This design comes from an exercise in tuning for small area and a short achievable clock period on the open sky130 flow, not from production work.
Where RTL was checked, it was by simulation tests only, not by an equivalence proof against the original.
The series may have gaps, and a smaller design here may also do less where the tests do not look.
Function not checked in runs 11 to 13: the RTL went through the layout flow alone.
Power is estimated from default activity; no workload was simulated.

==> run_1/class_map.png <==
Scale: 2 px per µm. Fill, decap, tap and diode cells in grey.
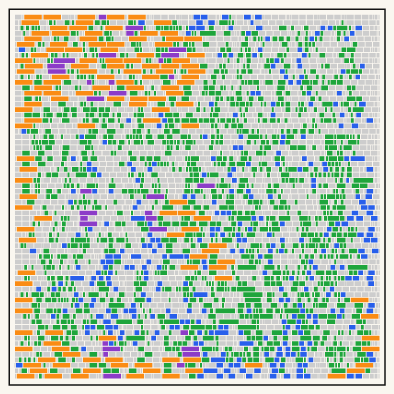
==> run_1/blocks.png <==
Scale: 4 px per µm.
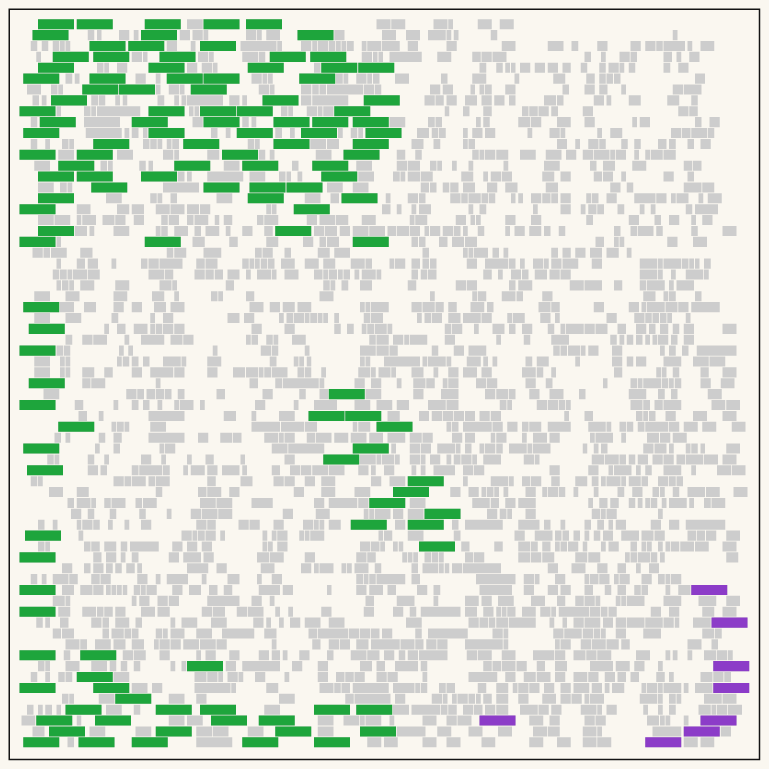
==> run_1/route_heat.png <==
Scale: 2 px per µm. 37 x 37 tiles, from black (low) to pale yellow (high), scaled to the fullest tile. Values are wire area over tile area, all layers added.
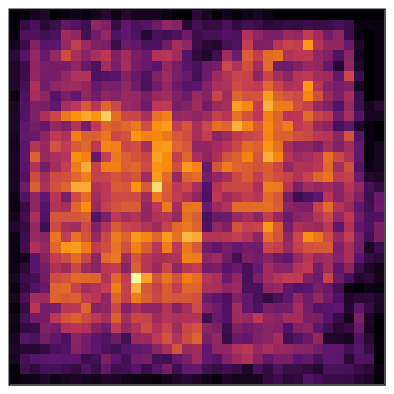
### flow/run.sh
#!/bin/bash
# synth_recipe.tcl (not shown) runs the flow's synth.tcl, then flattens the netlist and writes it again
# the make line also repeats each setting of config.mk as NAME=value (left out here)
make -C /OpenROAD-flow-scripts/flow DESIGN_CONFIG=/design/flow/config.mk WORK_HOME=/design/flow/orfs CLKGATE_MAP_FILE= SYNTH_SCRIPT=/design/flow/synth_recipe.tcl finish
### flow/config.mk
export PLATFORM = sky130hd
export DESIGN_NAME = alu_instrmem_top
export DESIGN_NICKNAME = alu_instrmem_top
export VERILOG_FILES = /design/flow/design.v
export SDC_FILE = /design/flow/constraint.sdc
export NUM_CORES = 4
export LEC_CHECK = 0
export CAP_MARGIN = 20
export CORE_MARGIN = 2
export CORE_UTILIZATION = 40
export SETUP_SLACK_MARGIN = 0.3
export SLEW_MARGIN = 20
### flow/constraint.sdc
create_clock -name core_clock -period 10.0 [get_ports {clk}]
set_input_delay 2.0000 -clock core_clock [delete_from_list [all_inputs] [get_ports {clk}]]
set_output_delay 2.0000 -clock core_clock [all_outputs]
set_load 0.01 [all_outputs]
### flow/design.v
`timescale 1ns / 1ps
module TwoToOneMux(
    input logic [15:0] a,
    input logic [15:0] b,
    input logic sel_mux,
    output logic [15:0] out
    );
    always_comb
        begin
        if(sel_mux==1) out=b;
        else out=a;
        end
endmodule
`timescale 1ns / 1ps
module alu( 
    input [3:0] s,
    input signed [15:0] a,
    input signed [15:0] b,
    output logic [15:0] f,
    output logic ovf,
    output logic take_branch
    );
    always_comb  begin
        case(s)
            4'b0000: begin
                f=a+b;
                take_branch=0;
                ovf=a[15]&b[15]&~f[15]|~a[15]&~b[15]&f[15];
                end
           4'b0001 : begin
                f=~b; 
                ovf=0;
                take_branch=0;
                end
          4'b0010 : begin
                f=a&b;
                ovf=0;
                take_branch=0;
                end
          4'b0011 : begin
                f=a|b;
                ovf=0;
                take_branch=0;
                end
          4'b0100 : begin
                f=a>>>b;
                ovf=0;
                take_branch=0;
                end
         4'b0101 : begin
                f=a<<b;
                ovf=0;
                take_branch=0;
                end
        4'b0110 : begin
                f=0;
                ovf=0;
                take_branch=a===0;
                end
        4'b0111 : begin
                f=0;
                ovf=0;
                take_branch=a!==0;
                end
        4'b1000 : begin
                f=a^b;
                ovf=0;
                take_branch=0;
                end
        default : begin
                f=0;
                ovf=0;
                take_branch=0;
                end
        endcase
end
endmodule
`timescale 1ns / 1ps
module regfile(input logic rst, input logic clk, 
                input logic wr_en, input logic [2:0] rd0_addr,
                input logic [2:0] rd1_addr, input logic [2:0] wr_addr,
                input logic [15:0] wr_data, output logic [15:0] rd0_data,
                output logic [15:0] rd1_data
    );
   logic [15:0] array [0:7];
   assign rd0_data=array[rd0_addr];
   assign rd1_data=array[rd1_addr];
    always @(posedge clk or posedge rst) begin
        if(rst==1)
        begin 
            array [0]<=16'd0;
            array [1]<=16'd0;
            array [2]<=16'd0;
            array [3]<=16'd0;
            array [4]<=16'd0;
            array [5]<=16'd0;
            array [6]<=16'd0;
            array [7]<=16'd0;
            end
        else if(wr_en==1) 
            begin 
            array[wr_addr]<=wr_data;
            end
        end
endmodule
`timescale 1ns / 1ps
module mapper(input [15:0] instruction,
              output logic [2:0] rs1,rs2,rd,
              output logic [6:0] immediate,
              output logic [5:0] nzimm,
              output logic [8:0] offset,
              output logic [3:0] opcode);
  always_comb
  begin
  nzimm = 0;
  offset = 0;
  immediate = 0;
  rs1=0;
  rs2=0;
  rd=0;
  opcode=4'b1111;  
  case(instruction[15:13])
  3'b110:begin 
         case(instruction[1:0])
            2'b00 : begin immediate = {instruction[5],instruction[12],instruction[11:10],instruction[6],2'b00};rs1=instruction[9:7];rs2=instruction[4:2];opcode=4'b0001;end  
            2'b01 : begin offset = {instruction[12],instruction[12],instruction[6:5],instruction[2],instruction[11:10],instruction[4:3]}; rs1=instruction[9:7];opcode=4'b1010; end  
         endcase
           end
  3'b010: begin immediate = {instruction[5],instruction[12],instruction[11:10],instruction[6],2'b00};rs1=instruction[9:7]; rd = instruction[4:2];opcode=4'b0000; end  
  3'b100 : begin
           case(instruction[11:10])
                2'b01 : begin
                        case(instruction[1:0])
                        2'b10: begin rd = instruction[9:7]; rs2 = instruction[4:2];opcode=4'b0010; end  
                        2'b01: begin nzimm = {instruction[12],instruction[6:5],instruction[4:2]};rd = instruction[9:7];rs1=instruction[9:7];opcode= 4'b1000; end  
                        endcase 
                        end                                    
                2'b11 : begin
                        case(instruction[6:5])
                            2'b11: begin rs1 = instruction[9:7]; rd = instruction[9:7];rs2 = instruction[4:2];opcode=4'b0100;end  
                            2'b10: begin rs1 = instruction[9:7]; rd = instruction[9:7]; rs2 = instruction[4:2];opcode=4'b0110;end  
                            2'b01 : begin rs1 = instruction[9:7]; rd = instruction[9:7]; rs2 = instruction[4:2];opcode=4'b0111; end  
                         endcase 
                        end 
                2'b10 : begin immediate = {1'b0,instruction[12],instruction[6:5],instruction[4:2]}; rs1 = instruction[9:7]; rd = instruction[9:7];opcode=4'b0101; end  
            endcase
           end
  3'b000 : begin
           case(instruction[1:0])
                2'b01: begin nzimm = {instruction[12],instruction[6:5],instruction[4:2]};rs1 = instruction[9:7]; rd = instruction[9:7];opcode=4'b0011; end  
                2'b10 : begin nzimm = {instruction[12],instruction[6:5],instruction[4:2]};rd = instruction[9:7];opcode=4'b1001; end  
           endcase 
           end
  3'b111 : begin offset = {instruction[12],instruction[12],instruction[6:5],instruction[2],instruction[11:10],instruction[4:3]}; rs1 = instruction[9:7];opcode=4'b1011; end  
  endcase
  end
endmodule
`timescale 1ns / 1ps
module instruction_decoder(
    input logic [6:0] immediate,
    input logic [5:0] nzimm,
    input logic [8:0] offset,
    input logic [3:0] opcode,
    output logic RegWrite,
    output logic RegDst,
    output logic [15:0] instr_i,
    output logic ALUSrc1,
    output logic ALUSrc2,
    output logic [3:0] ALUOp,
    output logic MemWrite,
    output logic MemToReg,
    output logic Regsrc
    );
    always_comb begin
    RegWrite=1'b0;
            RegDst=1'b0;
            instr_i=16'b0;
            ALUSrc1=1'b0;
            ALUSrc2=1'b0;
            ALUOp=4'b0;
            MemWrite=1'b0;
            MemToReg=1'b0;
            Regsrc=1'b0;
    case(opcode)
        4'b0000 : begin
            RegWrite=1;
            RegDst=1;
            instr_i=immediate;
            ALUSrc1=0;
            ALUSrc2=1;
            ALUOp=0;
            MemWrite=0;
            MemToReg=1;
            Regsrc=0;
            end
        4'b0001 : begin
            RegWrite=0;
            RegDst=0;
            instr_i=immediate;
            ALUSrc1=0;
            ALUSrc2=1;
            ALUOp=0;
            MemWrite=1;
            MemToReg=0;
            Regsrc=0;
            end
        4'b0010 : begin
            RegDst=1;
            ALUSrc1=0;
            ALUSrc2=0;
            MemWrite=0;
            MemToReg=0;
            Regsrc=1;
            RegWrite=1;
            ALUOp=0;
            end
        4'b0011 : begin
            RegWrite=1;
            ALUOp=0;
            RegDst=1;
            if(nzimm[5]==0)
               instr_i={10'b0000000000,nzimm};
            else begin 
               instr_i={10'b1111111111, nzimm}; 
               end
            ALUSrc1=0;
            ALUSrc2=1;
            MemWrite=0;
            MemToReg=0;
            Regsrc=1;
            end
        4'b0100 : begin
            RegWrite=1;
            RegDst=1;
            ALUSrc1=0;
            ALUSrc2=0;
            ALUOp=2;
            MemWrite=0;
            MemToReg=0;
            Regsrc=1;
            end
        4'b0101 : begin
            RegWrite=1;
            RegDst=1;
            instr_i=immediate;
            ALUSrc1=0;
            ALUSrc2=1;
            ALUOp=2;
            MemWrite=0;
            MemToReg=0;
            Regsrc=1;
            end
        4'b0110 : begin
            RegWrite=1;
            RegDst=1;
            ALUSrc1=0;
            ALUSrc2=0;
            ALUOp=3;
            MemWrite=0;
            MemToReg=0;
            Regsrc=1;
            end
        4'b0111 : begin
            RegWrite=1;
            RegDst=1;
            ALUSrc1=0;
            ALUSrc2=0;
            ALUOp=8;
            MemWrite=0;
            MemToReg=0;
            Regsrc=1;
            end
        4'b1000 : begin
            RegWrite=1;
            RegDst=1;
            instr_i=nzimm;
            ALUSrc1=0;
            ALUSrc2=1;
            ALUOp=4'b0100;
            MemWrite=0;
            MemToReg=0;
            Regsrc=1;
            end
        4'b1001 : begin
            RegWrite=1;
            RegDst=1;
            instr_i=nzimm;
            ALUSrc1=0;
            ALUSrc2=1;
            ALUOp=5;
            MemWrite=0;
            MemToReg=0;
            Regsrc=1;
            end
        4'b1010 : begin
            RegWrite=0;
            RegDst=1;
            instr_i=offset;
            ALUSrc1=0;
            ALUSrc2=1;
            ALUOp=6;
            MemWrite=0;
            MemToReg=0;
            Regsrc=0;
            end
        4'b1011 : begin
            RegWrite=0;
            RegDst=1;
            instr_i=offset;
            ALUSrc1=0;
            ALUSrc2=1;
            ALUOp=7;
            MemWrite=0;
            MemToReg=0;
            Regsrc=0;
            end
        default : begin
            RegWrite=0;
            RegDst=0;
            instr_i=0;
            ALUSrc1=0;
            ALUSrc2=0;
            ALUOp=4'b1111;
            MemWrite=0;
            MemToReg=0;
            Regsrc=0;
            end
        endcase
    end
endmodule
`timescale 1ns / 1ps
module program_counter(input logic clk, input logic rst, input logic [8:0] offset, input logic take_branch, output logic [8:0]pc
    );
    always@(posedge clk or posedge rst) begin
    if(rst==1) 
    pc<=0;
   else begin
        case(take_branch)
            0:pc<=pc+1;
            1: pc<=pc+offset; 
         endcase
         end
    end 
endmodule
`timescale 1ns / 1ps
module alu_instrmem_top(input clk,	 
        input reset,
        output [7:0] imem_addr,
        input [15:0] imem_data,
        output [9:0] dmem_addr,
        output [15:0] dmem_wdata,
        output dmem_we,
        input [15:0] dmem_rdata,
		output logic ovf_ctrl,
		output logic take_branch
    );
    logic [8:0] pc;
    logic [15:0] alu_input1, alu_input2,alu_input2_instr_src;
    logic [15:0] alu_output;
    logic [3:0] ALUOp;
    logic RegWrite;
    logic alu_ovf_flag, alu_take_branch;
    logic [2:0] regfile_ReadAddress1;	 
    logic [2:0] regfile_ReadAddress2;	 
    logic [2:0] regfile_WriteAddress;	 
    logic [15:0] regfile_WriteData;		 
    logic [15:0] regfile_ReadData1;		 
    logic [15:0] regfile_ReadData2;		 
    logic ALUSrc1, ALUSrc2;
    logic [15:0] DataMemOut;
    logic [15:0] zero_register;
    logic MemWrite, MemToReg;
    logic Regdst,Regsrc;
    logic [15:0] addr1_mux, addr_wr_mux;
    logic [2:0] rs1,rs2,rd;
    logic [6:0] immediate;
    logic [8:0] offset;
    logic [3:0] opcode;
    logic [5:0] nzimm;
    logic [15:0] instruction;
	assign ovf_ctrl = alu_ovf_flag;
	assign take_branch = alu_take_branch;
	assign zero_register = 16'd0;
    assign imem_addr = pc[7:0];
    assign instruction = imem_data;
	program_counter prog_count(.clk(clk),.rst(reset),.offset (offset), .take_branch(alu_take_branch), .pc(pc));
	mapper map(.instruction(instruction), .rs1(rs1),.rs2(rs2),.rd(rd),.immediate(immediate),.nzimm(nzimm),.offset(offset),.opcode(opcode));
	instruction_decoder inst (.nzimm(nzimm),
    .opcode(opcode),.immediate(immediate),.offset(offset),.RegWrite(RegWrite),.RegDst(Regdst),
    .ALUSrc1(ALUSrc1),.ALUSrc2(ALUSrc2),.MemWrite(MemWrite),.MemToReg(MemToReg),.Regsrc(Regsrc),
    .instr_i(alu_input2_instr_src),.ALUOp(ALUOp));
    regfile reg1(.rst(reset),.clk(clk),.wr_en(RegWrite),.rd0_addr(regfile_ReadAddress1),
    .rd1_addr(regfile_ReadAddress2),.wr_addr(regfile_WriteAddress),
    .wr_data(regfile_WriteData),.rd0_data(regfile_ReadData1),.rd1_data(regfile_ReadData2)
    );
    TwoToOneMux mux1(.a(regfile_ReadData1),.b(zero_register),.sel_mux(ALUSrc1),.out(alu_input1));
    TwoToOneMux mux2(.a(regfile_ReadData2),.b(alu_input2_instr_src),.sel_mux(ALUSrc2),.out(alu_input2));
    alu sixteenbit_alu(
        .s(ALUOp),
        .a(alu_input1),
        .b(alu_input2),
        .f(alu_output),
        .ovf(alu_ovf_flag),
        .take_branch(alu_take_branch)
        );
    assign dmem_we = MemWrite;
    assign dmem_addr = alu_output[9:0];
    assign dmem_wdata = regfile_ReadData2;
    assign DataMemOut = dmem_rdata;
    TwoToOneMux mux3(.a(alu_output),.b(DataMemOut),.sel_mux(MemToReg),.out(regfile_WriteData));
    TwoToOneMux mux4(.a({13'd0,rs1}),.b({13'd0,rd}),.sel_mux(Regsrc),.out(addr1_mux));
    TwoToOneMux mux5(.a({13'd0,rs2}),.b({13'd0,rd}),.sel_mux(Regdst),.out(addr_wr_mux));
    assign regfile_ReadAddress1 = addr1_mux[2:0];
    assign regfile_WriteAddress = addr_wr_mux[2:0];
    assign regfile_ReadAddress2 = rs2;
endmodule
==> flow_metrics.py, run 1 <==
metrics = {
    "floorplan": {
        "die_w_um": 187,
        "die_h_um": 187,
        "io_pins": 71,
        "initial_utilization_pct": 40.3,
    },
    "setup_path": {
        "crit_end": "dmem_addr[8]",
        "cp_max_fo": 13,
        "crit_required_ns": 8.00,
        "critPathMaxStageDelay_ns": 0.49,
        "worst-path-buf-inv": 4,
        "worstPathCellList": "clkdlybuf4s50_1, or3b_4, a211oi_2, o211ai_4, xnor2_4, buf_6, buf_6, mux2i_1, o32ai_2, a31oi_2, ha_2, fa_1, a21o_1, a21o_1, a21o_1, a21o_1, a21o_1, a21oi_2, a21oi_1, nand2b_1, o311ai_0, a41oi_1, o211ai_1, clkbuf_2",
        "cp-start-kind": "input pin",
        "worstReg2RegEnd": "reg1.array[2][15]",
        "r2r_start": "reg1.array[2][1]",
        "critical_path.top_delay_family": "compound AO/OA/AOI/OAI gates",
        "r2r_slack_ns": 4.58,
    },
    "power_and_ir_drop": {
        "p_clk_share_pct": 22.2,
        "power.share.combinational_pct": 54.2,
        "switching_share_pct": 46.1,
        "seqPwrFrac_pct": 23.6,
        "p_leak_uw": 0.00742,
        "powerComb_uw": 1630,
        "power_density_mw_per_mm2": 174,
        "peakVddDrop_v": 0.000152,
        "power-top-group": "combinational cells",
        "p_switching_uw": 1390,
        "p_int_uw": 1620,
    },
    "cts": {
        "post-cts-setup-buffers": 8,
        "clock_latency_ns": 0.46,
        "cts_resized": 27,
    },
    "synthesis": {
        "yosys.area_share.simple_pct": 21.9,
        "synth_xor_area_share_pct": 1.05,
        "syn-mean-instance-area_um2": 7.88,
        "ys_top_cells_by_area": "dfrtp_1 25%, nand2_1 6.6%, mux2_2 6.0%",
        "synth_cells": 1704,
        "ys_ff_latch": 136,
        "async_flop_share_pct": 100,
        "yosysTopAreaCell": "dfrtp_1",
        "synth_top_area_share_pct": 25.4,
        "synth-compound-area-share_pct": 31.9,
    },
    "timing": {
        "setup-violations-final": 0,
        "hold_viol_final": 0,
        "rsz0062_at_grt": "true",
        "worst_slack_ns": 0.411,
        "skew_ns": 0.0186,
        "period_share_pct": 95.9,
    },
    "global_routing": {
        "grt_overflow": 0,
        "grt_pass1_wl_um": 106000,
        "grt_max_degree": 78,
    },
    "place": {
        "numPortBuffers": 70,
        "gp_congestion": 1.06,
        "dp_slack_ns": -0.115,
    },
    "routing": {
        "drc_errors": 0,
        "dr.first_iter.drc_count": 1928,
        "avgRoutedWirePerCell_um": 30.1,
        "viasPerCell": 6.62,
    },
    "flow_run": {
        "maxCapViolations": 0,
    },
    "cells_and_area": {
        "multi_input_area_mm2": 0.00955,
        "nets": 2038,
        "area_growth_pct": 28.9,
        "fillers": 3278,
        "final_cell_mix": "261 x buf_4, 235 x nand2_1, 138 x nor2_1, 136 x dfrtp_1, 111 x a21oi_1",
    },
    "min_path": {
        "min_path_cells": 1,
        "hold_path_class": "flop to flop",
    },
    "outcome": {
        "status": "no timing/DRC/antenna violations",
    },
}
-- class_map.png (at the start) --
purple -> clock drivers and dummy loads  # cells 32, share of their area 3.6%
blue -> remaining buffers and delay cells  # cells 350, share of their area 18%
orange -> registers  # cells 136, share of their area 20%
green -> remaining logic cells  # cells 1,453, share of their area 58%
Site Rows: 67
Core Util, Final: 52.0%
Core Area: 0.0333 mm²
Seq area share: 19.7%
fin area: 0.0173 mm²

-- blocks.png (at the start) --
green -> reg1  # flops 128
purple -> prog_count  # flops 8, where bottom right
die area: 0.0350 mm²
final cell count without fillers: 2,421

-- route_heat.png (at the start) --
densest ninth of the die = middle
mean over tiles = 0.36
nearly empty tiles = 2.8%
tiles over half the peak = 28%
fullest tile = 0.97
DRT Wirelength: 72,900 µm
GRT Total Usage: 41.1%

## run 1: routing by layer
metal  part of all wire (%)  wire length [µm]  vias to the layer above
met5                      0                 0                        -
met2                     43             31400                      991
li1                       -                 -                     6980
met3                    9.6              6970                      275
met4                    7.6              5530                        0
met1                     40             28900                     7772
## run 1: stage by stage
stage / utilization (%) / setup TNS [ns] / std cells / hold WS [ns] / cell area, µm²
3_5_place_dp: 48.8 / -0.272 / 2372 / 0.499 / 16300
2_1_floorplan: - / 0 / 1704 / 0.460 / 13400
3_3_place_gp: 48.8 / -0.141 / 2372 / 0.493 / 16300
5_1_grt: 52.0 / 0 / 2419 / 0.542 / 17300
4_1_cts: 51.2 / 0 / 2412 / 0.518 / 17000
6_report: 52.0 / 0 / 2421 / 0.519 / 17300
## run 1: flip-flops by register name, indices dropped and copies added, names as in the netlist
register / flops
reg1.array: 128
prog_count.pc: 8
## run 1: cell type report
| type | instances | area share [%] |
|---|---|---|
| antenna | 2 | 0.0289 |
| clock buffer | 17 | 2.46 |
| clock inverter | 15 | 1.03 |
| inverter | 60 | 1.33 |
| multi-input combinational | 1393 | 55.2 |
| sequential | 136 | 19.7 |
| tap | 448 | 3.24 |
| timing repair buffer | 350 | 17.0 |
==> run 2, diff against run 1 <==
==> flow/design.v (replaced) <==
`timescale 1ns / 1ps
module alu_instrmem_top(input clk,
        input reset,
        output [7:0] imem_addr,
        input [15:0] imem_data,
        output [9:0] dmem_addr,
        output [15:0] dmem_wdata,
        output dmem_we,
        input [15:0] dmem_rdata,
        output logic ovf_ctrl,
        output logic take_branch
    );
    wire [15:0] i = imem_data;
    wire [2:0] ra = i[9:7];
    wire [2:0] rb = i[4:2];
    wire f0 = i[15:13] == 3'b000;
    wire f2 = i[15:13] == 3'b010;
    wire f4 = i[15:13] == 3'b100;
    wire f6 = i[15:13] == 3'b110;
    wire f7 = i[15:13] == 3'b111;
    wire is_lw   = f2;
    wire is_sw   = f6 & (i[1:0] == 2'b00);
    wire is_beqz = f6 & (i[1:0] == 2'b01);
    wire is_bnez = f7;
    wire is_add  = f4 & (i[11:10] == 2'b01) & (i[1:0] == 2'b10);
    wire is_srai = f4 & (i[11:10] == 2'b01) & (i[1:0] == 2'b01);
    wire is_lgc  = f4 & (i[11:10] == 2'b11) & (i[6:5] != 2'b00);
    wire is_andi = f4 & (i[11:10] == 2'b10);
    wire is_addi = f0 & (i[1:0] == 2'b01);
    wire is_slli = f0 & (i[1:0] == 2'b10);
    wire we = is_lw | is_add | is_srai | is_lgc | is_andi | is_addi | is_slli;
    wire [2:0] wa = i[14] ? rb : ra;
    logic [15:0] R [0:7];
    logic [7:0] valid;
    logic [15:0] wd;
    always_ff @(posedge clk or posedge reset)
        if (reset) valid <= 8'd0;
        else if (we) valid[wa] <= 1'b1;
    always_ff @(posedge clk)
        if (we) R[wa] <= wd;
    logic [15:0] A, B;
    always_comb begin
        A = 16'd0;
        B = 16'd0;
        for (int k = 0; k < 8; k++) begin
            if (ra == k && valid[k]) A = A | R[k];
            if (rb == k && valid[k]) B = B | R[k];
        end
    end
    wire [4:0] imm5 = {i[5], i[12], i[11:10], i[6]};
    wire [5:0] alo = {1'b0, A[6:2]} + {1'b0, imm5};
    wire [2:0] ahi = A[9:7] + {2'b00, alo[5]};
    assign dmem_addr = {ahi, alo[4:0], A[1:0]};
    wire ovf_mem = ~A[15] & (&A[14:7]) & alo[5];
    wire [15:0] simm = {{10{i[12]}}, i[12], i[6:2]};
    wire [15:0] b = i[15] ? B : simm;       
    wire [15:0] sum = A + b;
    wire ovf_alu = (A[15] == b[15]) & (sum[15] != A[15]);
    assign ovf_ctrl = ((is_lw | is_sw) & ovf_mem) | ((is_add | is_addi) & ovf_alu);
    wire [5:0] sh = {i[12], i[6:2]};
    wire signed [15:0] As = A;
    wire [15:0] sra_s = As >>> sh[3:0];
    wire [15:0] sra = sh[5:4] != 2'b00 ? {16{A[15]}} : sra_s;
    wire [15:0] sll = sh[5:4] != 2'b00 ? 16'd0 : A << sh[3:0];
    wire [15:0] andimm = {10'd0, i[12], i[6:2]};
    logic [15:0] lg;
    always_comb
        if (!i[10]) lg = A & andimm;               
        else case (i[6:5])
            2'b11: lg = A & B;
            2'b10: lg = A | B;
            default: lg = A ^ B;
        endcase
    always_comb
        if (i[14]) wd = dmem_rdata;                 
        else if (!i[15]) wd = i[1] ? sll : sum;     
        else if (!i[11]) wd = i[1] ? sum : sra;     
        else wd = lg;                               
    assign dmem_we = is_sw;
    assign dmem_wdata = B;
    wire az = A == 16'd0;
    assign take_branch = (is_beqz & az) | (is_bnez & ~az);
    wire [7:0] off = {i[12], i[6:5], i[2], i[11:10], i[4:3]};
    logic [7:0] pc;
    always_ff @(posedge clk or posedge reset)
        if (reset) pc <= 8'd0;
        else pc <= take_branch ? pc + off : pc + 8'd1;
    assign imem_addr = pc;
endmodule
==> run_2/clock_wires.png <==
Scale: 3 px per µm.
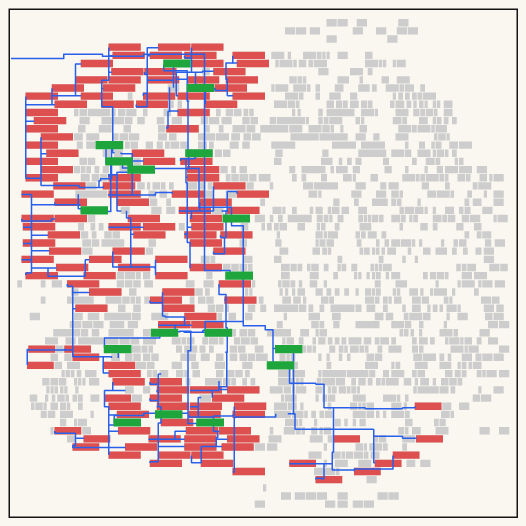
blue -> clock wires  # length 1,810 µm
red -> flip-flops  # count 144
green -> clock-net drivers  # count 17
routed clock nets = 18
Fin Clk Skew: 0.0139 ns
Clk pwr share: 28.6%
Clk Latency, worst-skew pair: 0.43 ns

==> run 2 against run 1 <==
Net effect: core utilization decreased by 5.2 points; sequential power is 6.8% higher; first-iteration DRC count shrank 32%; hold slack worse by 0.0082 ns; routed wire length shrank 46%; cell count is 38% lower; critical endpoint is now ovf_ctrl.
==> flow_metrics.py, run 2 <==
metrics = {
    "outcome": {
        "status": "no timing/DRC/antenna violations",
    },
    "cells_and_area": {
        "largest_reg_flops": 128,
        "multi_input_area_share_pct": 48.1,
        "final_area_mm2": 0.0125,
        "reg_top3": "R: 128 flops, pc: 8 flops, valid: 8 flops",
        "multi_input_area_mm2": 0.00603,
        "nMultiInputCombCells": 806,
        "regMostFlops": "R",
        "nonClkBufAreaFrac_pct": 7.85,
        "area_growth_pct": 15.3,
        "clk_share_pct": 4.92,
        "nClkBuffers": 17,
        "fillers": 2523,
        "fin_util_pct": 46.8,
        "flops_and_latches": 144,
    },
    "synthesis": {
        "async_flop_share_pct": 11.1,
        "ys_top_cells_by_area": "edfxtp_1 35%, ha_1 7.4%, a22oi_1 5.4%",
        "synth_cells": 1090,
        "synth_top_area_share_pct": 35.4,
        "syn-mean-instance-area_um2": 9.97,
        "yosysTopAreaCell": "edfxtp_1",
        "ys_ff_latch": 144,
    },
    "setup_path": {
        "worstReg2RegEnd": "R[2][8]",
        "r2r_slack_ns": 4.41,
        "crit_end": "ovf_ctrl",
        "cp_max_fo": 12,
    },
    "power_and_ir_drop": {
        "p_switching_uw": 848,
        "p_int_uw": 1430,
        "power_density_mw_per_mm2": 182,
        "seqPwrFrac_pct": 33.3,
        "peakVddDrop_v": 0.000109,
        "power-top-group": "combinational cells",
        "powerComb_uw": 866,
        "power.share.combinational_pct": 38.1,
    },
    "floorplan": {
        "die_h_um": 169,
        "initial_utilization_pct": 40.5,
        "io_pins": 71,
        "rows": 60,
        "tap_cells": 341,
    },
    "timing": {
        "worst_slack_ns": 1.05,
        "period_share_pct": 89.5,
        "hold_viol_final": 0,
        "whs_ns": 0.511,
        "rsz0062_at_grt": "false",
        "setup-violations-final": 0,
        "tns_ns": 0,
    },
    "routing": {
        "route.met3.wl_um": 4270,
        "drt-met1-wl_um": 15800,
        "routed.top_layer": "met4",
        "avgRoutedWirePerCell_um": 26.1,
        "drc_errors": 0,
        "wl_met2_um": 17900,
    },
    "place": {
        "dp_cells": 1461,
        "dpl_cell_area_mm2": 0.0119,
        "dp_slack_ns": 1.13,
    },
    "global_routing": {
        "grt_pass1_wl_um": 59000,
        "grt_overflow": 0,
        "grt_use_total_pct": 27.5,
        "grt_max_degree": 48,
    },
    "min_path": {
        "min_path_cells": 1,
    },
    "flow_run": {
        "maxCapViolations": 0,
    },
    "cts": {
        "cts_resized": 0,
    },
}
==> run_2/m2.png <==
Scale: 4 px per µm. Cells faint in the background.
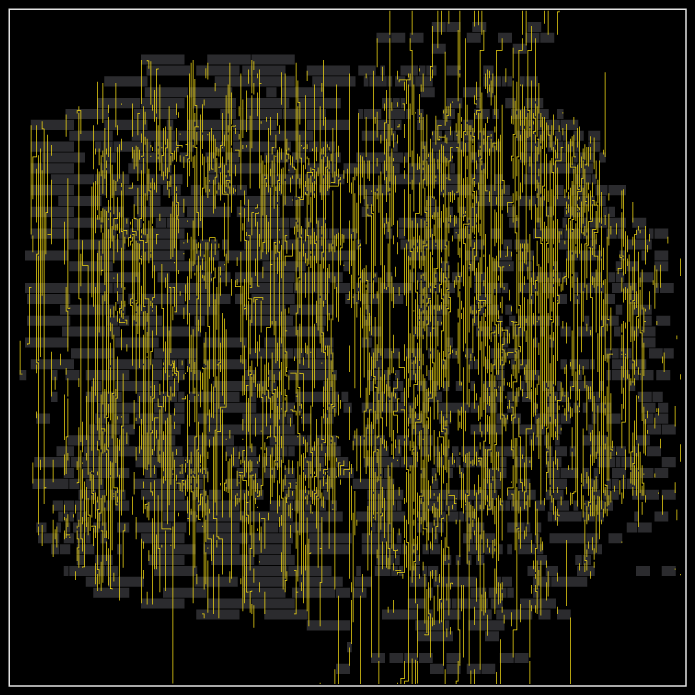
nets with wire on the layer = 1,031
main direction = vertical
Vias: 9,837
DRT Wirelength: 39,000 µm
met2 usage: 44.2%

-- run 2: cell count changes after synthesis, moves of 27 or more --
cell      before  now
mux2i_1       42   12
nand2_1      237   79
mux2_2        72    5
edfxtp_1       0  128
nor2_1       143   70
a21oi_1      115   79
nand3_1       71   26
a22oi_1       20   78
o31ai_1       35    8
dfrtp_1      136   16
o21ai_1       43    4
-- run 2: critical path, stage by stage --
cell,delay [ns]
clkdlybuf4s50_1,0.64
nor4b_4,0.94
a22oi_1,0.19
and4_1,0.35
inv_4,0.15
ha_1,0.30
a21oi_1,0.22
o211ai_1,0.16
a211oi_1,0.42
a211oi_1,0.20
or4_1,0.51
o21ai_0,0.08
o21ai_0,0.10
o41ai_1,0.07
clkdlybuf4s50_1,0.60
-- run 2: logic make-up (layout without fill, tap and decap cells) --
group / Yosys count / in the layout / synth area share, %
AND/OR/NAND/NOR: 289 / 289 / 14.7
buffers and inverters: 140 / 202 / 6.07
AO/OA/AOI/OAI: 392 / 392 / 24.9
flip-flops: 144 / 144 / 39.1
XOR/XNOR: 24 / 24 / 1.94
adder cells (fa/ha/maj): 67 / 67 / 7.92
multiplexers: 34 / 34 / 5.36
==> run 3, diff against run 2 <==
--- a/flow/config.mk
+++ b/flow/config.mk
@@ -5,8 +5,9 @@
 export SDC_FILE = /design/flow/constraint.sdc
 export NUM_CORES = 4
 export LEC_CHECK = 0
+export ABC_CLOCK_PERIOD_IN_PS = 3000
 export CAP_MARGIN = 20
 export CORE_MARGIN = 2
 export CORE_UTILIZATION = 40
-export SETUP_SLACK_MARGIN = 0.3
+export SETUP_SLACK_MARGIN = 4
 export SLEW_MARGIN = 20
==> run_3/m2.png <==
Scale: 4 px per µm. Cells faint in the background.
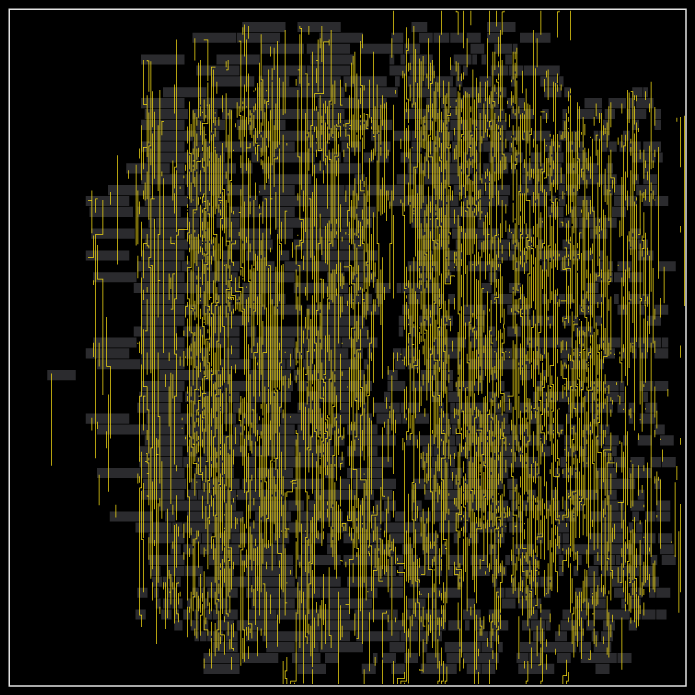
longest straight run = 72.4 µm
wire length on this layer = 20.2 mm
share of all routed wire = 46%
main direction = vertical
nets with wire on the layer = 1,146
DRT Wirelength: 43,800 µm
Vias: 10,700
met2 usage: 48.8%

==> run 3 against run 2 <==
Net effect: still clean on timing, DRC and antenna; maximum frequency rose by 22%; synthesized area did not move; design area rose by 13%; worst setup slack improved by 1.6 ns; sequential cell count did not move; register-to-register slack improved by 0.57 ns; power rose by 8.7%; die area did not move; hold slack got worse by 0.013 ns; combinational power rose by 24%; critical endpoint unchanged.
==> flow_metrics.py, run 3 <==
metrics = {
    "cells_and_area": {
        "nonClkBufAreaFrac_pct": 14.2,
        "reg_top3": "R: 128 flops, pc: 8 flops, valid: 8 flops",
        "flops_and_latches": 144,
        "mostFrequentLayoutCell": "edfxtp_1",
        "multi_input_area_mm2": 0.00661,
        "seqCellArea_mm2": 0.00424,
        "fillers": 2345,
        "multi_input_area_share_pct": 46.8,
        "nClkBuffers": 17,
        "nMultiInputCombCells": 809,
        "largest_reg_flops": 128,
        "clk_share_pct": 4.22,
        "area_growth_pct": 30.0,
        "regMostFlops": "R",
        "drive_gt1_share_pct": 26.9,
    },
    "cts": {
        "clock_latency_ns": 0.43,
        "hold_buffers": 0,
        "root_buffer": "clkbuf_16",
        "cts_buffers": 17,
        "cts.clk_slew.worst_paths_ns": 0.06,
        "cts_tree": "done",
        "cts_resized": 197,
        "ctsHtreeMaxLevel": 4,
    },
    "synthesis": {
        "yosysTopAreaCell": "edfxtp_1",
        "ys.flop_type": "edfxtp_1",
        "ys_ff_latch": 144,
        "syn-mean-instance-area_um2": 9.97,
        "synthDistinctLibCells": 95,
        "syn_area_mm2": 0.0109,
        "synth_edf_count": 128,
        "async_flop_share_pct": 11.1,
        "synth_most_common_cell": "edfxtp_1",
        "synth_cells": 1090,
        "yosys_warnings": 1,
        "ys_top_cells_by_area": "edfxtp_1 35%, ha_1 7.4%, a22oi_1 5.4%",
        "synth_top_area_share_pct": 35.4,
    },
    "routing": {
        "avgRoutedWirePerCell_um": 27.5,
        "routed.top_layer": "met5",
        "wl_met2_um": 20200,
        "route.met3.wl_um": 4540,
        "drt-met1-wl_um": 16500,
        "drc_errors": 0,
    },
    "global_routing": {
        "grt_max_degree": 47,
        "grt-busiest-layer": "met2",
        "grt_overflow": 0,
        "grt_use_total_pct": 30.0,
        "grt_pass1_wl_um": 63800,
        "met3_usage_pct": 6.36,
    },
    "flow_run": {
        "maxCapViolations": 0,
    },
    "min_path": {
        "min_path_cells": 1,
        "hold_path_class": "flop to flop",
    },
    "power_and_ir_drop": {
        "power_density_mw_per_mm2": 175,
        "p_int_uw": 1560,
        "switching_share_pct": 36.9,
        "p_clk_share_pct": 26.1,
        "power.share.combinational_pct": 43.1,
        "peakVddDrop_v": 0.000101,
        "p_leak_uw": 0.00546,
        "finalPower_uw": 2480,
        "pg_seq_uw": 763,
        "powerComb_uw": 1070,
        "p_switching_uw": 913,
        "seqPwrFrac_pct": 30.8,
        "p_clk_uw": 646,
        "power-top-group": "combinational cells",
    },
    "timing": {
        "slew_violations": 0,
        "worst_slack_ns": 2.69,
        "setup-violations-final": 0,
        "tns_ns": 0,
        "whs_ns": 0.498,
        "skew_ns": 0.0121,
        "period_needed_ns": 7.31,
        "tightest_slew_ns": 1.07,
        "hold_viol_final": 0,
        "period_share_pct": 73.1,
        "rsz0062_at_grt": "true",
    },
    "place": {
        "dp_cells": 1458,
        "dp_slack_ns": 1.09,
        "dpl_cell_area_mm2": 0.0120,
        "numPortBuffers": 70,
    },
    "floorplan": {
        "tap_cells": 341,
        "io_pins": 71,
        "initial_utilization_pct": 40.5,
        "die_h_um": 169,
    },
    "setup_path": {
        "cp_max_fo": 12,
        "worstReg2RegEnd": "R[1][8]",
        "r2r_start": "valid[4]",
        "r2r_slack_ns": 4.98,
        "cp-start-kind": "input pin",
        "crit_required_ns": 8.00,
    },
    "outcome": {
        "status": "no timing/DRC/antenna violations",
    },
}
==> run_3/class_map.png <==
Scale: 3 px per µm. Fill, decap, tap and diode cells in grey.
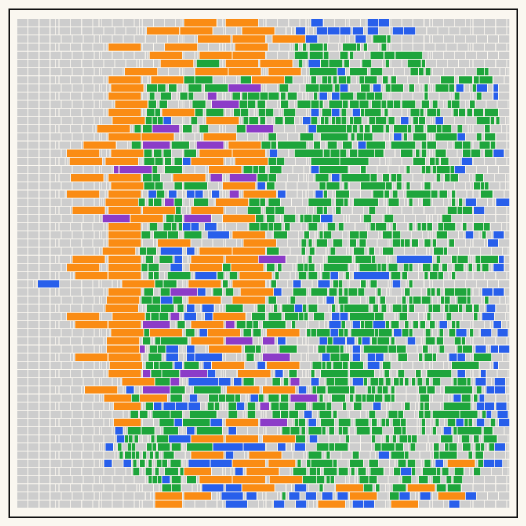
green -> remaining logic cells  # cells 869, share of their area 50%
blue -> remaining buffers and delay cells  # cells 206, share of their area 15%
purple -> clock drivers and dummy loads  # cells 32, share of their area 4.3%
orange -> registers  # cells 144, share of their area 31%
Core Util, Final: 52.7%
fin area: 0.0141 mm²
Seq area share: 30.1%
Site Rows: 60

-- run 3: critical path, stage by stage --
cell,delay [ns]
buf_12,0.13
nor4b_4,0.06
buf_12,0.15
buf_4,0.19
a222oi_1,0.37
nand3_1,0.18
a21oi_4,0.23
a21oi_2,0.09
ha_2,0.22
buf_4,0.14
nor2_1,0.09
nor2_1,0.07
a211oi_2,0.33
a211oi_4,0.11
or4_1,0.50
o21ai_2,0.09
o21ai_1,0.09
o41ai_2,0.06
buf_2,0.17
-- run 3: kinds of logic after synthesis --
logic type	Yosys count	synth area share, %
AND/OR/NAND/NOR	289	14.7
multiplexers	34	5.36
flip-flops	144	39.1
buffers and inverters	140	6.07
adder cells (fa/ha/maj)	67	7.92
AO/OA/AOI/OAI	392	24.9
XOR/XNOR	24	1.94
-- run 3: worst max path at each step --
stage                     endpoint  slack, ns  cells after the start          from
after floorplan           ovf_ctrl       3.01                     17  imem_data[4]
after global placement    ovf_ctrl       1.11                     17  imem_data[2]
after detailed placement  ovf_ctrl       1.09                     15  imem_data[7]
after CTS                 ovf_ctrl       2.76                     18  imem_data[4]
after global routing      ovf_ctrl       2.59                     18  imem_data[3]
final                     ovf_ctrl       2.69                     19  imem_data[2]
==> run 4, diff against run 3 <==
--- a/flow/config.mk
+++ b/flow/config.mk
@@ -5,7 +5,6 @@
 export SDC_FILE = /design/flow/constraint.sdc
 export NUM_CORES = 4
 export LEC_CHECK = 0
-export ABC_CLOCK_PERIOD_IN_PS = 3000
 export CAP_MARGIN = 20
 export CORE_MARGIN = 2
 export CORE_UTILIZATION = 40
==> run_4/route_heat.png <==
Scale: 2 px per µm. 34 x 34 tiles, from black (low) to pale yellow (high), scaled to the fullest tile. Values are wire area over tile area, all layers added.
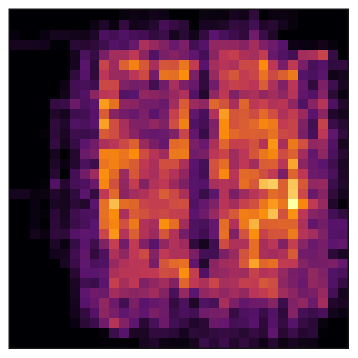
emptiest ninth of the die = bottom left
tiles over half the peak = 20%
nearly empty tiles = 18%
fullest tile = 0.93
mean over tiles = 0.27
GRT Total Usage: 30.0%
drt wl/cell: 27.5 µm

==> run 4 against run 3 <==
Net effect: still clean; worst setup slack did not move; maximum frequency is the same; routed wire length is the same; synthesized cell count is the same; power unchanged; hold slack is the same; largest cell class unchanged.
==> flow_metrics.py, run 4 <==
metrics = {
    "outcome": {
        "status": "no timing/DRC/antenna violations",
    },
    "timing": {
        "skew_ns": 0.0121,
        "tightest_slew_ns": 1.07,
        "setup-violations-final": 0,
        "slew_violations": 0,
        "tns_ns": 0,
        "rsz0062_at_grt": "true",
        "period_needed_ns": 7.31,
    },
    "global_routing": {
        "grt_overflow": 0,
        "grt_pass1_wl_um": 63800,
        "grt_max_degree": 47,
    },
    "floorplan": {
        "die_h_um": 169,
        "initial_utilization_pct": 40.5,
        "rows": 60,
        "io_pins": 71,
    },
    "setup_path": {
        "r2r_slack_ns": 4.98,
        "timing.critical_path.from": "imem_data[2]",
        "r2r_start": "valid[4]",
        "crit_required_ns": 8.00,
        "critical_path.top_delay_family": "compound AO/OA/AOI/OAI gates",
        "worst-path-buf-inv": 5,
    },
    "routing": {
        "wirelength_um": 43800,
        "drc_errors": 0,
        "dr_total_vias": 10700,
    },
    "cells_and_area": {
        "area_growth_pct": 30.0,
        "drive_gt1_share_pct": 26.9,
        "largest_reg_flops": 128,
    },
    "synthesis": {
        "yosys_warnings": 1,
        "ys.flop_type": "edfxtp_1",
        "synth_top_family_by_area": "compound AO/OA/AOI/OAI gates",
        "synth_edf_count": 128,
        "async_flop_share_pct": 11.1,
        "yosys.area_share.simple_pct": 14.7,
        "yosysTopAreaCell": "edfxtp_1",
        "synth-compound-area-share_pct": 24.9,
        "synth_xor_area_share_pct": 1.94,
        "synthAdderAreaFrac_pct": 7.92,
        "syn_area_mm2": 0.0109,
        "synthMuxAreaShare_pct": 5.36,
        "ys_top_cells_by_area": "edfxtp_1 35%, ha_1 7.4%, a22oi_1 5.4%",
        "synth_cells": 1090,
    },
    "cts": {
        "cts_tree": "done",
        "ctsHtreeMaxLevel": 4,
        "cts.clk_slew.worst_paths_ns": 0.06,
        "root_buffer": "clkbuf_16",
    },
    "flow_run": {
        "maxCapViolations": 0,
    },
    "place": {
        "numPortBuffers": 70,
        "dp_slack_ns": 1.09,
    },
    "power_and_ir_drop": {
        "finalPower_uw": 2480,
    },
}
==> run_4/clock_nets.png <==
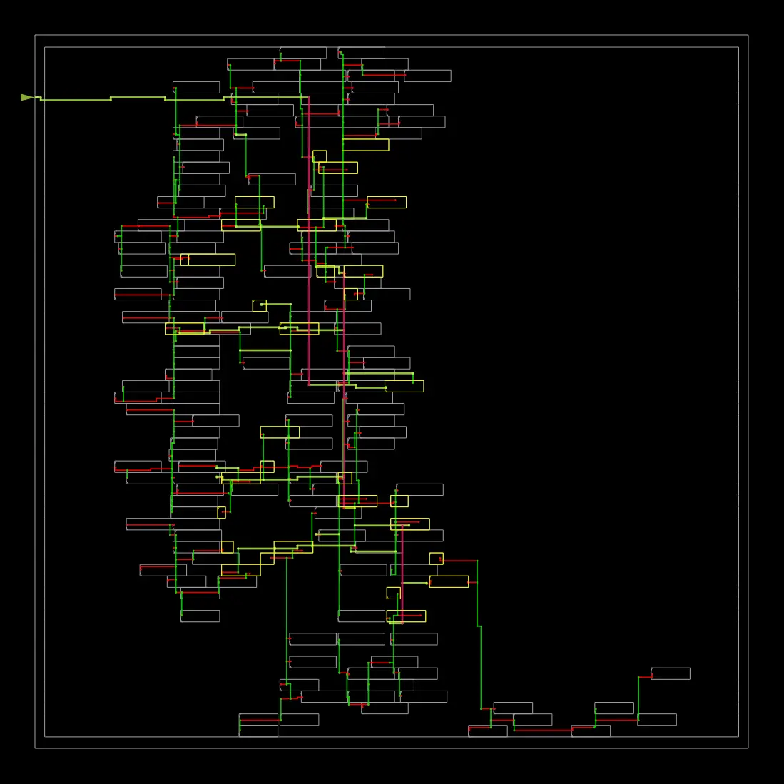
Clock group: 646 µW
Clock Sinks: 144
TritonCTS buffer count: 17
clock buffers: 17

run 4: area by class of cell:
cell class / count / area (µm²)
fill: 2345 / 12700
timing repair buffer: 206 / 2010
tap: 341 / 427
inverter: 60 / 238
clock inverter: 15 / 170
clock buffer: 17 / 425
multi-input combinational: 809 / 6610
sequential: 144 / 4240
run 4: repair_timing:
action	4_1_cts	5_1_grt
resized for setup	197	37
endpoints found under the setup margin	132	24
gates cloned	5	2
buffers inserted	63	31
pin swaps	49	55
run 4: where the power goes:
| part | total, µW | internal (µW) | switching, µW |
|---|---|---|---|
| sequential | 763 | 712 | 50.6 |
| clock | 646 | 375 | 271 |
| combinational | 1070 | 474 | 592 |
run 4: layer usage:
metal	vias to the layer above	global-route usage (%)	share of wire [%]
met4	2	15.3	5.8
met3	187	6.36	10
met2	766	48.8	46
li1	4563	-	-
met1	5136	37.9	38
met5	-	0	0.030
run 4: worst paths after layout:
path / endpoint / cells past startpoint
max: ovf_ctrl / 19
min: valid[7] / 1
max reg2reg: R[1][8] / 16
min reg2reg: valid[7] / 1
max in group asynchronous: pc[0] / 2
min in group asynchronous: pc[1] / 2
==> run 5, diff against run 4 <==
--- a/flow/design.v
+++ b/flow/design.v
@@ -52,38 +52,48 @@
     wire [2:0] ahi = A[9:7] + {2'b00, alo[5]};
     assign dmem_addr = {ahi, alo[4:0], A[1:0]};
     wire ovf_mem = ~A[15] & (&A[14:7]) & alo[5];
-    wire [15:0] simm = {{10{i[12]}}, i[12], i[6:2]};
-    wire [15:0] b = i[15] ? B : simm;       
+    wire [5:0] imm6 = {i[12], i[6:2]};
+    wire is_andi_f = i[11] & ~i[10];           
+    logic [15:0] b;
+    always_comb
+        if (!i[15]) b = {{10{i[12]}}, imm6};            
+        else if (is_andi_f) b = {10'd0, imm6};           
+        else b = B;                                      
+    wire [15:0] P = A ^ b;
+    wire [15:0] G = A & b;
     wire [15:0] sum = A + b;
     wire ovf_alu = (A[15] == b[15]) & (sum[15] != A[15]);
     assign ovf_ctrl = ((is_lw | is_sw) & ovf_mem) | ((is_add | is_addi) & ovf_alu);
-    wire [5:0] sh = {i[12], i[6:2]};
-    wire signed [15:0] As = A;
-    wire [15:0] sra_s = As >>> sh[3:0];
-    wire [15:0] sra = sh[5:4] != 2'b00 ? {16{A[15]}} : sra_s;
-    wire [15:0] sll = sh[5:4] != 2'b00 ? 16'd0 : A << sh[3:0];
-    wire [15:0] andimm = {10'd0, i[12], i[6:2]};
     logic [15:0] lg;
     always_comb
-        if (!i[10]) lg = A & andimm;               
+        if (!i[10]) lg = G;                     
         else case (i[6:5])
-            2'b11: lg = A & B;
-            2'b10: lg = A | B;
-            default: lg = A ^ B;
+            2'b11: lg = G;                      
+            2'b10: lg = P | G;                  
+            default: lg = P;                    
         endcase
+    wire [5:0] sh = imm6;
+    logic [15:0] Ar, x, y, yr;
+    always_comb for (int k = 0; k < 16; k++) Ar[k] = A[15-k];
+    assign x = i[15] ? A : Ar;                  
+    wire fill = i[15] & A[15];
+    wire [31:0] xs = {{16{fill}}, x} >> sh[3:0];
+    assign y = (sh[5:4] != 2'b00) ? {16{fill}} : xs[15:0];
+    always_comb for (int k = 0; k < 16; k++) yr[k] = y[15-k];
     always_comb
         if (i[14]) wd = dmem_rdata;                 
-        else if (!i[15]) wd = i[1] ? sll : sum;     
-        else if (!i[11]) wd = i[1] ? sum : sra;     
+        else if (!i[15]) wd = i[1] ? yr : sum;      
+        else if (!i[11]) wd = i[1] ? sum : y;       
         else wd = lg;                               
     assign dmem_we = is_sw;
     assign dmem_wdata = B;
     wire az = A == 16'd0;
     assign take_branch = (is_beqz & az) | (is_bnez & ~az);
     wire [7:0] off = {i[12], i[6:5], i[2], i[11:10], i[4:3]};
+    wire [7:0] inc = take_branch ? off : 8'd1;
     logic [7:0] pc;
     always_ff @(posedge clk or posedge reset)
         if (reset) pc <= 8'd0;
-        else pc <= take_branch ? pc + off : pc + 8'd1;
+        else pc <= pc + inc;
     assign imem_addr = pc;
 endmodule
==> run_5/clock_wires.png <==
Scale: 4 px per µm.
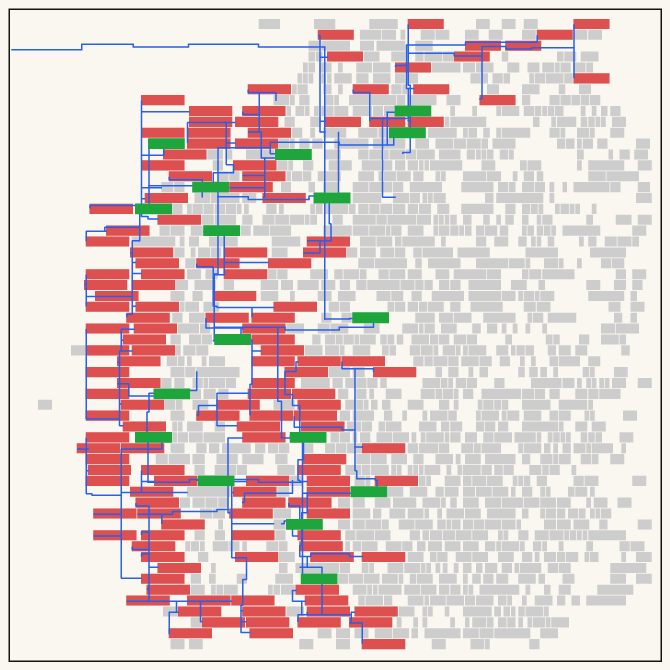
blue -> clock wires  # length 1,880 µm
red -> flip-flops  # count 144
green -> clock-net drivers  # count 17
routed clock nets = 18
Fin Clk Skew: 0.0136 ns
Clock group: 716 µW
Clk Latency, worst-skew pair: 0.44 ns

==> run 5 against run 4 <==
Net effect: non-clock buffer count increased by 45; sequential share of layout area decreased by 0.16 points; register-to-register slack got worse by 0.92 ns; critical endpoint unchanged; worst setup slack got worse by 0.29 ns; first-iteration DRC count decreased by 5.8%.
==> flow_metrics.py, run 5 <==
metrics = {
    "timing": {
        "tns_ns": 0,
        "tightest_slew_ns": 1.28,
        "slew_violations": 0,
        "period_needed_ns": 7.60,
        "setup-violations-final": 0,
        "rsz0062_at_grt": "true",
    },
    "floorplan": {
        "die_h_um": 163,
        "rows": 58,
        "initial_utilization_pct": 40.3,
        "tap_cells": 330,
        "io_pins": 71,
    },
    "routing": {
        "dr_total_vias": 10000,
        "wirelength_um": 41500,
        "avgRoutedWirePerCell_um": 26.8,
        "drc_errors": 0,
        "route.met3.wl_um": 4200,
        "routed.top_layer": "met4",
        "wl_met2_um": 19300,
    },
    "outcome": {
        "status": "no timing/DRC/antenna violations",
    },
    "global_routing": {
        "grtUsageMet1_pct": 38.9,
        "grt-busiest-layer": "met2",
        "grt_use_total_pct": 30.9,
        "grt_overflow": 0,
        "grt_pass1_wl_um": 60000,
        "grtUsageMet2_pct": 49.6,
        "met3_usage_pct": 5.88,
        "grt_max_degree": 51,
    },
    "cts": {
        "ctsHtreeMaxLevel": 4,
        "cts_buffers": 17,
        "clock_sinks": 144,
        "cts_tree": "done",
        "cts.clk_slew.worst_paths_ns": 0.07,
        "root_buffer": "clkbuf_16",
    },
    "cells_and_area": {
        "fillers": 2075,
        "sh_seq_area_pct": 29.9,
        "multi_input_area_mm2": 0.00604,
        "antenna_cells": 0,
        "nClkBuffers": 17,
        "nMultiInputCombCells": 720,
        "buffers": 251,
        "drive_gt1_share_pct": 32.9,
        "largest_class": "multi-input combinational cells",
        "inv_count": 72,
        "largest_reg_flops": 128,
        "area_growth_pct": 41.1,
        "multi_input_area_share_pct": 42.6,
        "seqCellArea_mm2": 0.00424,
        "nonClkBufAreaFrac_pct": 17.8,
        "clk_share_pct": 4.67,
    },
    "synthesis": {
        "synthAdderAreaFrac_pct": 6.69,
        "async_flop_share_pct": 11.1,
        "synth_edf_count": 128,
        "synth_xor_area_share_pct": 2.35,
        "synth_cells": 1001,
        "ys_top_cells_by_area": "edfxtp_1 38%, ha_1 6.1%, a22oi_1 4.6%",
        "synth-compound-area-share_pct": 22.3,
        "synth_top_family_by_area": "compound AO/OA/AOI/OAI gates",
        "ys.flop_type": "edfxtp_1",
        "yosysTopAreaCell": "edfxtp_1",
        "synthMuxAreaShare_pct": 6.35,
        "yosys_warnings": 1,
        "yosys.area_share.simple_pct": 14.3,
        "syn_area_mm2": 0.0101,
    },
    "place": {
        "dp_slack_ns": 0.737,
        "numPortBuffers": 70,
    },
    "power_and_ir_drop": {
        "p_switching_uw": 897,
        "powerComb_uw": 1060,
        "seqPwrFrac_pct": 29.5,
        "pg_seq_uw": 744,
        "power-top-group": "combinational cells",
        "power.share.combinational_pct": 42.2,
        "p_clk_share_pct": 28.4,
    },
    "setup_path": {
        "crit_required_ns": 8.00,
    },
    "flow_run": {
        "maxCapViolations": 0,
    },
}
==> run_5/clock_nets.png <==
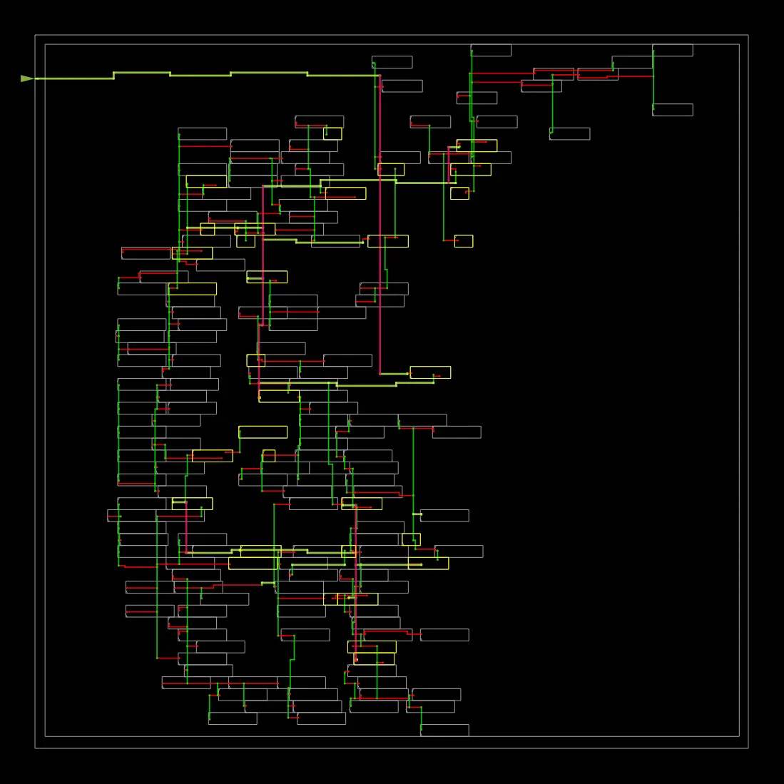
Seq cells: 144

## run 5: changes by cell type after synthesis, sizes merged, moves of 16 or more
cell,delta
nand2,+32
a22o,+16
nor3,+19
o21ai,-55
a221oi,+28
a21oi,-38
a22oi,-21
## run 5: worst paths after layout
check	start	to	slack [ns]	depth (start not counted)
worst max-delay path	imem_data[15]	ovf_ctrl	2.40	17
worst min-delay path	pc[0]	pc[0]	0.51	1
worst max register to register	valid[4]	R[4][13]	4.06	35
worst min register to register	pc[0]	pc[0]	0.51	1
max in group asynchronous	reset	valid[4]	7.61	2
min in group asynchronous	reset	pc[0]	1.97	2
## run 5: stage by stage
step / power (µW) / instances
detailed placement: 1570 / 1375
global route: 2610 / 1549
floorplan: 1270 / 1001
global placement: 1570 / 1375
finish: 2530 / 1549
CTS: 2420 / 1523
## run 5: timing repair
action | in CTS | in global routing
setup buffers | 114 | 26
gates resized for setup | 204 | 81
gates cloned | 2 | 0
pin swaps | 59 | 37
endpoints found under the setup margin | 157 | 79
## run 5: worst max-delay path, delay by kind of cell
kind            cells  cell delay [ns]
mux                 1             0.25
fa+ha+maj           1             0.22
compound gates      7             1.36
simple gates        4             0.70
buf+inv             4             1.05
==> run 6, diff against run 5 <==
--- a/flow/config.mk
+++ b/flow/config.mk
@@ -10,3 +10,4 @@
 export CORE_UTILIZATION = 40
 export SETUP_SLACK_MARGIN = 4
 export SLEW_MARGIN = 20
+export TNS_END_PERCENT = 5
==> run_6/clock_wires.png <==
Scale: 4 px per µm.
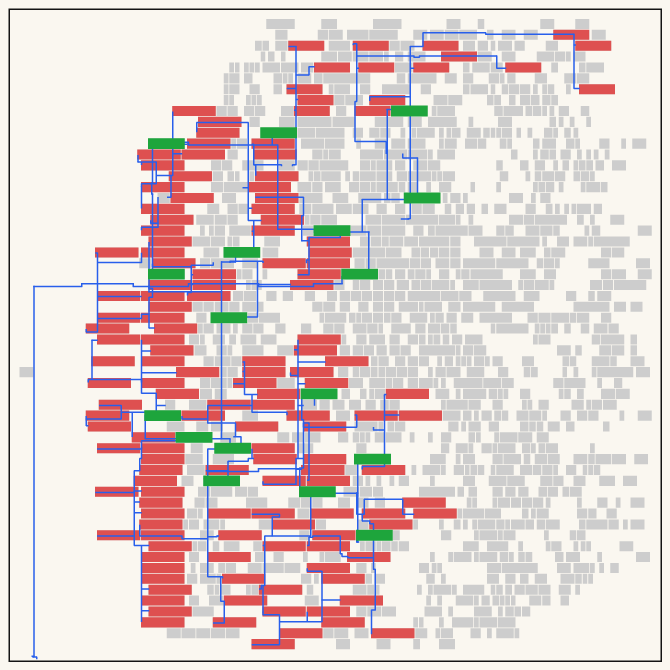
blue -> clock wires  # length 1,860 µm
red -> flip-flops  # count 144
green -> clock-net drivers  # count 17
routed clock nets = 18
Clk pwr share: 27.1%
Clock group: 637 µW
Clk Latency, worst-skew pair: 0.45 ns

==> run 6 against run 5 <==
Net effect: die area unchanged; non-clock buffer count shrank 29; largest power group unchanged; largest cell class unchanged; clock skew up 0.018 ns; hold slack improved by 0.0059 ns; routed wire length decreased by 5.3%.
==> flow_metrics.py, run 6 <==
metrics = {
    "timing": {
        "slew_violations": 0,
        "period_needed_ns": 7.45,
        "rsz0062_at_grt": "true",
        "setup-violations-final": 0,
        "tightest_slew_ns": 1.03,
    },
    "power_and_ir_drop": {
        "seqPwrFrac_pct": 31.5,
        "power.share.combinational_pct": 41.4,
        "p_switching_uw": 873,
        "power-top-group": "combinational cells",
        "pg_seq_uw": 743,
        "powerComb_uw": 975,
    },
    "cts": {
        "ctsHtreeMaxLevel": 4,
        "cts_resized": 180,
        "post-cts-setup-buffers": 103,
        "cts.clk_slew.worst_paths_ns": 0.07,
        "root_buffer": "clkbuf_16",
        "cts_tree": "done",
        "cts_buffers": 17,
    },
    "synthesis": {
        "synth_xor_area_share_pct": 2.35,
        "synth_cells": 1001,
        "ys.flop_type": "edfxtp_1",
        "ys_top_cells_by_area": "edfxtp_1 38%, ha_1 6.1%, a22oi_1 4.6%",
        "synthMuxAreaShare_pct": 6.35,
        "async_flop_share_pct": 11.1,
        "syn_area_mm2": 0.0101,
        "synthAdderAreaFrac_pct": 6.69,
        "yosys.area_share.simple_pct": 14.3,
        "yosys_warnings": 1,
        "synth_top_family_by_area": "compound AO/OA/AOI/OAI gates",
    },
    "global_routing": {
        "grt_max_degree": 51,
        "met3_usage_pct": 6.82,
        "grt-busiest-layer": "met2",
        "grtUsageMet2_pct": 47.8,
        "grt_pass1_wl_um": 58300,
    },
    "cells_and_area": {
        "nClkBuffers": 17,
        "drive_gt1_share_pct": 26.6,
        "nMultiInputCombCells": 720,
        "sh_seq_area_pct": 32.0,
        "seqCellArea_mm2": 0.00424,
        "multi_input_area_share_pct": 42.6,
        "inv_count": 72,
        "nonClkBufAreaFrac_pct": 15.4,
        "fillers": 2144,
        "flops_and_latches": 144,
        "final_cell_mix": "128 x edfxtp_1, 124 x buf_4, 108 x nand2_1, 59 x nor2_1, 56 x inv_1",
        "clk_share_pct": 4.60,
        "largest_class": "multi-input combinational cells",
        "multi_input_area_mm2": 0.00564,
        "buffers": 222,
    },
    "setup_path": {
        "worst-path-buf-inv": 4,
        "crit_required_ns": 8.00,
    },
    "place": {
        "numPortBuffers": 70,
    },
    "floorplan": {
        "tap_cells": 330,
        "io_pins": 71,
        "die_h_um": 163,
        "rows": 58,
    },
    "routing": {
        "dr_total_vias": 9737,
        "drc_errors": 0,
        "routed.top_layer": "met4",
    },
    "outcome": {
        "status": "no timing/DRC/antenna violations",
    },
}
==> run_6/route_heat.png <==
Scale: 2 px per µm. 33 x 33 tiles, from black (low) to pale yellow (high), scaled to the fullest tile. Values are wire area over tile area, all layers added.
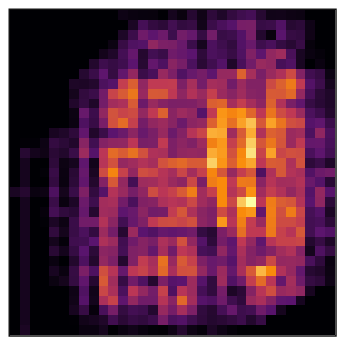
drt wl/cell: 25.9 µm
GRT Total Usage: 29.9%
DRT Wirelength: 39,300 µm

-- run 6: cell counts after synthesis --
Identical to the previous run, type by type.
-- run 6: cell families (layout without fill, tap and decap cells) --
| logic type | count (synthesis) | after routing |
|---|---|---|
| AOI/OAI and AO/OA | 300 | 300 |
| xor gates and xnor gates | 27 | 27 |
| adders and majority gates | 52 | 52 |
| buffers and inverters | 137 | 326 |
| DFF | 144 | 144 |
| muxes | 42 | 42 |
| and+or+nand+nor | 299 | 299 |
-- run 6: path summary, 6_finish.rpt --
kind                              start        to  slack, ns  cells past startpoint
max                        imem_data[2]  ovf_ctrl       2.55                     19
min                               pc[0]     pc[0]       0.52                      1
max reg2reg                    valid[6]   R[7][0]       3.86                     36
min reg2reg                       pc[0]     pc[0]       0.52                      1
max in group asynchronous         reset  valid[0]       7.67                      2
min in group asynchronous         reset  valid[1]       1.94                      2
-- run 6: metrics by stage --
stage	setup WS, ns	cells	total power (µW)	util, %
after floorplan	2.80	1001	1250	-
after global placement	0.790	1378	1550	45.2
after detailed placement	0.703	1378	1550	45.2
after CTS	2.71	1514	2310	52.8
after global routing	2.37	1520	2450	53.1
final	2.55	1520	2350	53.1
==> run 7, diff against run 6 <==
--- a/flow/design.v
+++ b/flow/design.v
@@ -1,3 +1,34 @@
+`timescale 1ns / 1ps
+module pfx_add #(parameter W = 16, parameter L = 4) (    
+    input  logic [W-1:0] a,
+    input  logic [W-1:0] b,
+    input  logic         cin,
+    output logic [W-1:0] p,       
+    output logic [W:0]   c        
+);
+    logic [W-1:0] g [0:L];
+    logic [W-1:0] q [0:L];
+    assign p = a ^ b;
+    always_comb begin
+        g[0] = a;
+        q[0] = p;
+        g[0][0] = p[0] ? cin : a[0];
+        q[0][0] = 1'b0;
+        for (int l = 0; l < L; l++) begin
+            for (int k = 0; k < W; k++) begin
+                if (((k >> l) & 1) == 1) begin
+                    g[l+1][k] = q[l][k] ? g[l][((k >> l) << l) - 1] : g[l][k];
+                    q[l+1][k] = q[l][k] & q[l][((k >> l) << l) - 1];
+                end else begin
+                    g[l+1][k] = g[l][k];
+                    q[l+1][k] = q[l][k];
+                end
+            end
+        end
+        c[0] = cin;
+        for (int k = 0; k < W; k++) c[k+1] = g[L][k];
+    end
+endmodule
 `timescale 1ns / 1ps
 module alu_instrmem_top(input clk,
         input reset,
@@ -38,39 +69,37 @@
         else if (we) valid[wa] <= 1'b1;
     always_ff @(posedge clk)
         if (we) R[wa] <= wd;
-    logic [15:0] A, B;
+    wire [5:0] imm6 = {i[12], i[6:2]};
+    logic [15:0] A, b;
     always_comb begin
         A = 16'd0;
-        B = 16'd0;
+        b = i[15] ? 16'd0 : {{10{i[12]}}, imm6};
         for (int k = 0; k < 8; k++) begin
             if (ra == k && valid[k]) A = A | R[k];
-            if (rb == k && valid[k]) B = B | R[k];
+            if (rb == k && valid[k] && i[15]) b = b | R[k];
         end
     end
     wire [4:0] imm5 = {i[5], i[12], i[11:10], i[6]};
-    wire [5:0] alo = {1'b0, A[6:2]} + {1'b0, imm5};
-    wire [2:0] ahi = A[9:7] + {2'b00, alo[5]};
-    assign dmem_addr = {ahi, alo[4:0], A[1:0]};
-    wire ovf_mem = ~A[15] & (&A[14:7]) & alo[5];
-    wire [5:0] imm6 = {i[12], i[6:2]};
-    wire is_andi_f = i[11] & ~i[10];           
-    logic [15:0] b;
-    always_comb
-        if (!i[15]) b = {{10{i[12]}}, imm6};            
-        else if (is_andi_f) b = {10'd0, imm6};           
-        else b = B;                                      
-    wire [15:0] P = A ^ b;
-    wire [15:0] G = A & b;
-    wire [15:0] sum = A + b;
-    wire ovf_alu = (A[15] == b[15]) & (sum[15] != A[15]);
+    logic [4:0] ap;
+    logic [5:0] ac;
+    pfx_add #(5, 3) addr_add (.a(A[6:2]), .b(imm5), .cin(1'b0), .p(ap), .c(ac));
+    wire [4:0] alo = ap ^ ac[4:0];
+    wire [2:0] ahi = A[9:7] + {2'b00, ac[5]};
+    assign dmem_addr = {ahi, alo, A[1:0]};
+    wire ovf_mem = ~A[15] & (&A[14:7]) & ac[5];
+    logic [15:0] P;
+    logic [16:0] C;
+    pfx_add #(16, 4) main_add (.a(A), .b(b), .cin(1'b0), .p(P), .c(C));
+    wire [15:0] sum = P ^ C[15:0];
+    wire ovf_alu = ~P[15] & (C[15] ^ A[15]);
     assign ovf_ctrl = ((is_lw | is_sw) & ovf_mem) | ((is_add | is_addi) & ovf_alu);
     logic [15:0] lg;
     always_comb
-        if (!i[10]) lg = G;                     
+        if (!i[10]) lg = {10'd0, A[5:0] & imm6};   
         else case (i[6:5])
-            2'b11: lg = G;                      
-            2'b10: lg = P | G;                  
-            default: lg = P;                    
+            2'b11: lg = A & ~P;                     
+            2'b10: lg = A | P;                      
+            default: lg = P;                        
         endcase
     wire [5:0] sh = imm6;
     logic [15:0] Ar, x, y, yr;
@@ -86,7 +115,7 @@
         else if (!i[11]) wd = i[1] ? sum : y;       
         else wd = lg;                               
     assign dmem_we = is_sw;
-    assign dmem_wdata = B;
+    assign dmem_wdata = b;                      
     wire az = A == 16'd0;
     assign take_branch = (is_beqz & az) | (is_bnez & ~az);
     wire [7:0] off = {i[12], i[6:5], i[2], i[11:10], i[4:3]};
--- a/flow/config.mk
+++ b/flow/config.mk
@@ -10,4 +10,4 @@
 export CORE_UTILIZATION = 40
 export SETUP_SLACK_MARGIN = 4
 export SLEW_MARGIN = 20
-export TNS_END_PERCENT = 5
+export TNS_END_PERCENT = 0
==> run_7/class_map.png <==
Scale: 3 px per µm. Fill, decap, tap and diode cells in grey.
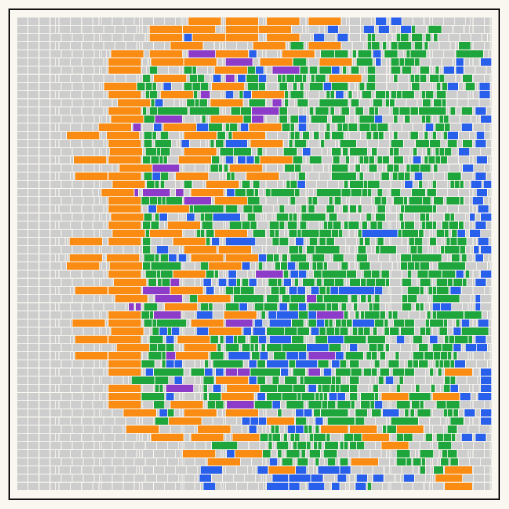
orange -> registers  # cells 144, share of their area 32%
purple -> clock drivers and dummy loads  # cells 32, share of their area 4.2%
green -> remaining logic cells  # cells 812, share of their area 48%
blue -> remaining buffers and delay cells  # cells 214, share of their area 16%
Core Util, Final: 54.4%
Seq area share: 31.3%
Core Area: 0.0250 mm²

==> run 7 against run 6 <==
Net effect: still clean on timing, DRC and antenna; clock power fell by 5.0%; routed wire length up 5.5%; clock skew decreased by 0.020 ns; die area increased by 0.31%; synthesized area increased by 0.32%; sequential cell count is the same; combinational power fell by 1%; sequential power rose by 2%; hold slack improved by 0.016 ns; via count is 3.6% higher; count of clock-buffer cells in the layout stayed put; critical endpoint unchanged.
==> flow_metrics.py, run 7 <==
metrics = {
    "setup_path": {
        "crit_end": "ovf_ctrl",
        "timing.critical_path.from": "imem_data[12]",
        "cpMostUsedCell": "buf_4",
        "crit_required_ns": 8.00,
        "timing.setup.critical_path_class": "input pin to output port",
        "worstReg2RegEnd": "pc[7]",
        "crit_arrival_ns": 5.08,
        "r2r_slack_ns": 5.17,
        "r2r_start": "valid[5]",
        "worstPathCellList": "clkdlybuf4s50_1, nor2b_1, buf_4, a2111oi_4, buf_4, ha_4, nand2b_4, o22ai_4, a21oi_4, nand3_2, o211ai_1, a21oi_2, xnor2_1, o21ai_1, buf_2",
        "critPathMaxStageDelay_ns": 0.67,
        "cp-start-kind": "input pin",
        "r2r_cells": 22,
    },
    "cts": {
        "clk_path_buf_depth": 2,
        "root_buffer": "clkbuf_16",
        "ctsHtreeMaxLevel": 4,
        "cts_buffers": 17,
        "clock_sinks": 144,
        "cts.clk_slew.worst_paths_ns": 0.06,
        "cts_tree": "done",
    },
    "routing": {
        "wirelength_um": 41500,
        "dr_total_vias": 10100,
        "dr.pass1.iters": 6,
        "avgRoutedWirePerCell_um": 27.1,
        "viasPerCell": 6.59,
        "dr.first_iter.drc_count": 1656,
        "drc_errors": 0,
    },
    "cells_and_area": {
        "inv_count": 56,
        "mostFrequentLayoutCell": "edfxtp_1",
        "largest_reg_flops": 128,
        "final_area_mm2": 0.0136,
        "nClkBuffers": 17,
        "drive_gt1_share_pct": 28.9,
        "seqCellArea_mm2": 0.00424,
        "clk_share_pct": 4.07,
        "buffers": 214,
        "antenna_cells": 0,
        "flops_and_latches": 144,
        "largest_class": "multi-input combinational cells",
        "multi_input_area_mm2": 0.00606,
        "nets": 1270,
        "final_cell_mix": "128 x edfxtp_1, 123 x nand2_1, 120 x buf_4, 72 x a22oi_1, 58 x nor2_1",
        "nonClkBufAreaFrac_pct": 15.2,
        "multi_input_area_share_pct": 44.7,
        "regMostFlops": "R",
        "reg_top3": "R: 128 flops, pc: 8 flops, valid: 8 flops",
        "final_cell_count_no_fill": 1532,
        "fillers": 2091,
        "nMultiInputCombCells": 756,
    },
    "global_routing": {
        "grt_pass1_wl_um": 58500,
        "grt_max_degree": 47,
        "antenna_found_initial": 0,
        "grt_pass1_vias": 9257,
        "grt_use_total_pct": 30.1,
    },
    "power_and_ir_drop": {
        "finalPower_uw": 2330,
        "pg_seq_uw": 761,
        "p_switching_uw": 864,
        "p_clk_share_pct": 26.0,
        "seqPwrFrac_pct": 32.7,
        "peakVddDrop_v": 0.000105,
        "power-top-group": "combinational cells",
        "switching_share_pct": 37.1,
        "powerComb_uw": 964,
        "power.share.combinational_pct": 41.4,
    },
    "place": {
        "place_hpwl_um": 26600,
        "dpl_cell_area_mm2": 0.0113,
        "dp_cells": 1387,
        "numPortBuffers": 70,
        "dp_slack_ns": 1.02,
        "gp_congestion": 1.00,
    },
    "timing": {
        "max_freq_mhz": 141,
        "setup-violations-final": 0,
        "slew_violations": 0,
        "slew_headroom_pct": 26.7,
        "period_share_pct": 70.8,
        "tightest_slew_ns": 1.10,
        "worst_slack_ns": 2.92,
        "period_needed_ns": 7.08,
        "rsz0062_at_grt": "true",
    },
    "synthesis": {
        "netlist_top_cells_count": "128 x edfxtp_1, 128 x nand2_1, 88 x a22oi_1",
        "ys.flop_type": "edfxtp_1",
        "async_flop_share_pct": 11.1,
        "synth_cells": 1027,
        "ys_seq_area_share_pct": 42.0,
        "yosys_warnings": 7,
        "ys_top_cells_by_area": "edfxtp_1 38%, a22oi_1 6.5%, ha_1 5.7%",
        "synth_fp_nets": 1108,
        "syn_area_mm2": 0.0101,
        "ys_ff_latch": 144,
    },
    "floorplan": {
        "tap_cells": 330,
        "die_h_um": 163,
        "rows": 58,
        "io_pins": 71,
    },
    "flow_run": {
        "maxCapViolations": 0,
    },
    "min_path": {
        "min_from": "valid[0]",
        "hold_end": "valid[0]",
        "hold_path_class": "flop to flop",
        "min_path_cells": 1,
    },
    "outcome": {
        "status": "no timing/DRC/antenna violations",
    },
}
==> run_7/clock_nets.png <==
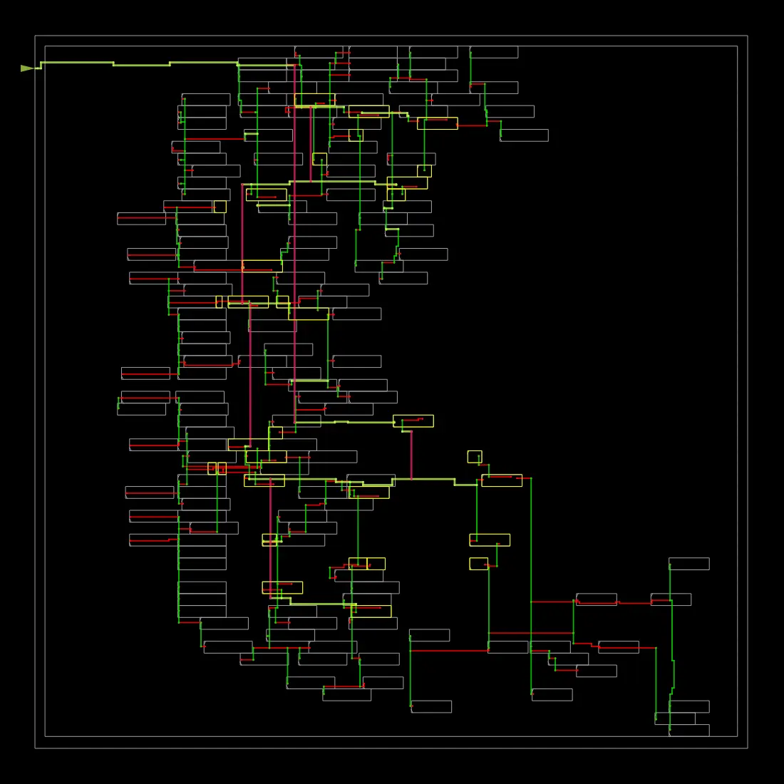
Clock group: 605 µW
Clk Latency, worst-skew pair: 0.44 ns
Fin Clk Skew: 0.0116 ns

## run 7: cell count changes in the layout (fill, tap and decap cells not counted), sizes merged, moves of 10 or more
cell / delta
o21ai: +23
a221oi: -25
o211ai: +13
nand3: -15
buf: -11
a2111oi: +10
inv: -12
nand2: +20
a22o: -16
mux4: -10
a22oi: +29
## run 7: what timing repair did
item	in CTS	in global routing
pin swaps	47	58
hold buffers	0	0
setup endpoints to repair	155	28
buffers inserted	73	32
gates resized for setup	158	66
gates cloned	5	3
## run 7: worst max-delay path: cells and delay by family
kind                     cells  cell delay (ns)
adder cells (fa/ha/maj)      1             0.27
XOR/XNOR                     1             0.14
AND/OR/NAND/NOR              3             0.45
AO/OA/AOI/OAI                6             0.88
buffers and inverters        4             1.33
## run 7: kinds of logic after synthesis
family	count (synthesis)	synth area share, %
adders and majority gates	50	6.23
muxes	28	3.68
DFF	144	42.0
and+or+nand+nor	303	14.8
buffers and inverters	131	6.00
AOI/OAI and AO/OA	337	24.3
xor gates and xnor gates	34	2.95
## run 7: per-layer routing
metal,part of all wire (%),GRT usage [%],vias to the layer above
met5,0,0,-
li1,-,-,4293
met2,45,48.9,802
met4,7.0,16.4,0
met3,11,5.02,199
met1,37,38.4,4798
==> run 8, diff against run 7 <==
--- a/flow/config.mk
+++ b/flow/config.mk
@@ -10,4 +10,4 @@
 export CORE_UTILIZATION = 40
 export SETUP_SLACK_MARGIN = 4
 export SLEW_MARGIN = 20
-export TNS_END_PERCENT = 0
+export TNS_END_PERCENT = 5
==> run_8/m2.png <==
Scale: 4 px per µm. Cells faint in the background.
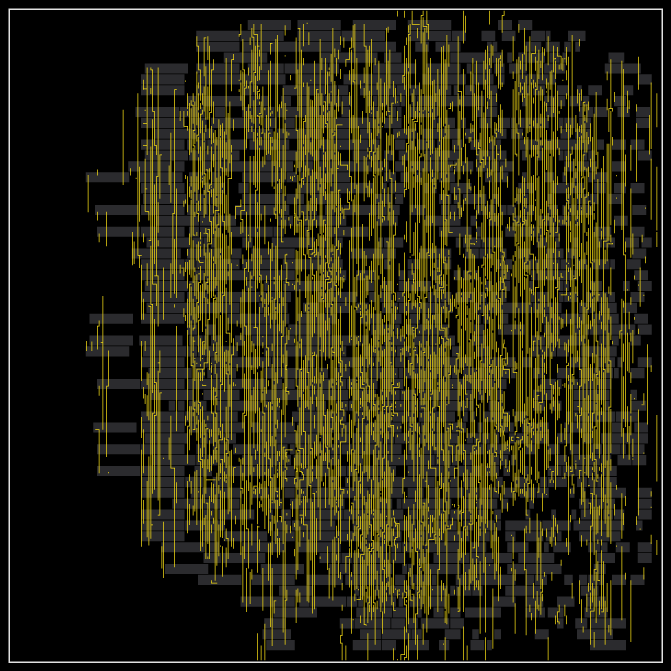
share of all routed wire = 45%
longest straight run = 78.2 µm
nets with wire on the layer = 1,108
main direction = vertical
Vias: 10,200
met2 usage: 49.6%
DRT Wirelength: 42,200 µm

==> run 8 against run 7 <==
Net effect: still clean; design area rose by 1.8%; worst setup slack got worse by 0.025 ns; core utilization rose by 0.98 points; global-route usage rose by 0.43 points.
==> flow_metrics.py, run 8 <==
metrics = {
    "setup_path": {
        "r2r_cells": 28,
        "cpMostUsedCell": "buf_4",
        "crit_arrival_ns": 5.10,
        "r2r_slack_ns": 4.32,
        "critPathMaxStageDelay_ns": 0.31,
        "crit_end": "ovf_ctrl",
        "worst-path-buf-inv": 5,
        "crit_required_ns": 8.00,
        "path_depth": 19,
        "timing.critical_path.from": "imem_data[4]",
        "cp-start-kind": "input pin",
    },
    "synthesis": {
        "synth-compound-area-share_pct": 24.3,
        "synth_cells": 1027,
        "yosys.area_share.simple_pct": 14.8,
        "ys_ff_latch": 144,
        "synth_xor_area_share_pct": 2.95,
        "yosys_warnings": 7,
        "ys_seq_area_share_pct": 42.0,
        "async_flop_share_pct": 11.1,
        "netlist_top_cells_count": "128 x edfxtp_1, 128 x nand2_1, 88 x a22oi_1",
        "synth_fp_nets": 1108,
        "synth_top_family_by_area": "compound AO/OA/AOI/OAI gates",
        "synthAdderAreaFrac_pct": 6.23,
        "synthMuxAreaShare_pct": 3.68,
        "ys_top_cells_by_area": "edfxtp_1 38%, a22oi_1 6.5%, ha_1 5.7%",
        "ys.flop_type": "edfxtp_1",
    },
    "cells_and_area": {
        "sh_seq_area_pct": 30.7,
        "largest_class": "multi-input combinational cells",
        "inv_count": 56,
        "seqCellArea_mm2": 0.00424,
        "nClkBuffers": 17,
        "clk_share_pct": 3.99,
        "drive_gt1_share_pct": 30.3,
        "flops_and_latches": 144,
        "final_area_mm2": 0.0138,
        "fin_util_pct": 55.3,
        "regMostFlops": "R",
        "largest_reg_flops": 128,
        "mostFrequentLayoutCell": "buf_4",
        "reg_top3": "R: 128 flops, pc: 8 flops, valid: 8 flops",
        "multi_input_area_share_pct": 44.5,
        "nonClkBufAreaFrac_pct": 16.1,
        "fillers": 2058,
    },
    "floorplan": {
        "die_h_um": 163,
        "rows": 58,
        "tap_cells": 330,
        "io_pins": 71,
    },
    "routing": {
        "dr.first_iter.drc_count": 1482,
        "drc_errors": 0,
        "viasPerCell": 6.60,
        "dr.pass1.iters": 6,
    },
    "place": {
        "place_hpwl_um": 26600,
        "gp_congestion": 1.00,
    },
    "timing": {
        "period_needed_ns": 7.10,
        "period_share_pct": 71.0,
        "rsz0062_at_grt": "true",
        "setup-violations-final": 0,
        "tightest_slew_ns": 1.13,
        "max_freq_mhz": 141,
        "slew_violations": 0,
    },
    "power_and_ir_drop": {
        "power.share.combinational_pct": 42.1,
        "powerComb_uw": 993,
        "seqPwrFrac_pct": 32.3,
        "power-top-group": "combinational cells",
        "pg_seq_uw": 762,
        "p_clk_uw": 605,
        "finalPower_uw": 2360,
        "peakVddDrop_v": 0.0000927,
    },
    "cts": {
        "clock_latency_ns": 0.44,
        "cts.clk_slew.worst_paths_ns": 0.07,
        "cts_resized": 196,
        "hold_buffers": 0,
        "cts_buffers": 17,
        "root_buffer": "clkbuf_16",
        "cts_tree": "done",
        "clock_sinks": 144,
    },
    "global_routing": {
        "grt_pass1_wl_um": 59600,
        "grt_pass1_vias": 9434,
        "grt_max_degree": 47,
        "antenna_found_initial": 0,
    },
    "outcome": {
        "status": "no timing/DRC/antenna violations",
    },
}
==> run_8/route_heat.png <==
Scale: 2 px per µm. 33 x 33 tiles, from black (low) to pale yellow (high), scaled to the fullest tile. Values are wire area over tile area, all layers added.
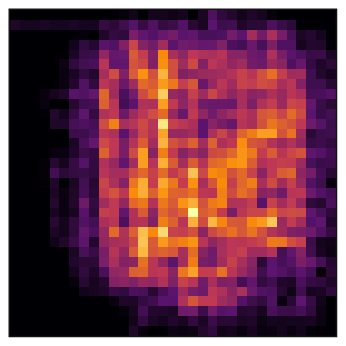
drt wl/cell: 27.3 µm
GRT Total Usage: 30.6%

[run 8: worst min-delay path by stage]
stage	startpoint	endpoint	cells after the start
4_1_cts	valid[2]	valid[2]	1
3_5_place_dp	valid[2]	valid[2]	1
2_1_floorplan	valid[2]	valid[2]	1
6_report	pc[0]	pc[0]	1
3_3_place_gp	valid[0]	valid[0]	1
5_1_grt	pc[0]	pc[0]	1
[run 8: worst reg2reg max path, delay by kind of cell, from the launching register on]
kind,cells,cell delay [ns]
XOR/XNOR,2,0.29
buffers and inverters,10,1.29
AND/OR/NAND/NOR,7,1.55
AO/OA/AOI/OAI,7,1.40
adder cells (fa/ha/maj),1,0.26
flip-flops,1,0.49
multiplexers,1,0.35
[run 8: layer usage]
layer / up-vias / track usage [%] / part of all wire, %
li1: 4306 / - / -
met1: 4900 / 38.3 / 37
met2: 780 / 49.6 / 45
met3: 213 / 5.83 / 11
met4: 0 / 17.1 / 7.4
met5: - / 0 / 0
[run 8: through the flow]
step	worst slack, ns	cells	hold slack (ns)
2_1_floorplan	3.18	1027	0.434
3_3_place_gp	1.13	1386	0.502
3_5_place_dp	1.02	1387	0.503
4_1_cts	2.97	1515	0.534
5_1_grt	2.84	1545	0.545
6_report	2.90	1545	0.536
==> run 9, diff against run 8 <==
==> flow/flow/run.sh (new file) <==
#!/bin/bash
# Own layout flow: the standard synthesis, then the standard ORFS layout
# with port buffers that start at the smallest buffer (timing repair upsizes
# the ones that matter), a clock tree built from mid-size clock buffers
# without dummy loads. Each step's full output goes to a log file here.
set -euo pipefail
bash standard.sh synth > synth.log 2>&1
bash standard.sh \
  "BUFFER_PORTS_ARGS=-buffer_cell sky130_fd_sc_hd__buf_1" \
  "CTS_ARGS=-sink_clustering_enable -repair_clock_nets -dont_use_dummy_load -buf_list {sky130_fd_sc_hd__clkbuf_4 sky130_fd_sc_hd__clkbuf_8}" \
  finish > layout.log 2>&1
==> flow/standard.sh (new file) <==
#!/bin/bash
# synth_recipe.tcl (not shown) runs the flow's synth.tcl, then flattens the netlist and writes it again
# the make line also repeats each setting of config.mk as NAME=value (left out here)
make -C /OpenROAD-flow-scripts/flow DESIGN_CONFIG=/design/flow/config.mk WORK_HOME=/design/flow/orfs CLKGATE_MAP_FILE= SYNTH_SCRIPT=/design/flow/synth_recipe.tcl "${@:-finish}"
--- a/flow/config.mk
+++ b/flow/config.mk
@@ -10,4 +10,4 @@
 export CORE_UTILIZATION = 40
 export SETUP_SLACK_MARGIN = 4
 export SLEW_MARGIN = 20
-export TNS_END_PERCENT = 5
+export TNS_END_PERCENT = 0
removed: flow/run.sh
==> run_9/m2.png <==
Scale: 4 px per µm. Cells faint in the background.
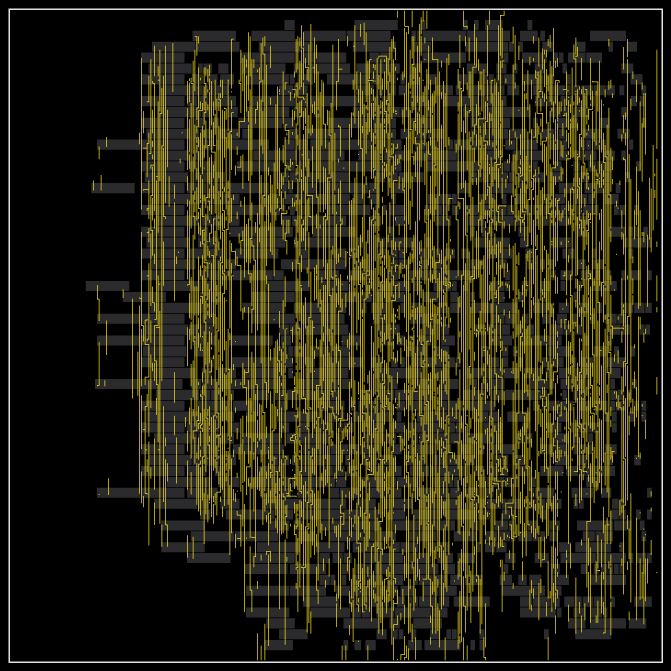
wire length on this layer = 19,000 µm
main direction = vertical
met2 usage: 51.2%
DRT Wirelength: 41,800 µm

==> run 9 against run 8 <==
Net effect: highest routed layer unchanged; maximum frequency decreased by 0.32%; synthesized cell count did not move; routed wire length shrank 1.0%.
==> flow_metrics.py, run 9 <==
metrics = {
    "synthesis": {
        "syn_area_mm2": 0.0101,
        "yosys_warnings": 7,
        "ys_top_cells_by_area": "edfxtp_1 38%, a22oi_1 6.5%, ha_1 5.7%",
        "synth-compound-area-share_pct": 24.3,
        "synth_cells": 1027,
        "ys.flop_type": "edfxtp_1",
        "synth_fp_nets": 1108,
        "synth_xor_area_share_pct": 2.95,
        "synthDistinctLibCells": 88,
        "yosys.area_share.simple_pct": 14.8,
        "async_flop_share_pct": 11.1,
        "synthMuxAreaShare_pct": 3.68,
        "ys_ff_latch": 144,
        "synth_top_family_by_area": "compound AO/OA/AOI/OAI gates",
        "ys_seq_area_share_pct": 42.0,
    },
    "global_routing": {
        "grt_pass1_vias": 9430,
        "grt_pass1_wl_um": 60600,
        "antenna_found_initial": 0,
        "met3_usage_pct": 4.79,
        "grt-busiest-layer": "met2",
        "grtUsageMet1_pct": 38.9,
        "grt_max_degree": 47,
        "grt_use_total_pct": 31.2,
    },
    "cells_and_area": {
        "largest_reg_flops": 128,
        "final_area_mm2": 0.0125,
        "reg_top3": "R: 128 flops, pc: 8 flops, valid: 8 flops",
        "drive_gt1_share_pct": 25.7,
        "fin_util_pct": 50.2,
        "final_cell_count_no_fill": 1498,
        "regMostFlops": "R",
        "fillers": 2271,
        "mostFrequentLayoutCell": "edfxtp_1",
    },
    "routing": {
        "wl_met2_um": 19000,
        "viasPerCell": 6.69,
        "dr_total_vias": 10000,
        "routed.top_layer": "met4",
        "dr.pass1.iters": 8,
        "drt-met1-wl_um": 15400,
        "avgRoutedWirePerCell_um": 27.9,
        "drc_errors": 0,
        "route.met3.wl_um": 4130,
        "dr.first_iter.drc_count": 1740,
    },
    "setup_path": {
        "r2r_slack_ns": 4.85,
        "crit_required_ns": 8.00,
        "crit_arrival_ns": 5.12,
        "critPathMaxStageDelay_ns": 0.33,
        "cp-start-kind": "input pin",
        "timing.critical_path.from": "imem_data[15]",
        "r2r_cells": 21,
        "worst-path-buf-inv": 5,
    },
    "timing": {
        "rsz0062_at_grt": "true",
        "tightest_slew_ns": 1.18,
        "period_share_pct": 71.2,
        "setup-violations-final": 0,
        "whs_ns": 0.518,
        "worst_slack_ns": 2.88,
        "period_needed_ns": 7.12,
        "max_freq_mhz": 140,
        "slew_violations": 0,
    },
    "cts": {
        "cts.clk_slew.worst_paths_ns": 0.07,
        "hold_buffers": 0,
        "cts_tree": "done",
        "root_buffer": "clkbuf_8",
        "clock_sinks": 144,
        "cts_buffers": 17,
        "ctsHtreeMaxLevel": 4,
    },
    "place": {
        "dp_cells": 1382,
        "gp_congestion": 0.958,
        "place_hpwl_um": 26800,
        "dp_slack_ns": 1.59,
    },
    "min_path": {
        "hold_end": "pc[0]",
        "min_path_cells": 1,
        "min_from": "pc[0]",
    },
    "floorplan": {
        "io_pins": 71,
        "die_h_um": 163,
        "rows": 58,
    },
    "outcome": {
        "status": "no timing/DRC/antenna violations",
    },
    "power_and_ir_drop": {
        "finalPower_uw": 2000,
        "peakVddDrop_v": 0.0000811,
    },
}
==> run_9/clock_nets.png <==
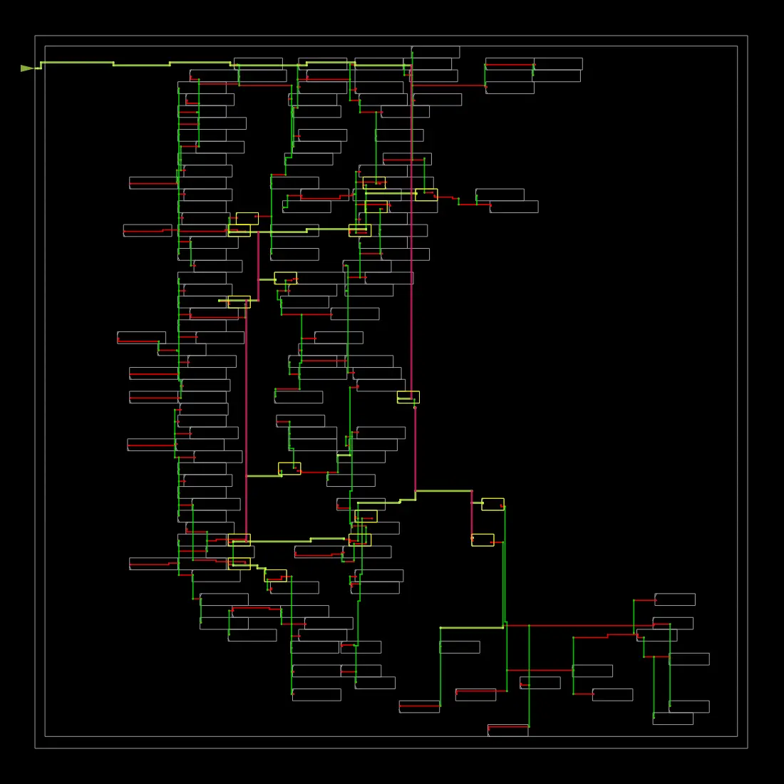
Clk Latency, worst-skew pair: 0.46 ns
Clock group: 340 µW
Fin Clk Skew: 0.0446 ns

run 9: cell count changes in the layout (fill, tap and decap cells not counted), moves of 6 or more:
| cell | delta |
|---|---|
| clkbuf_16 | -18 |
| buf_1 | +58 |
| clkdlybuf4s50_1 | -55 |
| buf_6 | -6 |
| buf_4 | -25 |
| clkbuf_8 | +17 |
run 9: area by class of cell:
type                       count  area [µm²]  share of cell area (%)
timing repair buffer         195        1490                    11.8
multi-input combinational    756        5930                    47.3
tap                          330         413                    3.29
sequential                   144        4240                    33.8
clock buffer                  17         234                    1.87
inverter                      56         231                    1.85
run 9: worst max-delay path by stage:
stage,cells past startpoint,end
6_report,18,ovf_ctrl
5_1_grt,17,ovf_ctrl
4_1_cts,15,dmem_addr[9]
3_5_place_dp,16,ovf_ctrl
3_3_place_gp,16,ovf_ctrl
2_1_floorplan,19,ovf_ctrl
run 9: where the power goes:
part	switching [µW]	internal, µW	leakage [µW]
Clock	191	150	0.000122
Sequential	37.2	720	0.00133
Combinational	547	359	0.00331
run 9: timing repair:
item,4_1_cts,5_1_grt
pin swaps,47,22
endpoints found under the setup margin,136,56
gates cloned,9,0
setup buffers,79,11
resized for setup,136,19
==> run 10, diff against run 9 <==
--- a/flow/config.mk
+++ b/flow/config.mk
@@ -7,7 +7,7 @@
 export LEC_CHECK = 0
 export CAP_MARGIN = 20
 export CORE_MARGIN = 2
-export CORE_UTILIZATION = 40
+export CORE_UTILIZATION = 60
 export SETUP_SLACK_MARGIN = 4
 export SLEW_MARGIN = 20
 export TNS_END_PERCENT = 0
==> run_10/route_heat.png <==
Scale: 3 px per µm. 27 x 27 tiles, from black (low) to pale yellow (high), scaled to the fullest tile. Values are wire area over tile area, all layers added.
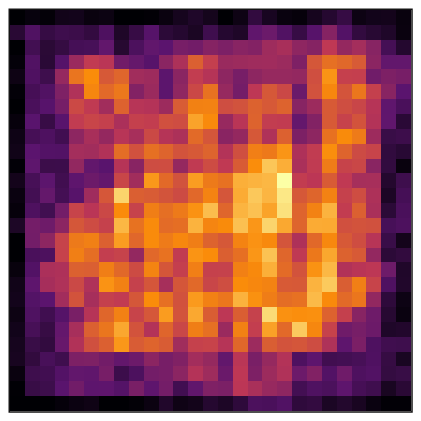
densest ninth of the die = middle
mean over tiles = 0.44
fullest tile = 1.0
tiles over half the peak = 42%
nearly empty tiles = 3.6%
drt wl/cell: 29.7 µm
DRT Wirelength: 42,200 µm
GRT Total Usage: 45.0%
Vias: 10,500

==> run 10 against run 9 <==
Net effect: maximum frequency increased by 0.96%; sequential cell count unchanged; synthesized area unchanged; count of clock-buffer cells in the layout unchanged; hold slack got worse by 0.0070 ns; global-route usage increased by 14 points; cell count decreased by 5.1%; critical path type unchanged; highest routed layer unchanged.
==> flow_metrics.py, run 10 <==
metrics = {
    "timing": {
        "slew_violations": 0,
        "rsz0062_at_grt": "true",
        "period_share_pct": 70.6,
        "setup-violations-final": 0,
        "tightest_slew_ns": 1.03,
        "worst_slack_ns": 2.94,
        "period_needed_ns": 7.06,
        "max_freq_mhz": 142,
        "whs_ns": 0.511,
    },
    "place": {
        "dp_slack_ns": 1.80,
        "gp_congestion": 1.03,
        "dp_cells": 1270,
        "place_hpwl_um": 24900,
    },
    "routing": {
        "drc_errors": 0,
        "dr.first_iter.drc_count": 2082,
        "dr.pass1.iters": 9,
        "detail-route-antenna-nets": 0,
        "viasPerCell": 7.42,
    },
    "cells_and_area": {
        "fin_util_pct": 77.4,
        "final_cell_count_no_fill": 1421,
        "regMostFlops": "R",
        "multi_input_area_mm2": 0.00609,
        "largest_reg_flops": 128,
        "seqCellArea_mm2": 0.00424,
        "mostFrequentLayoutCell": "buf_4",
        "drive_gt1_share_pct": 29.1,
        "final_cell_mix": "130 x buf_4, 128 x edfxtp_1, 117 x nand2_1, 73 x a22oi_1, 59 x buf_1",
        "reg_top3": "R: 128 flops, pc: 8 flops, valid: 8 flops",
        "nets": 1283,
        "fillers": 1098,
        "final_area_mm2": 0.0128,
    },
    "synthesis": {
        "ys_seq_area_share_pct": 42.0,
        "synth_cells": 1027,
        "async_flop_share_pct": 11.1,
        "syn_area_mm2": 0.0101,
        "ys_ff_latch": 144,
        "ys.flop_type": "edfxtp_1",
        "syn-mean-instance-area_um2": 9.83,
        "ys_top_cells_by_area": "edfxtp_1 38%, a22oi_1 6.5%, ha_1 5.7%",
        "synthDistinctLibCells": 88,
        "yosys_warnings": 7,
        "synth_fp_nets": 1108,
    },
    "power_and_ir_drop": {
        "p_clk_share_pct": 16.2,
        "finalPower_uw": 2070,
        "power-top-group": "combinational cells",
        "p_leak_uw": 0.00494,
        "pg_seq_uw": 754,
        "seqPwrFrac_pct": 36.5,
        "p_int_uw": 1260,
        "peakVddDrop_v": 0.000126,
        "powerComb_uw": 976,
        "power.share.combinational_pct": 47.3,
        "p_switching_uw": 809,
        "switching_share_pct": 39.2,
    },
    "setup_path": {
        "timing.critical_path.from": "imem_data[4]",
        "crit_required_ns": 8.00,
        "r2r_start": "valid[3]",
        "critPathMaxStageDelay_ns": 0.33,
        "r2r_cells": 13,
        "crit_arrival_ns": 5.06,
        "cp-start-kind": "input pin",
        "worstReg2RegEnd": "R[5][0]",
        "path_depth": 20,
        "slowest_stage": "and3_4",
        "r2r_slack_ns": 4.97,
        "worstPathCellList": "buf_8, buf_12, clkinvlp_4, buf_4, nor2_4, and3_4, a22oi_2, nand2_2, a2111oi_4, buf_4, ha_4, buf_4, buf_4, nand3_2, a21oi_2, o211ai_1, a21oi_2, xnor2_1, o21ai_1, buf_2",
        "worst-path-buf-inv": 8,
    },
    "cts": {
        "clock_sinks": 144,
        "hold_buffers": 0,
        "ctsHtreeMaxLevel": 4,
        "cts_tree": "done",
        "cts.clk_slew.worst_paths_ns": 0.07,
        "clock_latency_ns": 0.46,
        "root_buffer": "clkbuf_8",
        "cts_buffers": 17,
    },
    "global_routing": {
        "grt-busiest-layer": "met2",
        "met3_usage_pct": 10.2,
        "grt_pass1_vias": 9798,
        "grt_pass1_wl_um": 59100,
        "grt_max_degree": 47,
        "grtUsageMet1_pct": 56.1,
        "grtUsageMet2_pct": 69.9,
        "antenna_found_initial": 2,
    },
    "min_path": {
        "hold_end": "pc[0]",
        "min_path_cells": 1,
        "min_from": "pc[0]",
    },
    "floorplan": {
        "io_pins": 71,
        "initial_utilization_pct": 61.1,
        "rows": 47,
        "die_h_um": 134,
        "core-area_mm2": 0.0165,
    },
    "outcome": {
        "status": "no timing/DRC/antenna violations",
    },
}
==> run_10/clock_nets.png <==
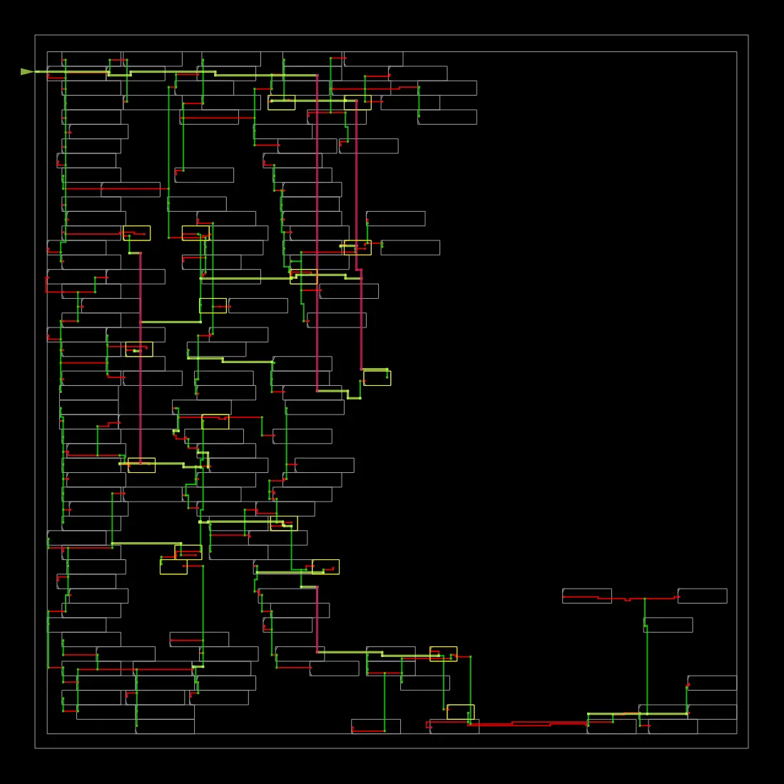
Fin Clk Skew: 0.0355 ns
Clock group: 335 µW

[run 10: cells by family after synthesis]
logic type      Yosys count  synth area share (%)
flops                   144                  42.0
mux                      28                  3.68
simple gates            303                  14.8
compound gates          337                  24.3
buf+inv                 131                  6.00
xor+xnor                 34                  2.95
fa+ha+maj                50                  6.23
[run 10: per-layer routing]
metal	vias to the layer above	share of wire, %
li1	4279	-
met1	4850	33
met2	1072	43
met3	341	15
met4	0	9.1
met5	-	0
[run 10: how the worst max path moves through the flow]
stage | end | slack, ns
after floorplan | ovf_ctrl | 3.18
after global placement | ovf_ctrl | 1.95
after detailed placement | ovf_ctrl | 1.80
after CTS | ovf_ctrl | 3.07
after global routing | ovf_ctrl | 2.78
final | ovf_ctrl | 2.94
[run 10: repair_timing]
| item | 4_1_cts | 5_1_grt |
|---|---|---|
| setup buffers | 100 | 25 |
| gates cloned | 8 | 0 |
| gates resized for setup | 135 | 51 |
| endpoints found under the setup margin | 99 | 21 |
| pin swaps | 50 | 50 |
[run 10: area by class of cell]
cell class | count | area share, %
tap | 220 | 2.15
antenna | 1 | 0.0196
multi-input combinational | 757 | 47.6
timing repair buffer | 226 | 13.5
sequential | 144 | 33.2
clock buffer | 17 | 1.83
inverter | 56 | 1.81
==> run 11, diff against run 10 <==
--- a/flow/design.v
+++ b/flow/design.v
@@ -71,11 +71,18 @@
         if (we) R[wa] <= wd;
     wire [5:0] imm6 = {i[12], i[6:2]};
     logic [15:0] A, b;
+    logic anz, amem;
     always_comb begin
         A = 16'd0;
+        anz = 1'b0;
+        amem = 1'b0;
         b = i[15] ? 16'd0 : {{10{i[12]}}, imm6};
         for (int k = 0; k < 8; k++) begin
-            if (ra == k && valid[k]) A = A | R[k];
+            if (ra == k && valid[k]) begin
+                A = A | R[k];
+                anz = anz | (|R[k]);
+                amem = amem | (~R[k][15] & (&R[k][14:7]));
+            end
             if (rb == k && valid[k] && i[15]) b = b | R[k];
         end
     end
@@ -86,7 +93,7 @@
     wire [4:0] alo = ap ^ ac[4:0];
     wire [2:0] ahi = A[9:7] + {2'b00, ac[5]};
     assign dmem_addr = {ahi, alo, A[1:0]};
-    wire ovf_mem = ~A[15] & (&A[14:7]) & ac[5];
+    wire ovf_mem = amem & ac[5];
     logic [15:0] P;
     logic [16:0] C;
     pfx_add #(16, 4) main_add (.a(A), .b(b), .cin(1'b0), .p(P), .c(C));
@@ -116,8 +123,7 @@
         else wd = lg;                               
     assign dmem_we = is_sw;
     assign dmem_wdata = b;                      
-    wire az = A == 16'd0;
-    assign take_branch = (is_beqz & az) | (is_bnez & ~az);
+    assign take_branch = (is_beqz & ~anz) | (is_bnez & anz);
     wire [7:0] off = {i[12], i[6:5], i[2], i[11:10], i[4:3]};
     wire [7:0] inc = take_branch ? off : 8'd1;
     logic [7:0] pc;
--- a/flow/config.mk
+++ b/flow/config.mk
@@ -7,7 +7,7 @@
 export LEC_CHECK = 0
 export CAP_MARGIN = 20
 export CORE_MARGIN = 2
-export CORE_UTILIZATION = 60
+export CORE_UTILIZATION = 40
 export SETUP_SLACK_MARGIN = 4
 export SLEW_MARGIN = 20
 export TNS_END_PERCENT = 0
==> run_11/clock_nets.png <==
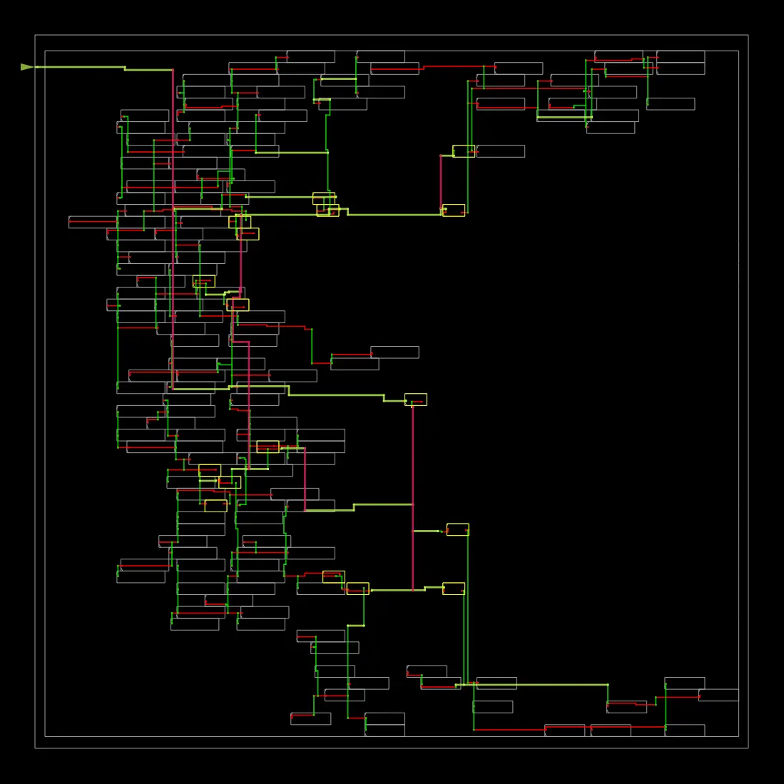
Clock group: 352 µW
Fin Clk Skew: 0.0445 ns
Clk Latency, worst-skew pair: 0.48 ns

==> run 11 against run 10 <==
Net effect: synthesized area is 1.6% higher; sequential share of layout area rose by 0.52 points; still clean; hold slack improved by 0.0067 ns; highest routed layer unchanged; largest cell class unchanged; sequential power rose by 1%; register-to-register slack gained 0.14 ns; routed wire length is 3.4% higher; worst setup slack worse by 0.17 ns; die area grew 51%; critical endpoint unchanged; sequential cell count unchanged; via count down 2.1%; design area shrank 1.5%.
==> flow_metrics.py, run 11 <==
metrics = {
    "synthesis": {
        "syn_area_mm2": 0.0103,
        "synthMuxAreaShare_pct": 3.38,
        "yosysTopAreaCell": "edfxtp_1",
        "synth_xor_area_share_pct": 2.99,
        "synth_cells": 1077,
        "synth-compound-area-share_pct": 23.3,
        "async_flop_share_pct": 11.1,
        "synth_most_common_cell": "nand2_1",
        "ys_ff_latch": 144,
        "synth_top_family_by_area": "compound AO/OA/AOI/OAI gates",
        "ys.flop_type": "edfxtp_1",
        "synthAdderAreaFrac_pct": 6.03,
        "syn-mean-instance-area_um2": 9.52,
        "yosys_warnings": 7,
        "ys_top_cells_by_area": "edfxtp_1 37%, a22oi_1 6.7%, ha_1 5.6%",
        "ys_seq_area_share_pct": 41.4,
        "synth_fp_nets": 1158,
        "synthDistinctLibCells": 83,
        "yosys.area_share.simple_pct": 18.1,
    },
    "timing": {
        "slew_violations": 0,
        "period_share_pct": 72.2,
        "period_needed_ns": 7.22,
        "worst_slack_ns": 2.78,
        "rsz0062_at_grt": "true",
        "max_freq_mhz": 138,
        "tightest_slew_ns": 1.03,
        "whs_ns": 0.518,
        "setup-violations-final": 0,
    },
    "global_routing": {
        "grt_pass1_vias": 9634,
        "grtUsageMet2_pct": 47.8,
        "grt_max_degree": 42,
        "antenna_found_initial": 0,
        "grt_pass1_wl_um": 63100,
        "met3_usage_pct": 6.16,
        "grtUsageMet1_pct": 44.4,
        "grt_use_total_pct": 32.0,
        "grt-busiest-layer": "met2",
    },
    "cells_and_area": {
        "regMostFlops": "R",
        "antenna_cells": 1,
        "largest_reg_flops": 128,
        "multi_input_area_share_pct": 48.8,
        "final_cell_count_no_fill": 1527,
        "mostFrequentLayoutCell": "edfxtp_1",
        "largest_class": "multi-input combinational cells",
        "nClkBuffers": 17,
        "drive_gt1_share_pct": 21.1,
        "fillers": 2340,
        "nMultiInputCombCells": 815,
        "seqCellArea_mm2": 0.00424,
        "flops_and_latches": 144,
        "inv_count": 51,
        "reg_top3": "R: 128 flops, pc: 8 flops, valid: 8 flops",
        "buffers": 169,
        "nonClkBufAreaFrac_pct": 10.6,
        "multi_input_area_mm2": 0.00614,
        "final_cell_mix": "128 x edfxtp_1, 121 x nand2_1, 80 x a22oi_1, 76 x buf_4, 64 x nor2_1",
        "nets": 1279,
        "clk_share_pct": 1.86,
    },
    "flow_run": {
        "maxCapViolations": 0,
    },
    "routing": {
        "drc_errors": 0,
        "wirelength_um": 43600,
        "dr.pass1.iters": 8,
        "dr.first_iter.drc_count": 1810,
        "wl_met2_um": 18800,
        "avgRoutedWirePerCell_um": 28.5,
        "drt-met1-wl_um": 17300,
        "route.met3.wl_um": 4940,
        "dr_total_vias": 10300,
        "viasPerCell": 6.76,
        "detail-route-antenna-nets": 0,
        "routed.top_layer": "met4",
    },
    "power_and_ir_drop": {
        "seqPwrFrac_pct": 38.3,
        "pg_seq_uw": 765,
        "p_clk_share_pct": 17.7,
        "power-top-group": "combinational cells",
        "p_leak_uw": 0.00456,
        "finalPower_uw": 2000,
        "powerComb_uw": 878,
        "power.share.combinational_pct": 44.0,
        "p_int_uw": 1220,
        "peakVddDrop_v": 0.000101,
        "p_switching_uw": 778,
        "switching_share_pct": 39.0,
    },
    "floorplan": {
        "io_pins": 71,
        "tap_cells": 330,
        "initial_utilization_pct": 40.7,
        "die_h_um": 164,
        "die_w_um": 164,
    },
    "setup_path": {
        "slowest_stage": "a21oi_2",
        "worst-path-buf-inv": 6,
        "critPathMaxStageDelay_ns": 0.27,
        "worstPathCellList": "buf_6, buf_12, buf_12, nand2_4, nor3_4, buf_12, a22oi_2, nand2_2, nor3_4, inv_2, ha_2, nand2b_1, and3_4, o31ai_4, nand4_1, a21oi_2, o31ai_4, mux2i_2, xnor2_1, a22o_1, buf_2",
        "crit_required_ns": 8.00,
        "critical_path.top_delay_family": "simple AND/OR/NAND/NOR gates",
        "crit_arrival_ns": 5.22,
        "cp-start-kind": "input pin",
    },
    "cts": {
        "hold_buffers": 0,
        "root_buffer": "clkbuf_8",
        "cts_tree": "done",
        "ctsHtreeMaxLevel": 4,
        "cts.clk_slew.worst_paths_ns": 0.06,
        "clock_sinks": 144,
        "cts_buffers": 17,
        "cts_resized": 79,
        "post-cts-setup-buffers": 52,
    },
    "place": {
        "gp_congestion": 0.993,
        "place_hpwl_um": 31800,
        "dp_cells": 1438,
        "dp_slack_ns": 1.90,
    },
    "outcome": {
        "status": "no timing/DRC/antenna violations",
    },
}
==> run_11/class_map.png <==
Scale: 3 px per µm. Fill, decap, tap and diode cells in grey.
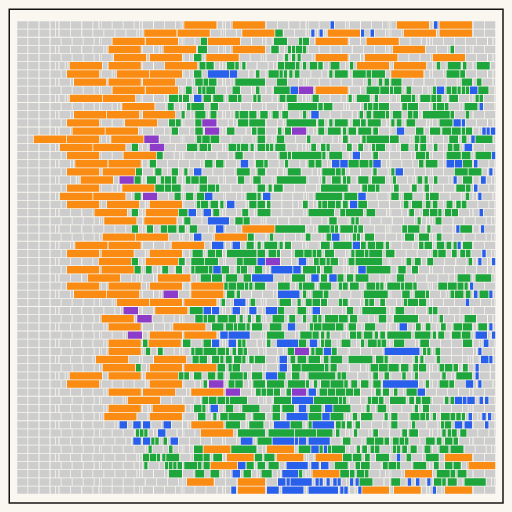
orange -> registers  # cells 144, share of their area 35%
purple -> clock-net drivers  # cells 17, share of their area 1.9%
green -> remaining logic cells  # cells 866, share of their area 52%
blue -> remaining buffers and delay cells  # cells 169, share of their area 11%
Core Util, Final: 50.0%
Site Rows: 58
Core Area: 0.0252 mm²
Seq area share: 33.7%
fin area: 0.0126 mm²

run 11: cell count changes after synthesis, sizes merged, moves of 5 or more:
cell / before / now
nand4: 6 / 22
a31o: 0 / 5
and3: 12 / 6
nand3: 8 / 15
nor4: 6 / 30
o22ai: 16 / 10
nor3: 26 / 44
o211ai: 17 / 23
nand4b: 0 / 8
buf: 27 / 20
o32ai: 10 / 5
run 11: worst paths after layout:
kind	to	startpoint	cells past startpoint	slack, ns
hold reg to reg	pc[0]	pc[0]	1	0.52
hold / removal	pc[0]	pc[0]	1	0.52
setup / recovery	ovf_ctrl	imem_data[15]	21	2.78
setup reg to reg	pc[6]	R[1][9]	16	5.11
max in group asynchronous	pc[2]	reset	2	7.94
min in group asynchronous	pc[6]	reset	2	1.63
run 11: worst reg2reg max path: stages (launching register included):
cell	delay, ns
edfxtp_1	0.48
nor4_1	0.70
nand4_1	0.16
a22o_1	0.27
a221oi_1	0.25
nand4_1	0.37
nor4b_1	0.39
a21oi_1	0.16
nor2_1	0.34
nand2_1	0.13
ha_1	0.24
fa_1	0.44
a21o_1	0.19
a21oi_1	0.25
o21bai_1	0.11
a21oi_1	0.19
xnor2_1	0.14
==> run 12, diff against run 11 <==
--- a/flow/design.v
+++ b/flow/design.v
@@ -71,18 +71,11 @@
         if (we) R[wa] <= wd;
     wire [5:0] imm6 = {i[12], i[6:2]};
     logic [15:0] A, b;
-    logic anz, amem;
     always_comb begin
         A = 16'd0;
-        anz = 1'b0;
-        amem = 1'b0;
         b = i[15] ? 16'd0 : {{10{i[12]}}, imm6};
         for (int k = 0; k < 8; k++) begin
-            if (ra == k && valid[k]) begin
-                A = A | R[k];
-                anz = anz | (|R[k]);
-                amem = amem | (~R[k][15] & (&R[k][14:7]));
-            end
+            if (ra == k && valid[k]) A = A | R[k];
             if (rb == k && valid[k] && i[15]) b = b | R[k];
         end
     end
@@ -93,21 +86,17 @@
     wire [4:0] alo = ap ^ ac[4:0];
     wire [2:0] ahi = A[9:7] + {2'b00, ac[5]};
     assign dmem_addr = {ahi, alo, A[1:0]};
-    wire ovf_mem = amem & ac[5];
+    wire ovf_mem = ~A[15] & (&A[14:7]) & ac[5];
     logic [15:0] P;
     logic [16:0] C;
     pfx_add #(16, 4) main_add (.a(A), .b(b), .cin(1'b0), .p(P), .c(C));
     wire [15:0] sum = P ^ C[15:0];
     wire ovf_alu = ~P[15] & (C[15] ^ A[15]);
     assign ovf_ctrl = ((is_lw | is_sw) & ovf_mem) | ((is_add | is_addi) & ovf_alu);
-    logic [15:0] lg;
-    always_comb
-        if (!i[10]) lg = {10'd0, A[5:0] & imm6};   
-        else case (i[6:5])
-            2'b11: lg = A & ~P;                     
-            2'b10: lg = A | P;                      
-            default: lg = P;                        
-        endcase
+    wire t_g = i[10] & i[6];             
+    wire t_p = i[10] & ~(i[6] & i[5]);   
+    wire [15:0] lg = ({16{t_g}} & A & ~P) | ({16{t_p}} & P)
+                   | {10'd0, {6{~i[10]}} & A[5:0] & imm6};
     wire [5:0] sh = imm6;
     logic [15:0] Ar, x, y, yr;
     always_comb for (int k = 0; k < 16; k++) Ar[k] = A[15-k];
@@ -116,14 +105,17 @@
     wire [31:0] xs = {{16{fill}}, x} >> sh[3:0];
     assign y = (sh[5:4] != 2'b00) ? {16{fill}} : xs[15:0];
     always_comb for (int k = 0; k < 16; k++) yr[k] = y[15-k];
-    always_comb
-        if (i[14]) wd = dmem_rdata;                 
-        else if (!i[15]) wd = i[1] ? yr : sum;      
-        else if (!i[11]) wd = i[1] ? sum : y;       
-        else wd = lg;                               
+    wire s_rd  = i[14];                                       
+    wire s_sum = ~i[14] & (i[15] ? (~i[11] & i[1]) : ~i[1]);  
+    wire s_yr  = ~i[14] & ~i[15] & i[1];                      
+    wire s_y   = ~i[14] & i[15] & ~i[11] & ~i[1];             
+    wire s_lg  = ~i[14] & i[15] & i[11];                      
+    assign wd = ({16{s_rd}} & dmem_rdata) | ({16{s_sum}} & sum) | ({16{s_yr}} & yr)
+              | ({16{s_y}} & y) | ({16{s_lg}} & lg);
     assign dmem_we = is_sw;
     assign dmem_wdata = b;                      
-    assign take_branch = (is_beqz & ~anz) | (is_bnez & anz);
+    wire az = A == 16'd0;
+    assign take_branch = (is_beqz & az) | (is_bnez & ~az);
     wire [7:0] off = {i[12], i[6:5], i[2], i[11:10], i[4:3]};
     wire [7:0] inc = take_branch ? off : 8'd1;
     logic [7:0] pc;
==> run_12/m2.png <==
Scale: 4 px per µm. Cells faint in the background.
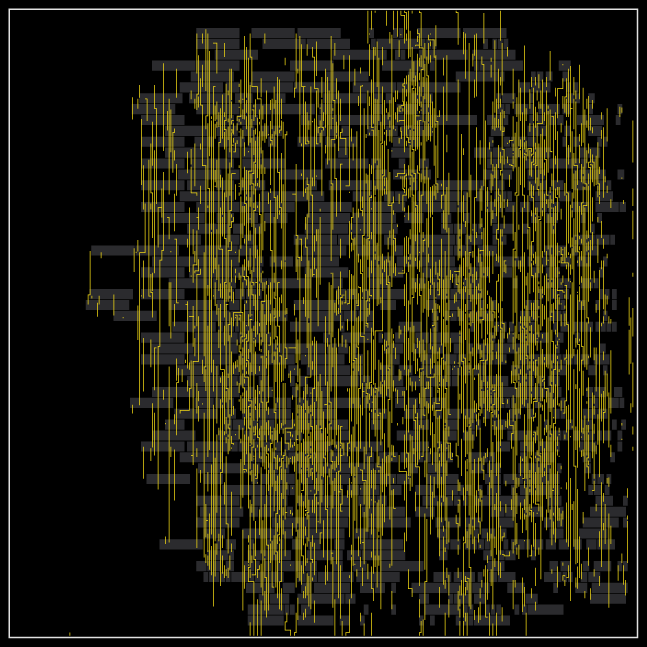
wire length on this layer = 15,500 µm
share of all routed wire = 45%
main direction = vertical
nets with wire on the layer = 897
longest straight run = 65.3 µm
met2 usage: 44.3%
Vias: 8,682

==> run 12 against run 11 <==
Net effect: maximum frequency down 5.2%; synthesized cell count down 13%; sequential cell count unchanged; via count down 16%; global-route usage down 3.8 points; critical path depth down 3; combinational power down 24%; non-clock buffer count down 28; register-to-register slack worse by 0.26 ns.
==> flow_metrics.py, run 12 <==
metrics = {
    "outcome": {
        "status": "no timing/DRC/antenna violations",
    },
    "cts": {
        "hold_buffers": 0,
        "cts_buffers": 17,
        "cts_resized": 82,
    },
    "routing": {
        "avgRoutedWirePerCell_um": 25.9,
        "detail-route-antenna-nets": 0,
        "drc_errors": 0,
        "viasPerCell": 6.54,
        "drt-met1-wl_um": 13100,
        "route.met3.wl_um": 3730,
    },
    "timing": {
        "max_freq_mhz": 131,
        "rsz0062_at_grt": "true",
        "tightest_slew_ns": 1.09,
        "period_needed_ns": 7.62,
    },
    "synthesis": {
        "ys_ff_latch": 144,
        "async_flop_share_pct": 11.1,
        "synth_most_common_cell": "edfxtp_1",
        "syn-mean-instance-area_um2": 9.99,
        "synthMuxAreaShare_pct": 4.67,
        "synth_cells": 934,
        "synth_fp_nets": 984,
        "ys.flop_type": "edfxtp_1",
        "synthDistinctLibCells": 68,
    },
    "floorplan": {
        "die_w_um": 157,
    },
    "cells_and_area": {
        "multi_input_area_mm2": 0.00491,
        "antenna_cells": 0,
        "fin_util_pct": 47.9,
        "fillers": 2058,
        "final_area_mm2": 0.0109,
    },
    "power_and_ir_drop": {
        "p_int_uw": 1120,
        "power.share.combinational_pct": 37.8,
        "p_switching_uw": 640,
        "pg_seq_uw": 754,
    },
    "global_routing": {
        "grt_use_total_pct": 28.3,
        "met3_usage_pct": 6.18,
        "grt_max_degree": 33,
        "grt-busiest-layer": "met2",
    },
    "setup_path": {
        "r2r_slack_ns": 4.85,
        "timing.critical_path.from": "imem_data[7]",
    },
    "flow_run": {
        "maxCapViolations": 0,
    },
}
==> run_12/clock_wires.png <==
Scale: 4 px per µm.
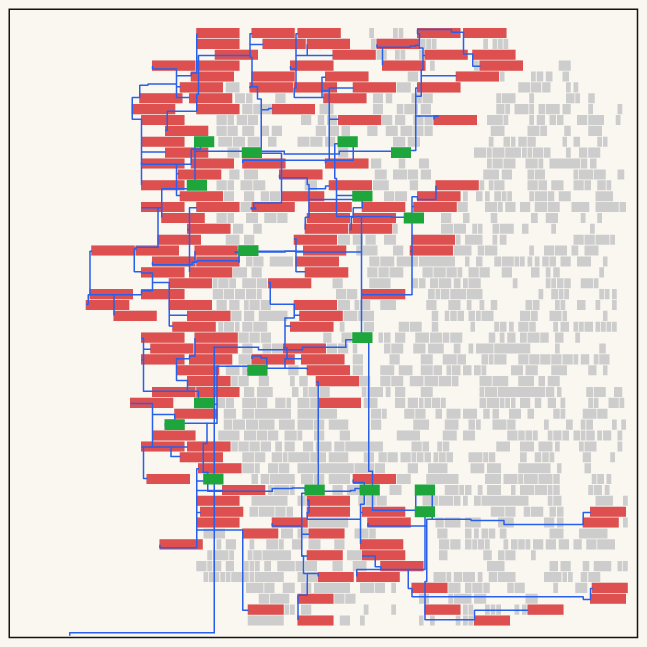
Clk Latency, worst-skew pair: 0.46 ns
Clock group: 340 µW
Clk pwr share: 19.3%
Fin Clk Skew: 0.0416 ns

[run 12: cell types whose count changed in the layout (fill, tap and decap cells not counted), moves of 12 or more]
cell | before | now
nand2_1 | 121 | 61
nor4_1 | 30 | 2
ha_1 | 38 | 13
nor3_1 | 36 | 17
mux2i_1 | 13 | 30
o21ai_0 | 44 | 28
a22oi_1 | 80 | 65
o211ai_1 | 23 | 8
a211oi_1 | 8 | 21
a21oi_1 | 42 | 55
buf_12 | 15 | 2
nand4_1 | 21 | 8
nand3_1 | 13 | 25
[run 12: cell type report]
type / instances / area share (%)
multi-input cells: 674 / 45.0
flip-flops and latches: 144 / 38.9
repair buffers: 141 / 9.06
well taps: 313 / 3.59
clock buffers: 17 / 2.14
inverters: 39 / 1.34
[run 12: worst max-delay path, cell delays in order]
cell and delay (ns):
buf_4 0.16, nor4bb_4 0.16, buf_4 0.19, buf_6 0.15, a221oi_2 0.24, and3_4 0.24
inv_2 0.07, ha_4 0.16, maj3_2 0.31, maj3_2 0.33, a211oi_2 0.24, o31ai_2 0.12
maj3_2 0.34, a211o_1 0.32, a31oi_4 0.17, mux2i_1 0.19, nand2_1 0.07, buf_2 0.14
==> run 13, diff against run 12 <==
--- a/flow/config.mk
+++ b/flow/config.mk
@@ -8,6 +8,6 @@
 export CAP_MARGIN = 20
 export CORE_MARGIN = 2
 export CORE_UTILIZATION = 40
-export SETUP_SLACK_MARGIN = 4
+export SETUP_SLACK_MARGIN = 5
 export SLEW_MARGIN = 20
 export TNS_END_PERCENT = 0
==> run_13/route_heat.png <==
Scale: 2 px per µm. 31 x 31 tiles, from black (low) to pale yellow (high), scaled to the fullest tile. Values are wire area over tile area, all layers added.
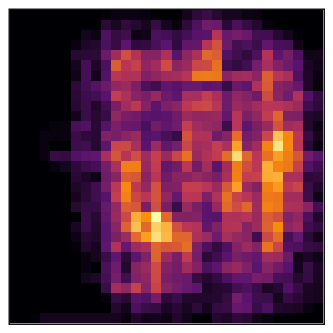
emptiest ninth of the die = bottom left
fullest tile = 1.0
densest ninth of the die = right middle
tiles over half the peak = 13%
DRT Wirelength: 34,400 µm
GRT Total Usage: 28.3%
drt wl/cell: 25.9 µm

==> run 13 against run 12 <==
Net effect: sequential share of layout area did not move; hold slack did not move; clock power about the same; power unchanged; first-iteration DRC count unchanged; via count unchanged; sequential cell count stayed put; cell count unchanged.
==> flow_metrics.py, run 13 <==
metrics = {
    "cts": {
        "hold_buffers": 0,
        "cts_buffers": 17,
    },
    "routing": {
        "drt-met1-wl_um": 13100,
        "viasPerCell": 6.54,
        "detail-route-antenna-nets": 0,
        "drc_errors": 0,
        "dr_total_vias": 8682,
        "route.met3.wl_um": 3730,
    },
    "place": {
        "dp_cells": 1263,
        "gp_congestion": 1.01,
    },
    "setup_path": {
        "cpMostUsedCell": "maj3_2",
        "critical_path.top_delay_family": "adder cells",
        "critPathMaxStageDelay_ns": 0.34,
        "slowest_stage": "maj3_2",
        "worstPathCellList": "buf_4, nor4bb_4, buf_4, buf_6, a221oi_2, and3_4, inv_2, ha_4, maj3_2, maj3_2, a211oi_2, o31ai_2, maj3_2, a211o_1, a31oi_4, mux2i_1, nand2_1, buf_2",
        "r2r_slack_ns": 4.85,
        "path_depth": 18,
        "worst-path-buf-inv": 5,
    },
    "power_and_ir_drop": {
        "p_clk_uw": 340,
        "power.share.combinational_pct": 37.8,
        "p_int_uw": 1120,
        "p_switching_uw": 640,
        "p_clk_share_pct": 19.3,
        "pg_seq_uw": 754,
    },
    "cells_and_area": {
        "fillers": 2058,
        "antenna_cells": 0,
        "fin_util_pct": 47.9,
        "area_growth_pct": 17.0,
    },
    "timing": {
        "max_freq_mhz": 131,
        "skew_ns": 0.0416,
        "rsz0062_at_grt": "true",
        "tightest_slew_ns": 1.09,
        "period_needed_ns": 7.62,
    },
    "outcome": {
        "status": "no timing/DRC/antenna violations",
    },
    "synthesis": {
        "synth_most_common_cell": "edfxtp_1",
        "async_flop_share_pct": 11.1,
        "ys_ff_latch": 144,
        "synth_fp_nets": 984,
        "synthDistinctLibCells": 68,
        "ys.flop_type": "edfxtp_1",
        "syn-mean-instance-area_um2": 9.99,
        "synthMuxAreaShare_pct": 4.67,
    },
    "global_routing": {
        "grtUsageMet2_pct": 44.3,
        "grt-busiest-layer": "met2",
    },
    "floorplan": {
        "die_w_um": 157,
    },
    "flow_run": {
        "maxCapViolations": 0,
    },
}
==> run_13/clock_nets.png <==
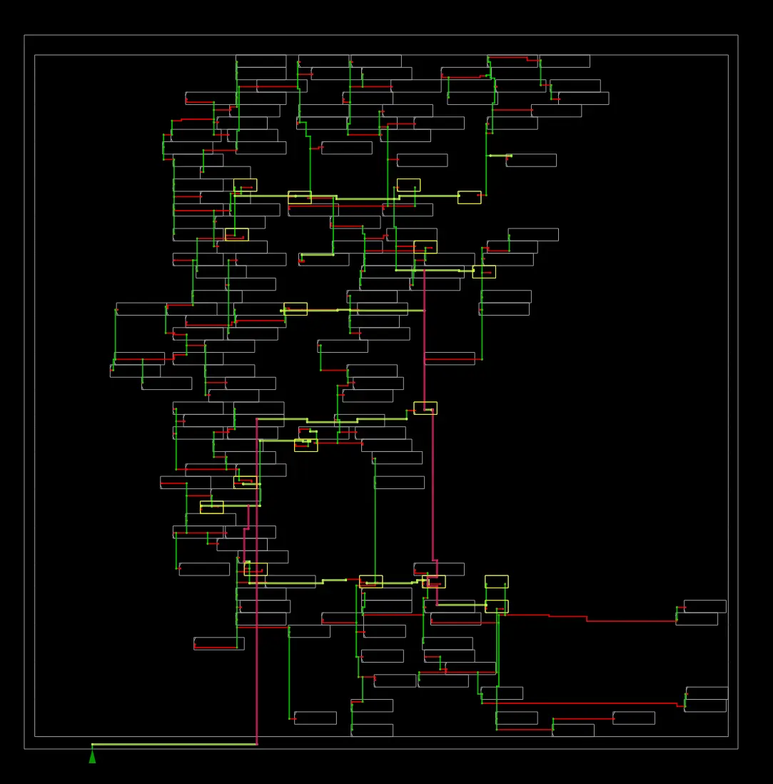

==> run 13: kinds of logic (layout without fill, tap and decap cells) <==
family                     count (synthesis)  count (layout)
DFF                                      144             144
and+or+nand+nor                          273             273
adders and majority gates                 26              26
muxes                                     40              40
AOI/OAI and AO/OA                        293             293
buffers and inverters                    116             197
xor gates and xnor gates                  42              42
==> run 13: what timing repair did <==
item                                   CTS  global route
cloned                                   4             0
resized for setup                       82             4
setup endpoints to repair              181           165
pin swaps                               25             1
buffers inserted                        44             0
endpoints found under the hold margin    0             0
==> run 13: how the worst max path moves through the flow <==
stage / start / to / slack (ns)
finish: imem_data[7] / ovf_ctrl / 2.38
global route: imem_data[7] / ovf_ctrl / 2.28
CTS: imem_data[15] / ovf_ctrl / 2.47
detailed placement: imem_data[9] / dmem_addr[9] / 1.48
global placement: imem_data[12] / ovf_ctrl / 1.45
floorplan: imem_data[8] / ovf_ctrl / 2.48
==> run 13: final cells by class <==
type / instances / area [µm²] / share of cell area, %
clock buffer: 17 / 234 / 2.14
inverter: 39 / 146 / 1.34
multi-input combinational: 674 / 4910 / 45.0
sequential: 144 / 4240 / 38.9
tap: 313 / 392 / 3.59
timing repair buffer: 141 / 988 / 9.06

re-timing with driven ports:
No port has a modelled driver above. Below, the same layouts with a new extraction and two added sets of constraints.
Step 1 sets driving cells, clkbuf_16 on the clock port and buf_2 on the other inputs (assumed; they add their load-dependent delay and slew).
Step 2 times the ports against the registers' clock, not the clock port: input delays grow and output delays shrink by t, the midpoint of the rising clock arrivals with the driver on.
Three values: ideal ports, drivers, drivers and shift; two values: the first two.
run | t, ns | setup slack, ns | clock arrival spread, ns | slew at the worst register clock pin (ns) | pins driven straight from the clock port
run 1 | 0.506 | 0.411 / 0.385 / 0.385 | 0.019 / 0.018 | 0.08 / 0.08 | 1
run 2 | 0.475 | 1.054 / 1.008 / 1.008 | 0.014 / 0.014 | 0.07 / 0.07 | 1
run 3 | 0.476 | 2.692 / 2.544 / 2.544 | 0.012 / 0.013 | 0.07 / 0.07 | 1
run 4 | 0.476 | 2.692 / 2.544 / 2.544 | 0.012 / 0.013 | 0.07 / 0.07 | 1
run 5 | 0.483 | 2.403 / 2.362 / 2.223 | 0.014 / 0.014 | 0.07 / 0.07 | 1
run 6 | 0.482 | 2.553 / 2.492 / 2.128 | 0.031 / 0.031 | 0.07 / 0.07 | 1
run 7 | 0.482 | 2.924 / 2.887 / 2.887 | 0.012 / 0.011 | 0.07 / 0.07 | 1
run 8 | 0.484 | 2.899 / 2.827 / 2.617 | 0.010 / 0.009 | 0.07 / 0.07 | 1
run 9 | 0.485 | 2.876 / 2.745 / 2.745 | 0.045 / 0.045 | 0.10 / 0.10 | 1
run 10 | 0.483 | 2.944 / 2.879 / 2.879 | 0.036 / 0.035 | 0.09 / 0.09 | 1
run 11 | 0.502 | 2.778 / 2.735 / 2.735 | 0.044 / 0.044 | 0.10 / 0.10 | 1
run 12 | 0.488 | 2.381 / 2.350 / 2.350 | 0.042 / 0.042 | 0.09 / 0.09 | 1
run 13 | 0.488 | 2.381 / 2.350 / 2.350 | 0.042 / 0.042 | 0.09 / 0.09 | 1
After both steps setup and hold are still met in every run listed. The setup slack of run 6, which loses most, moves by -0.061 ns with the drivers and by -0.425 ns with both steps.
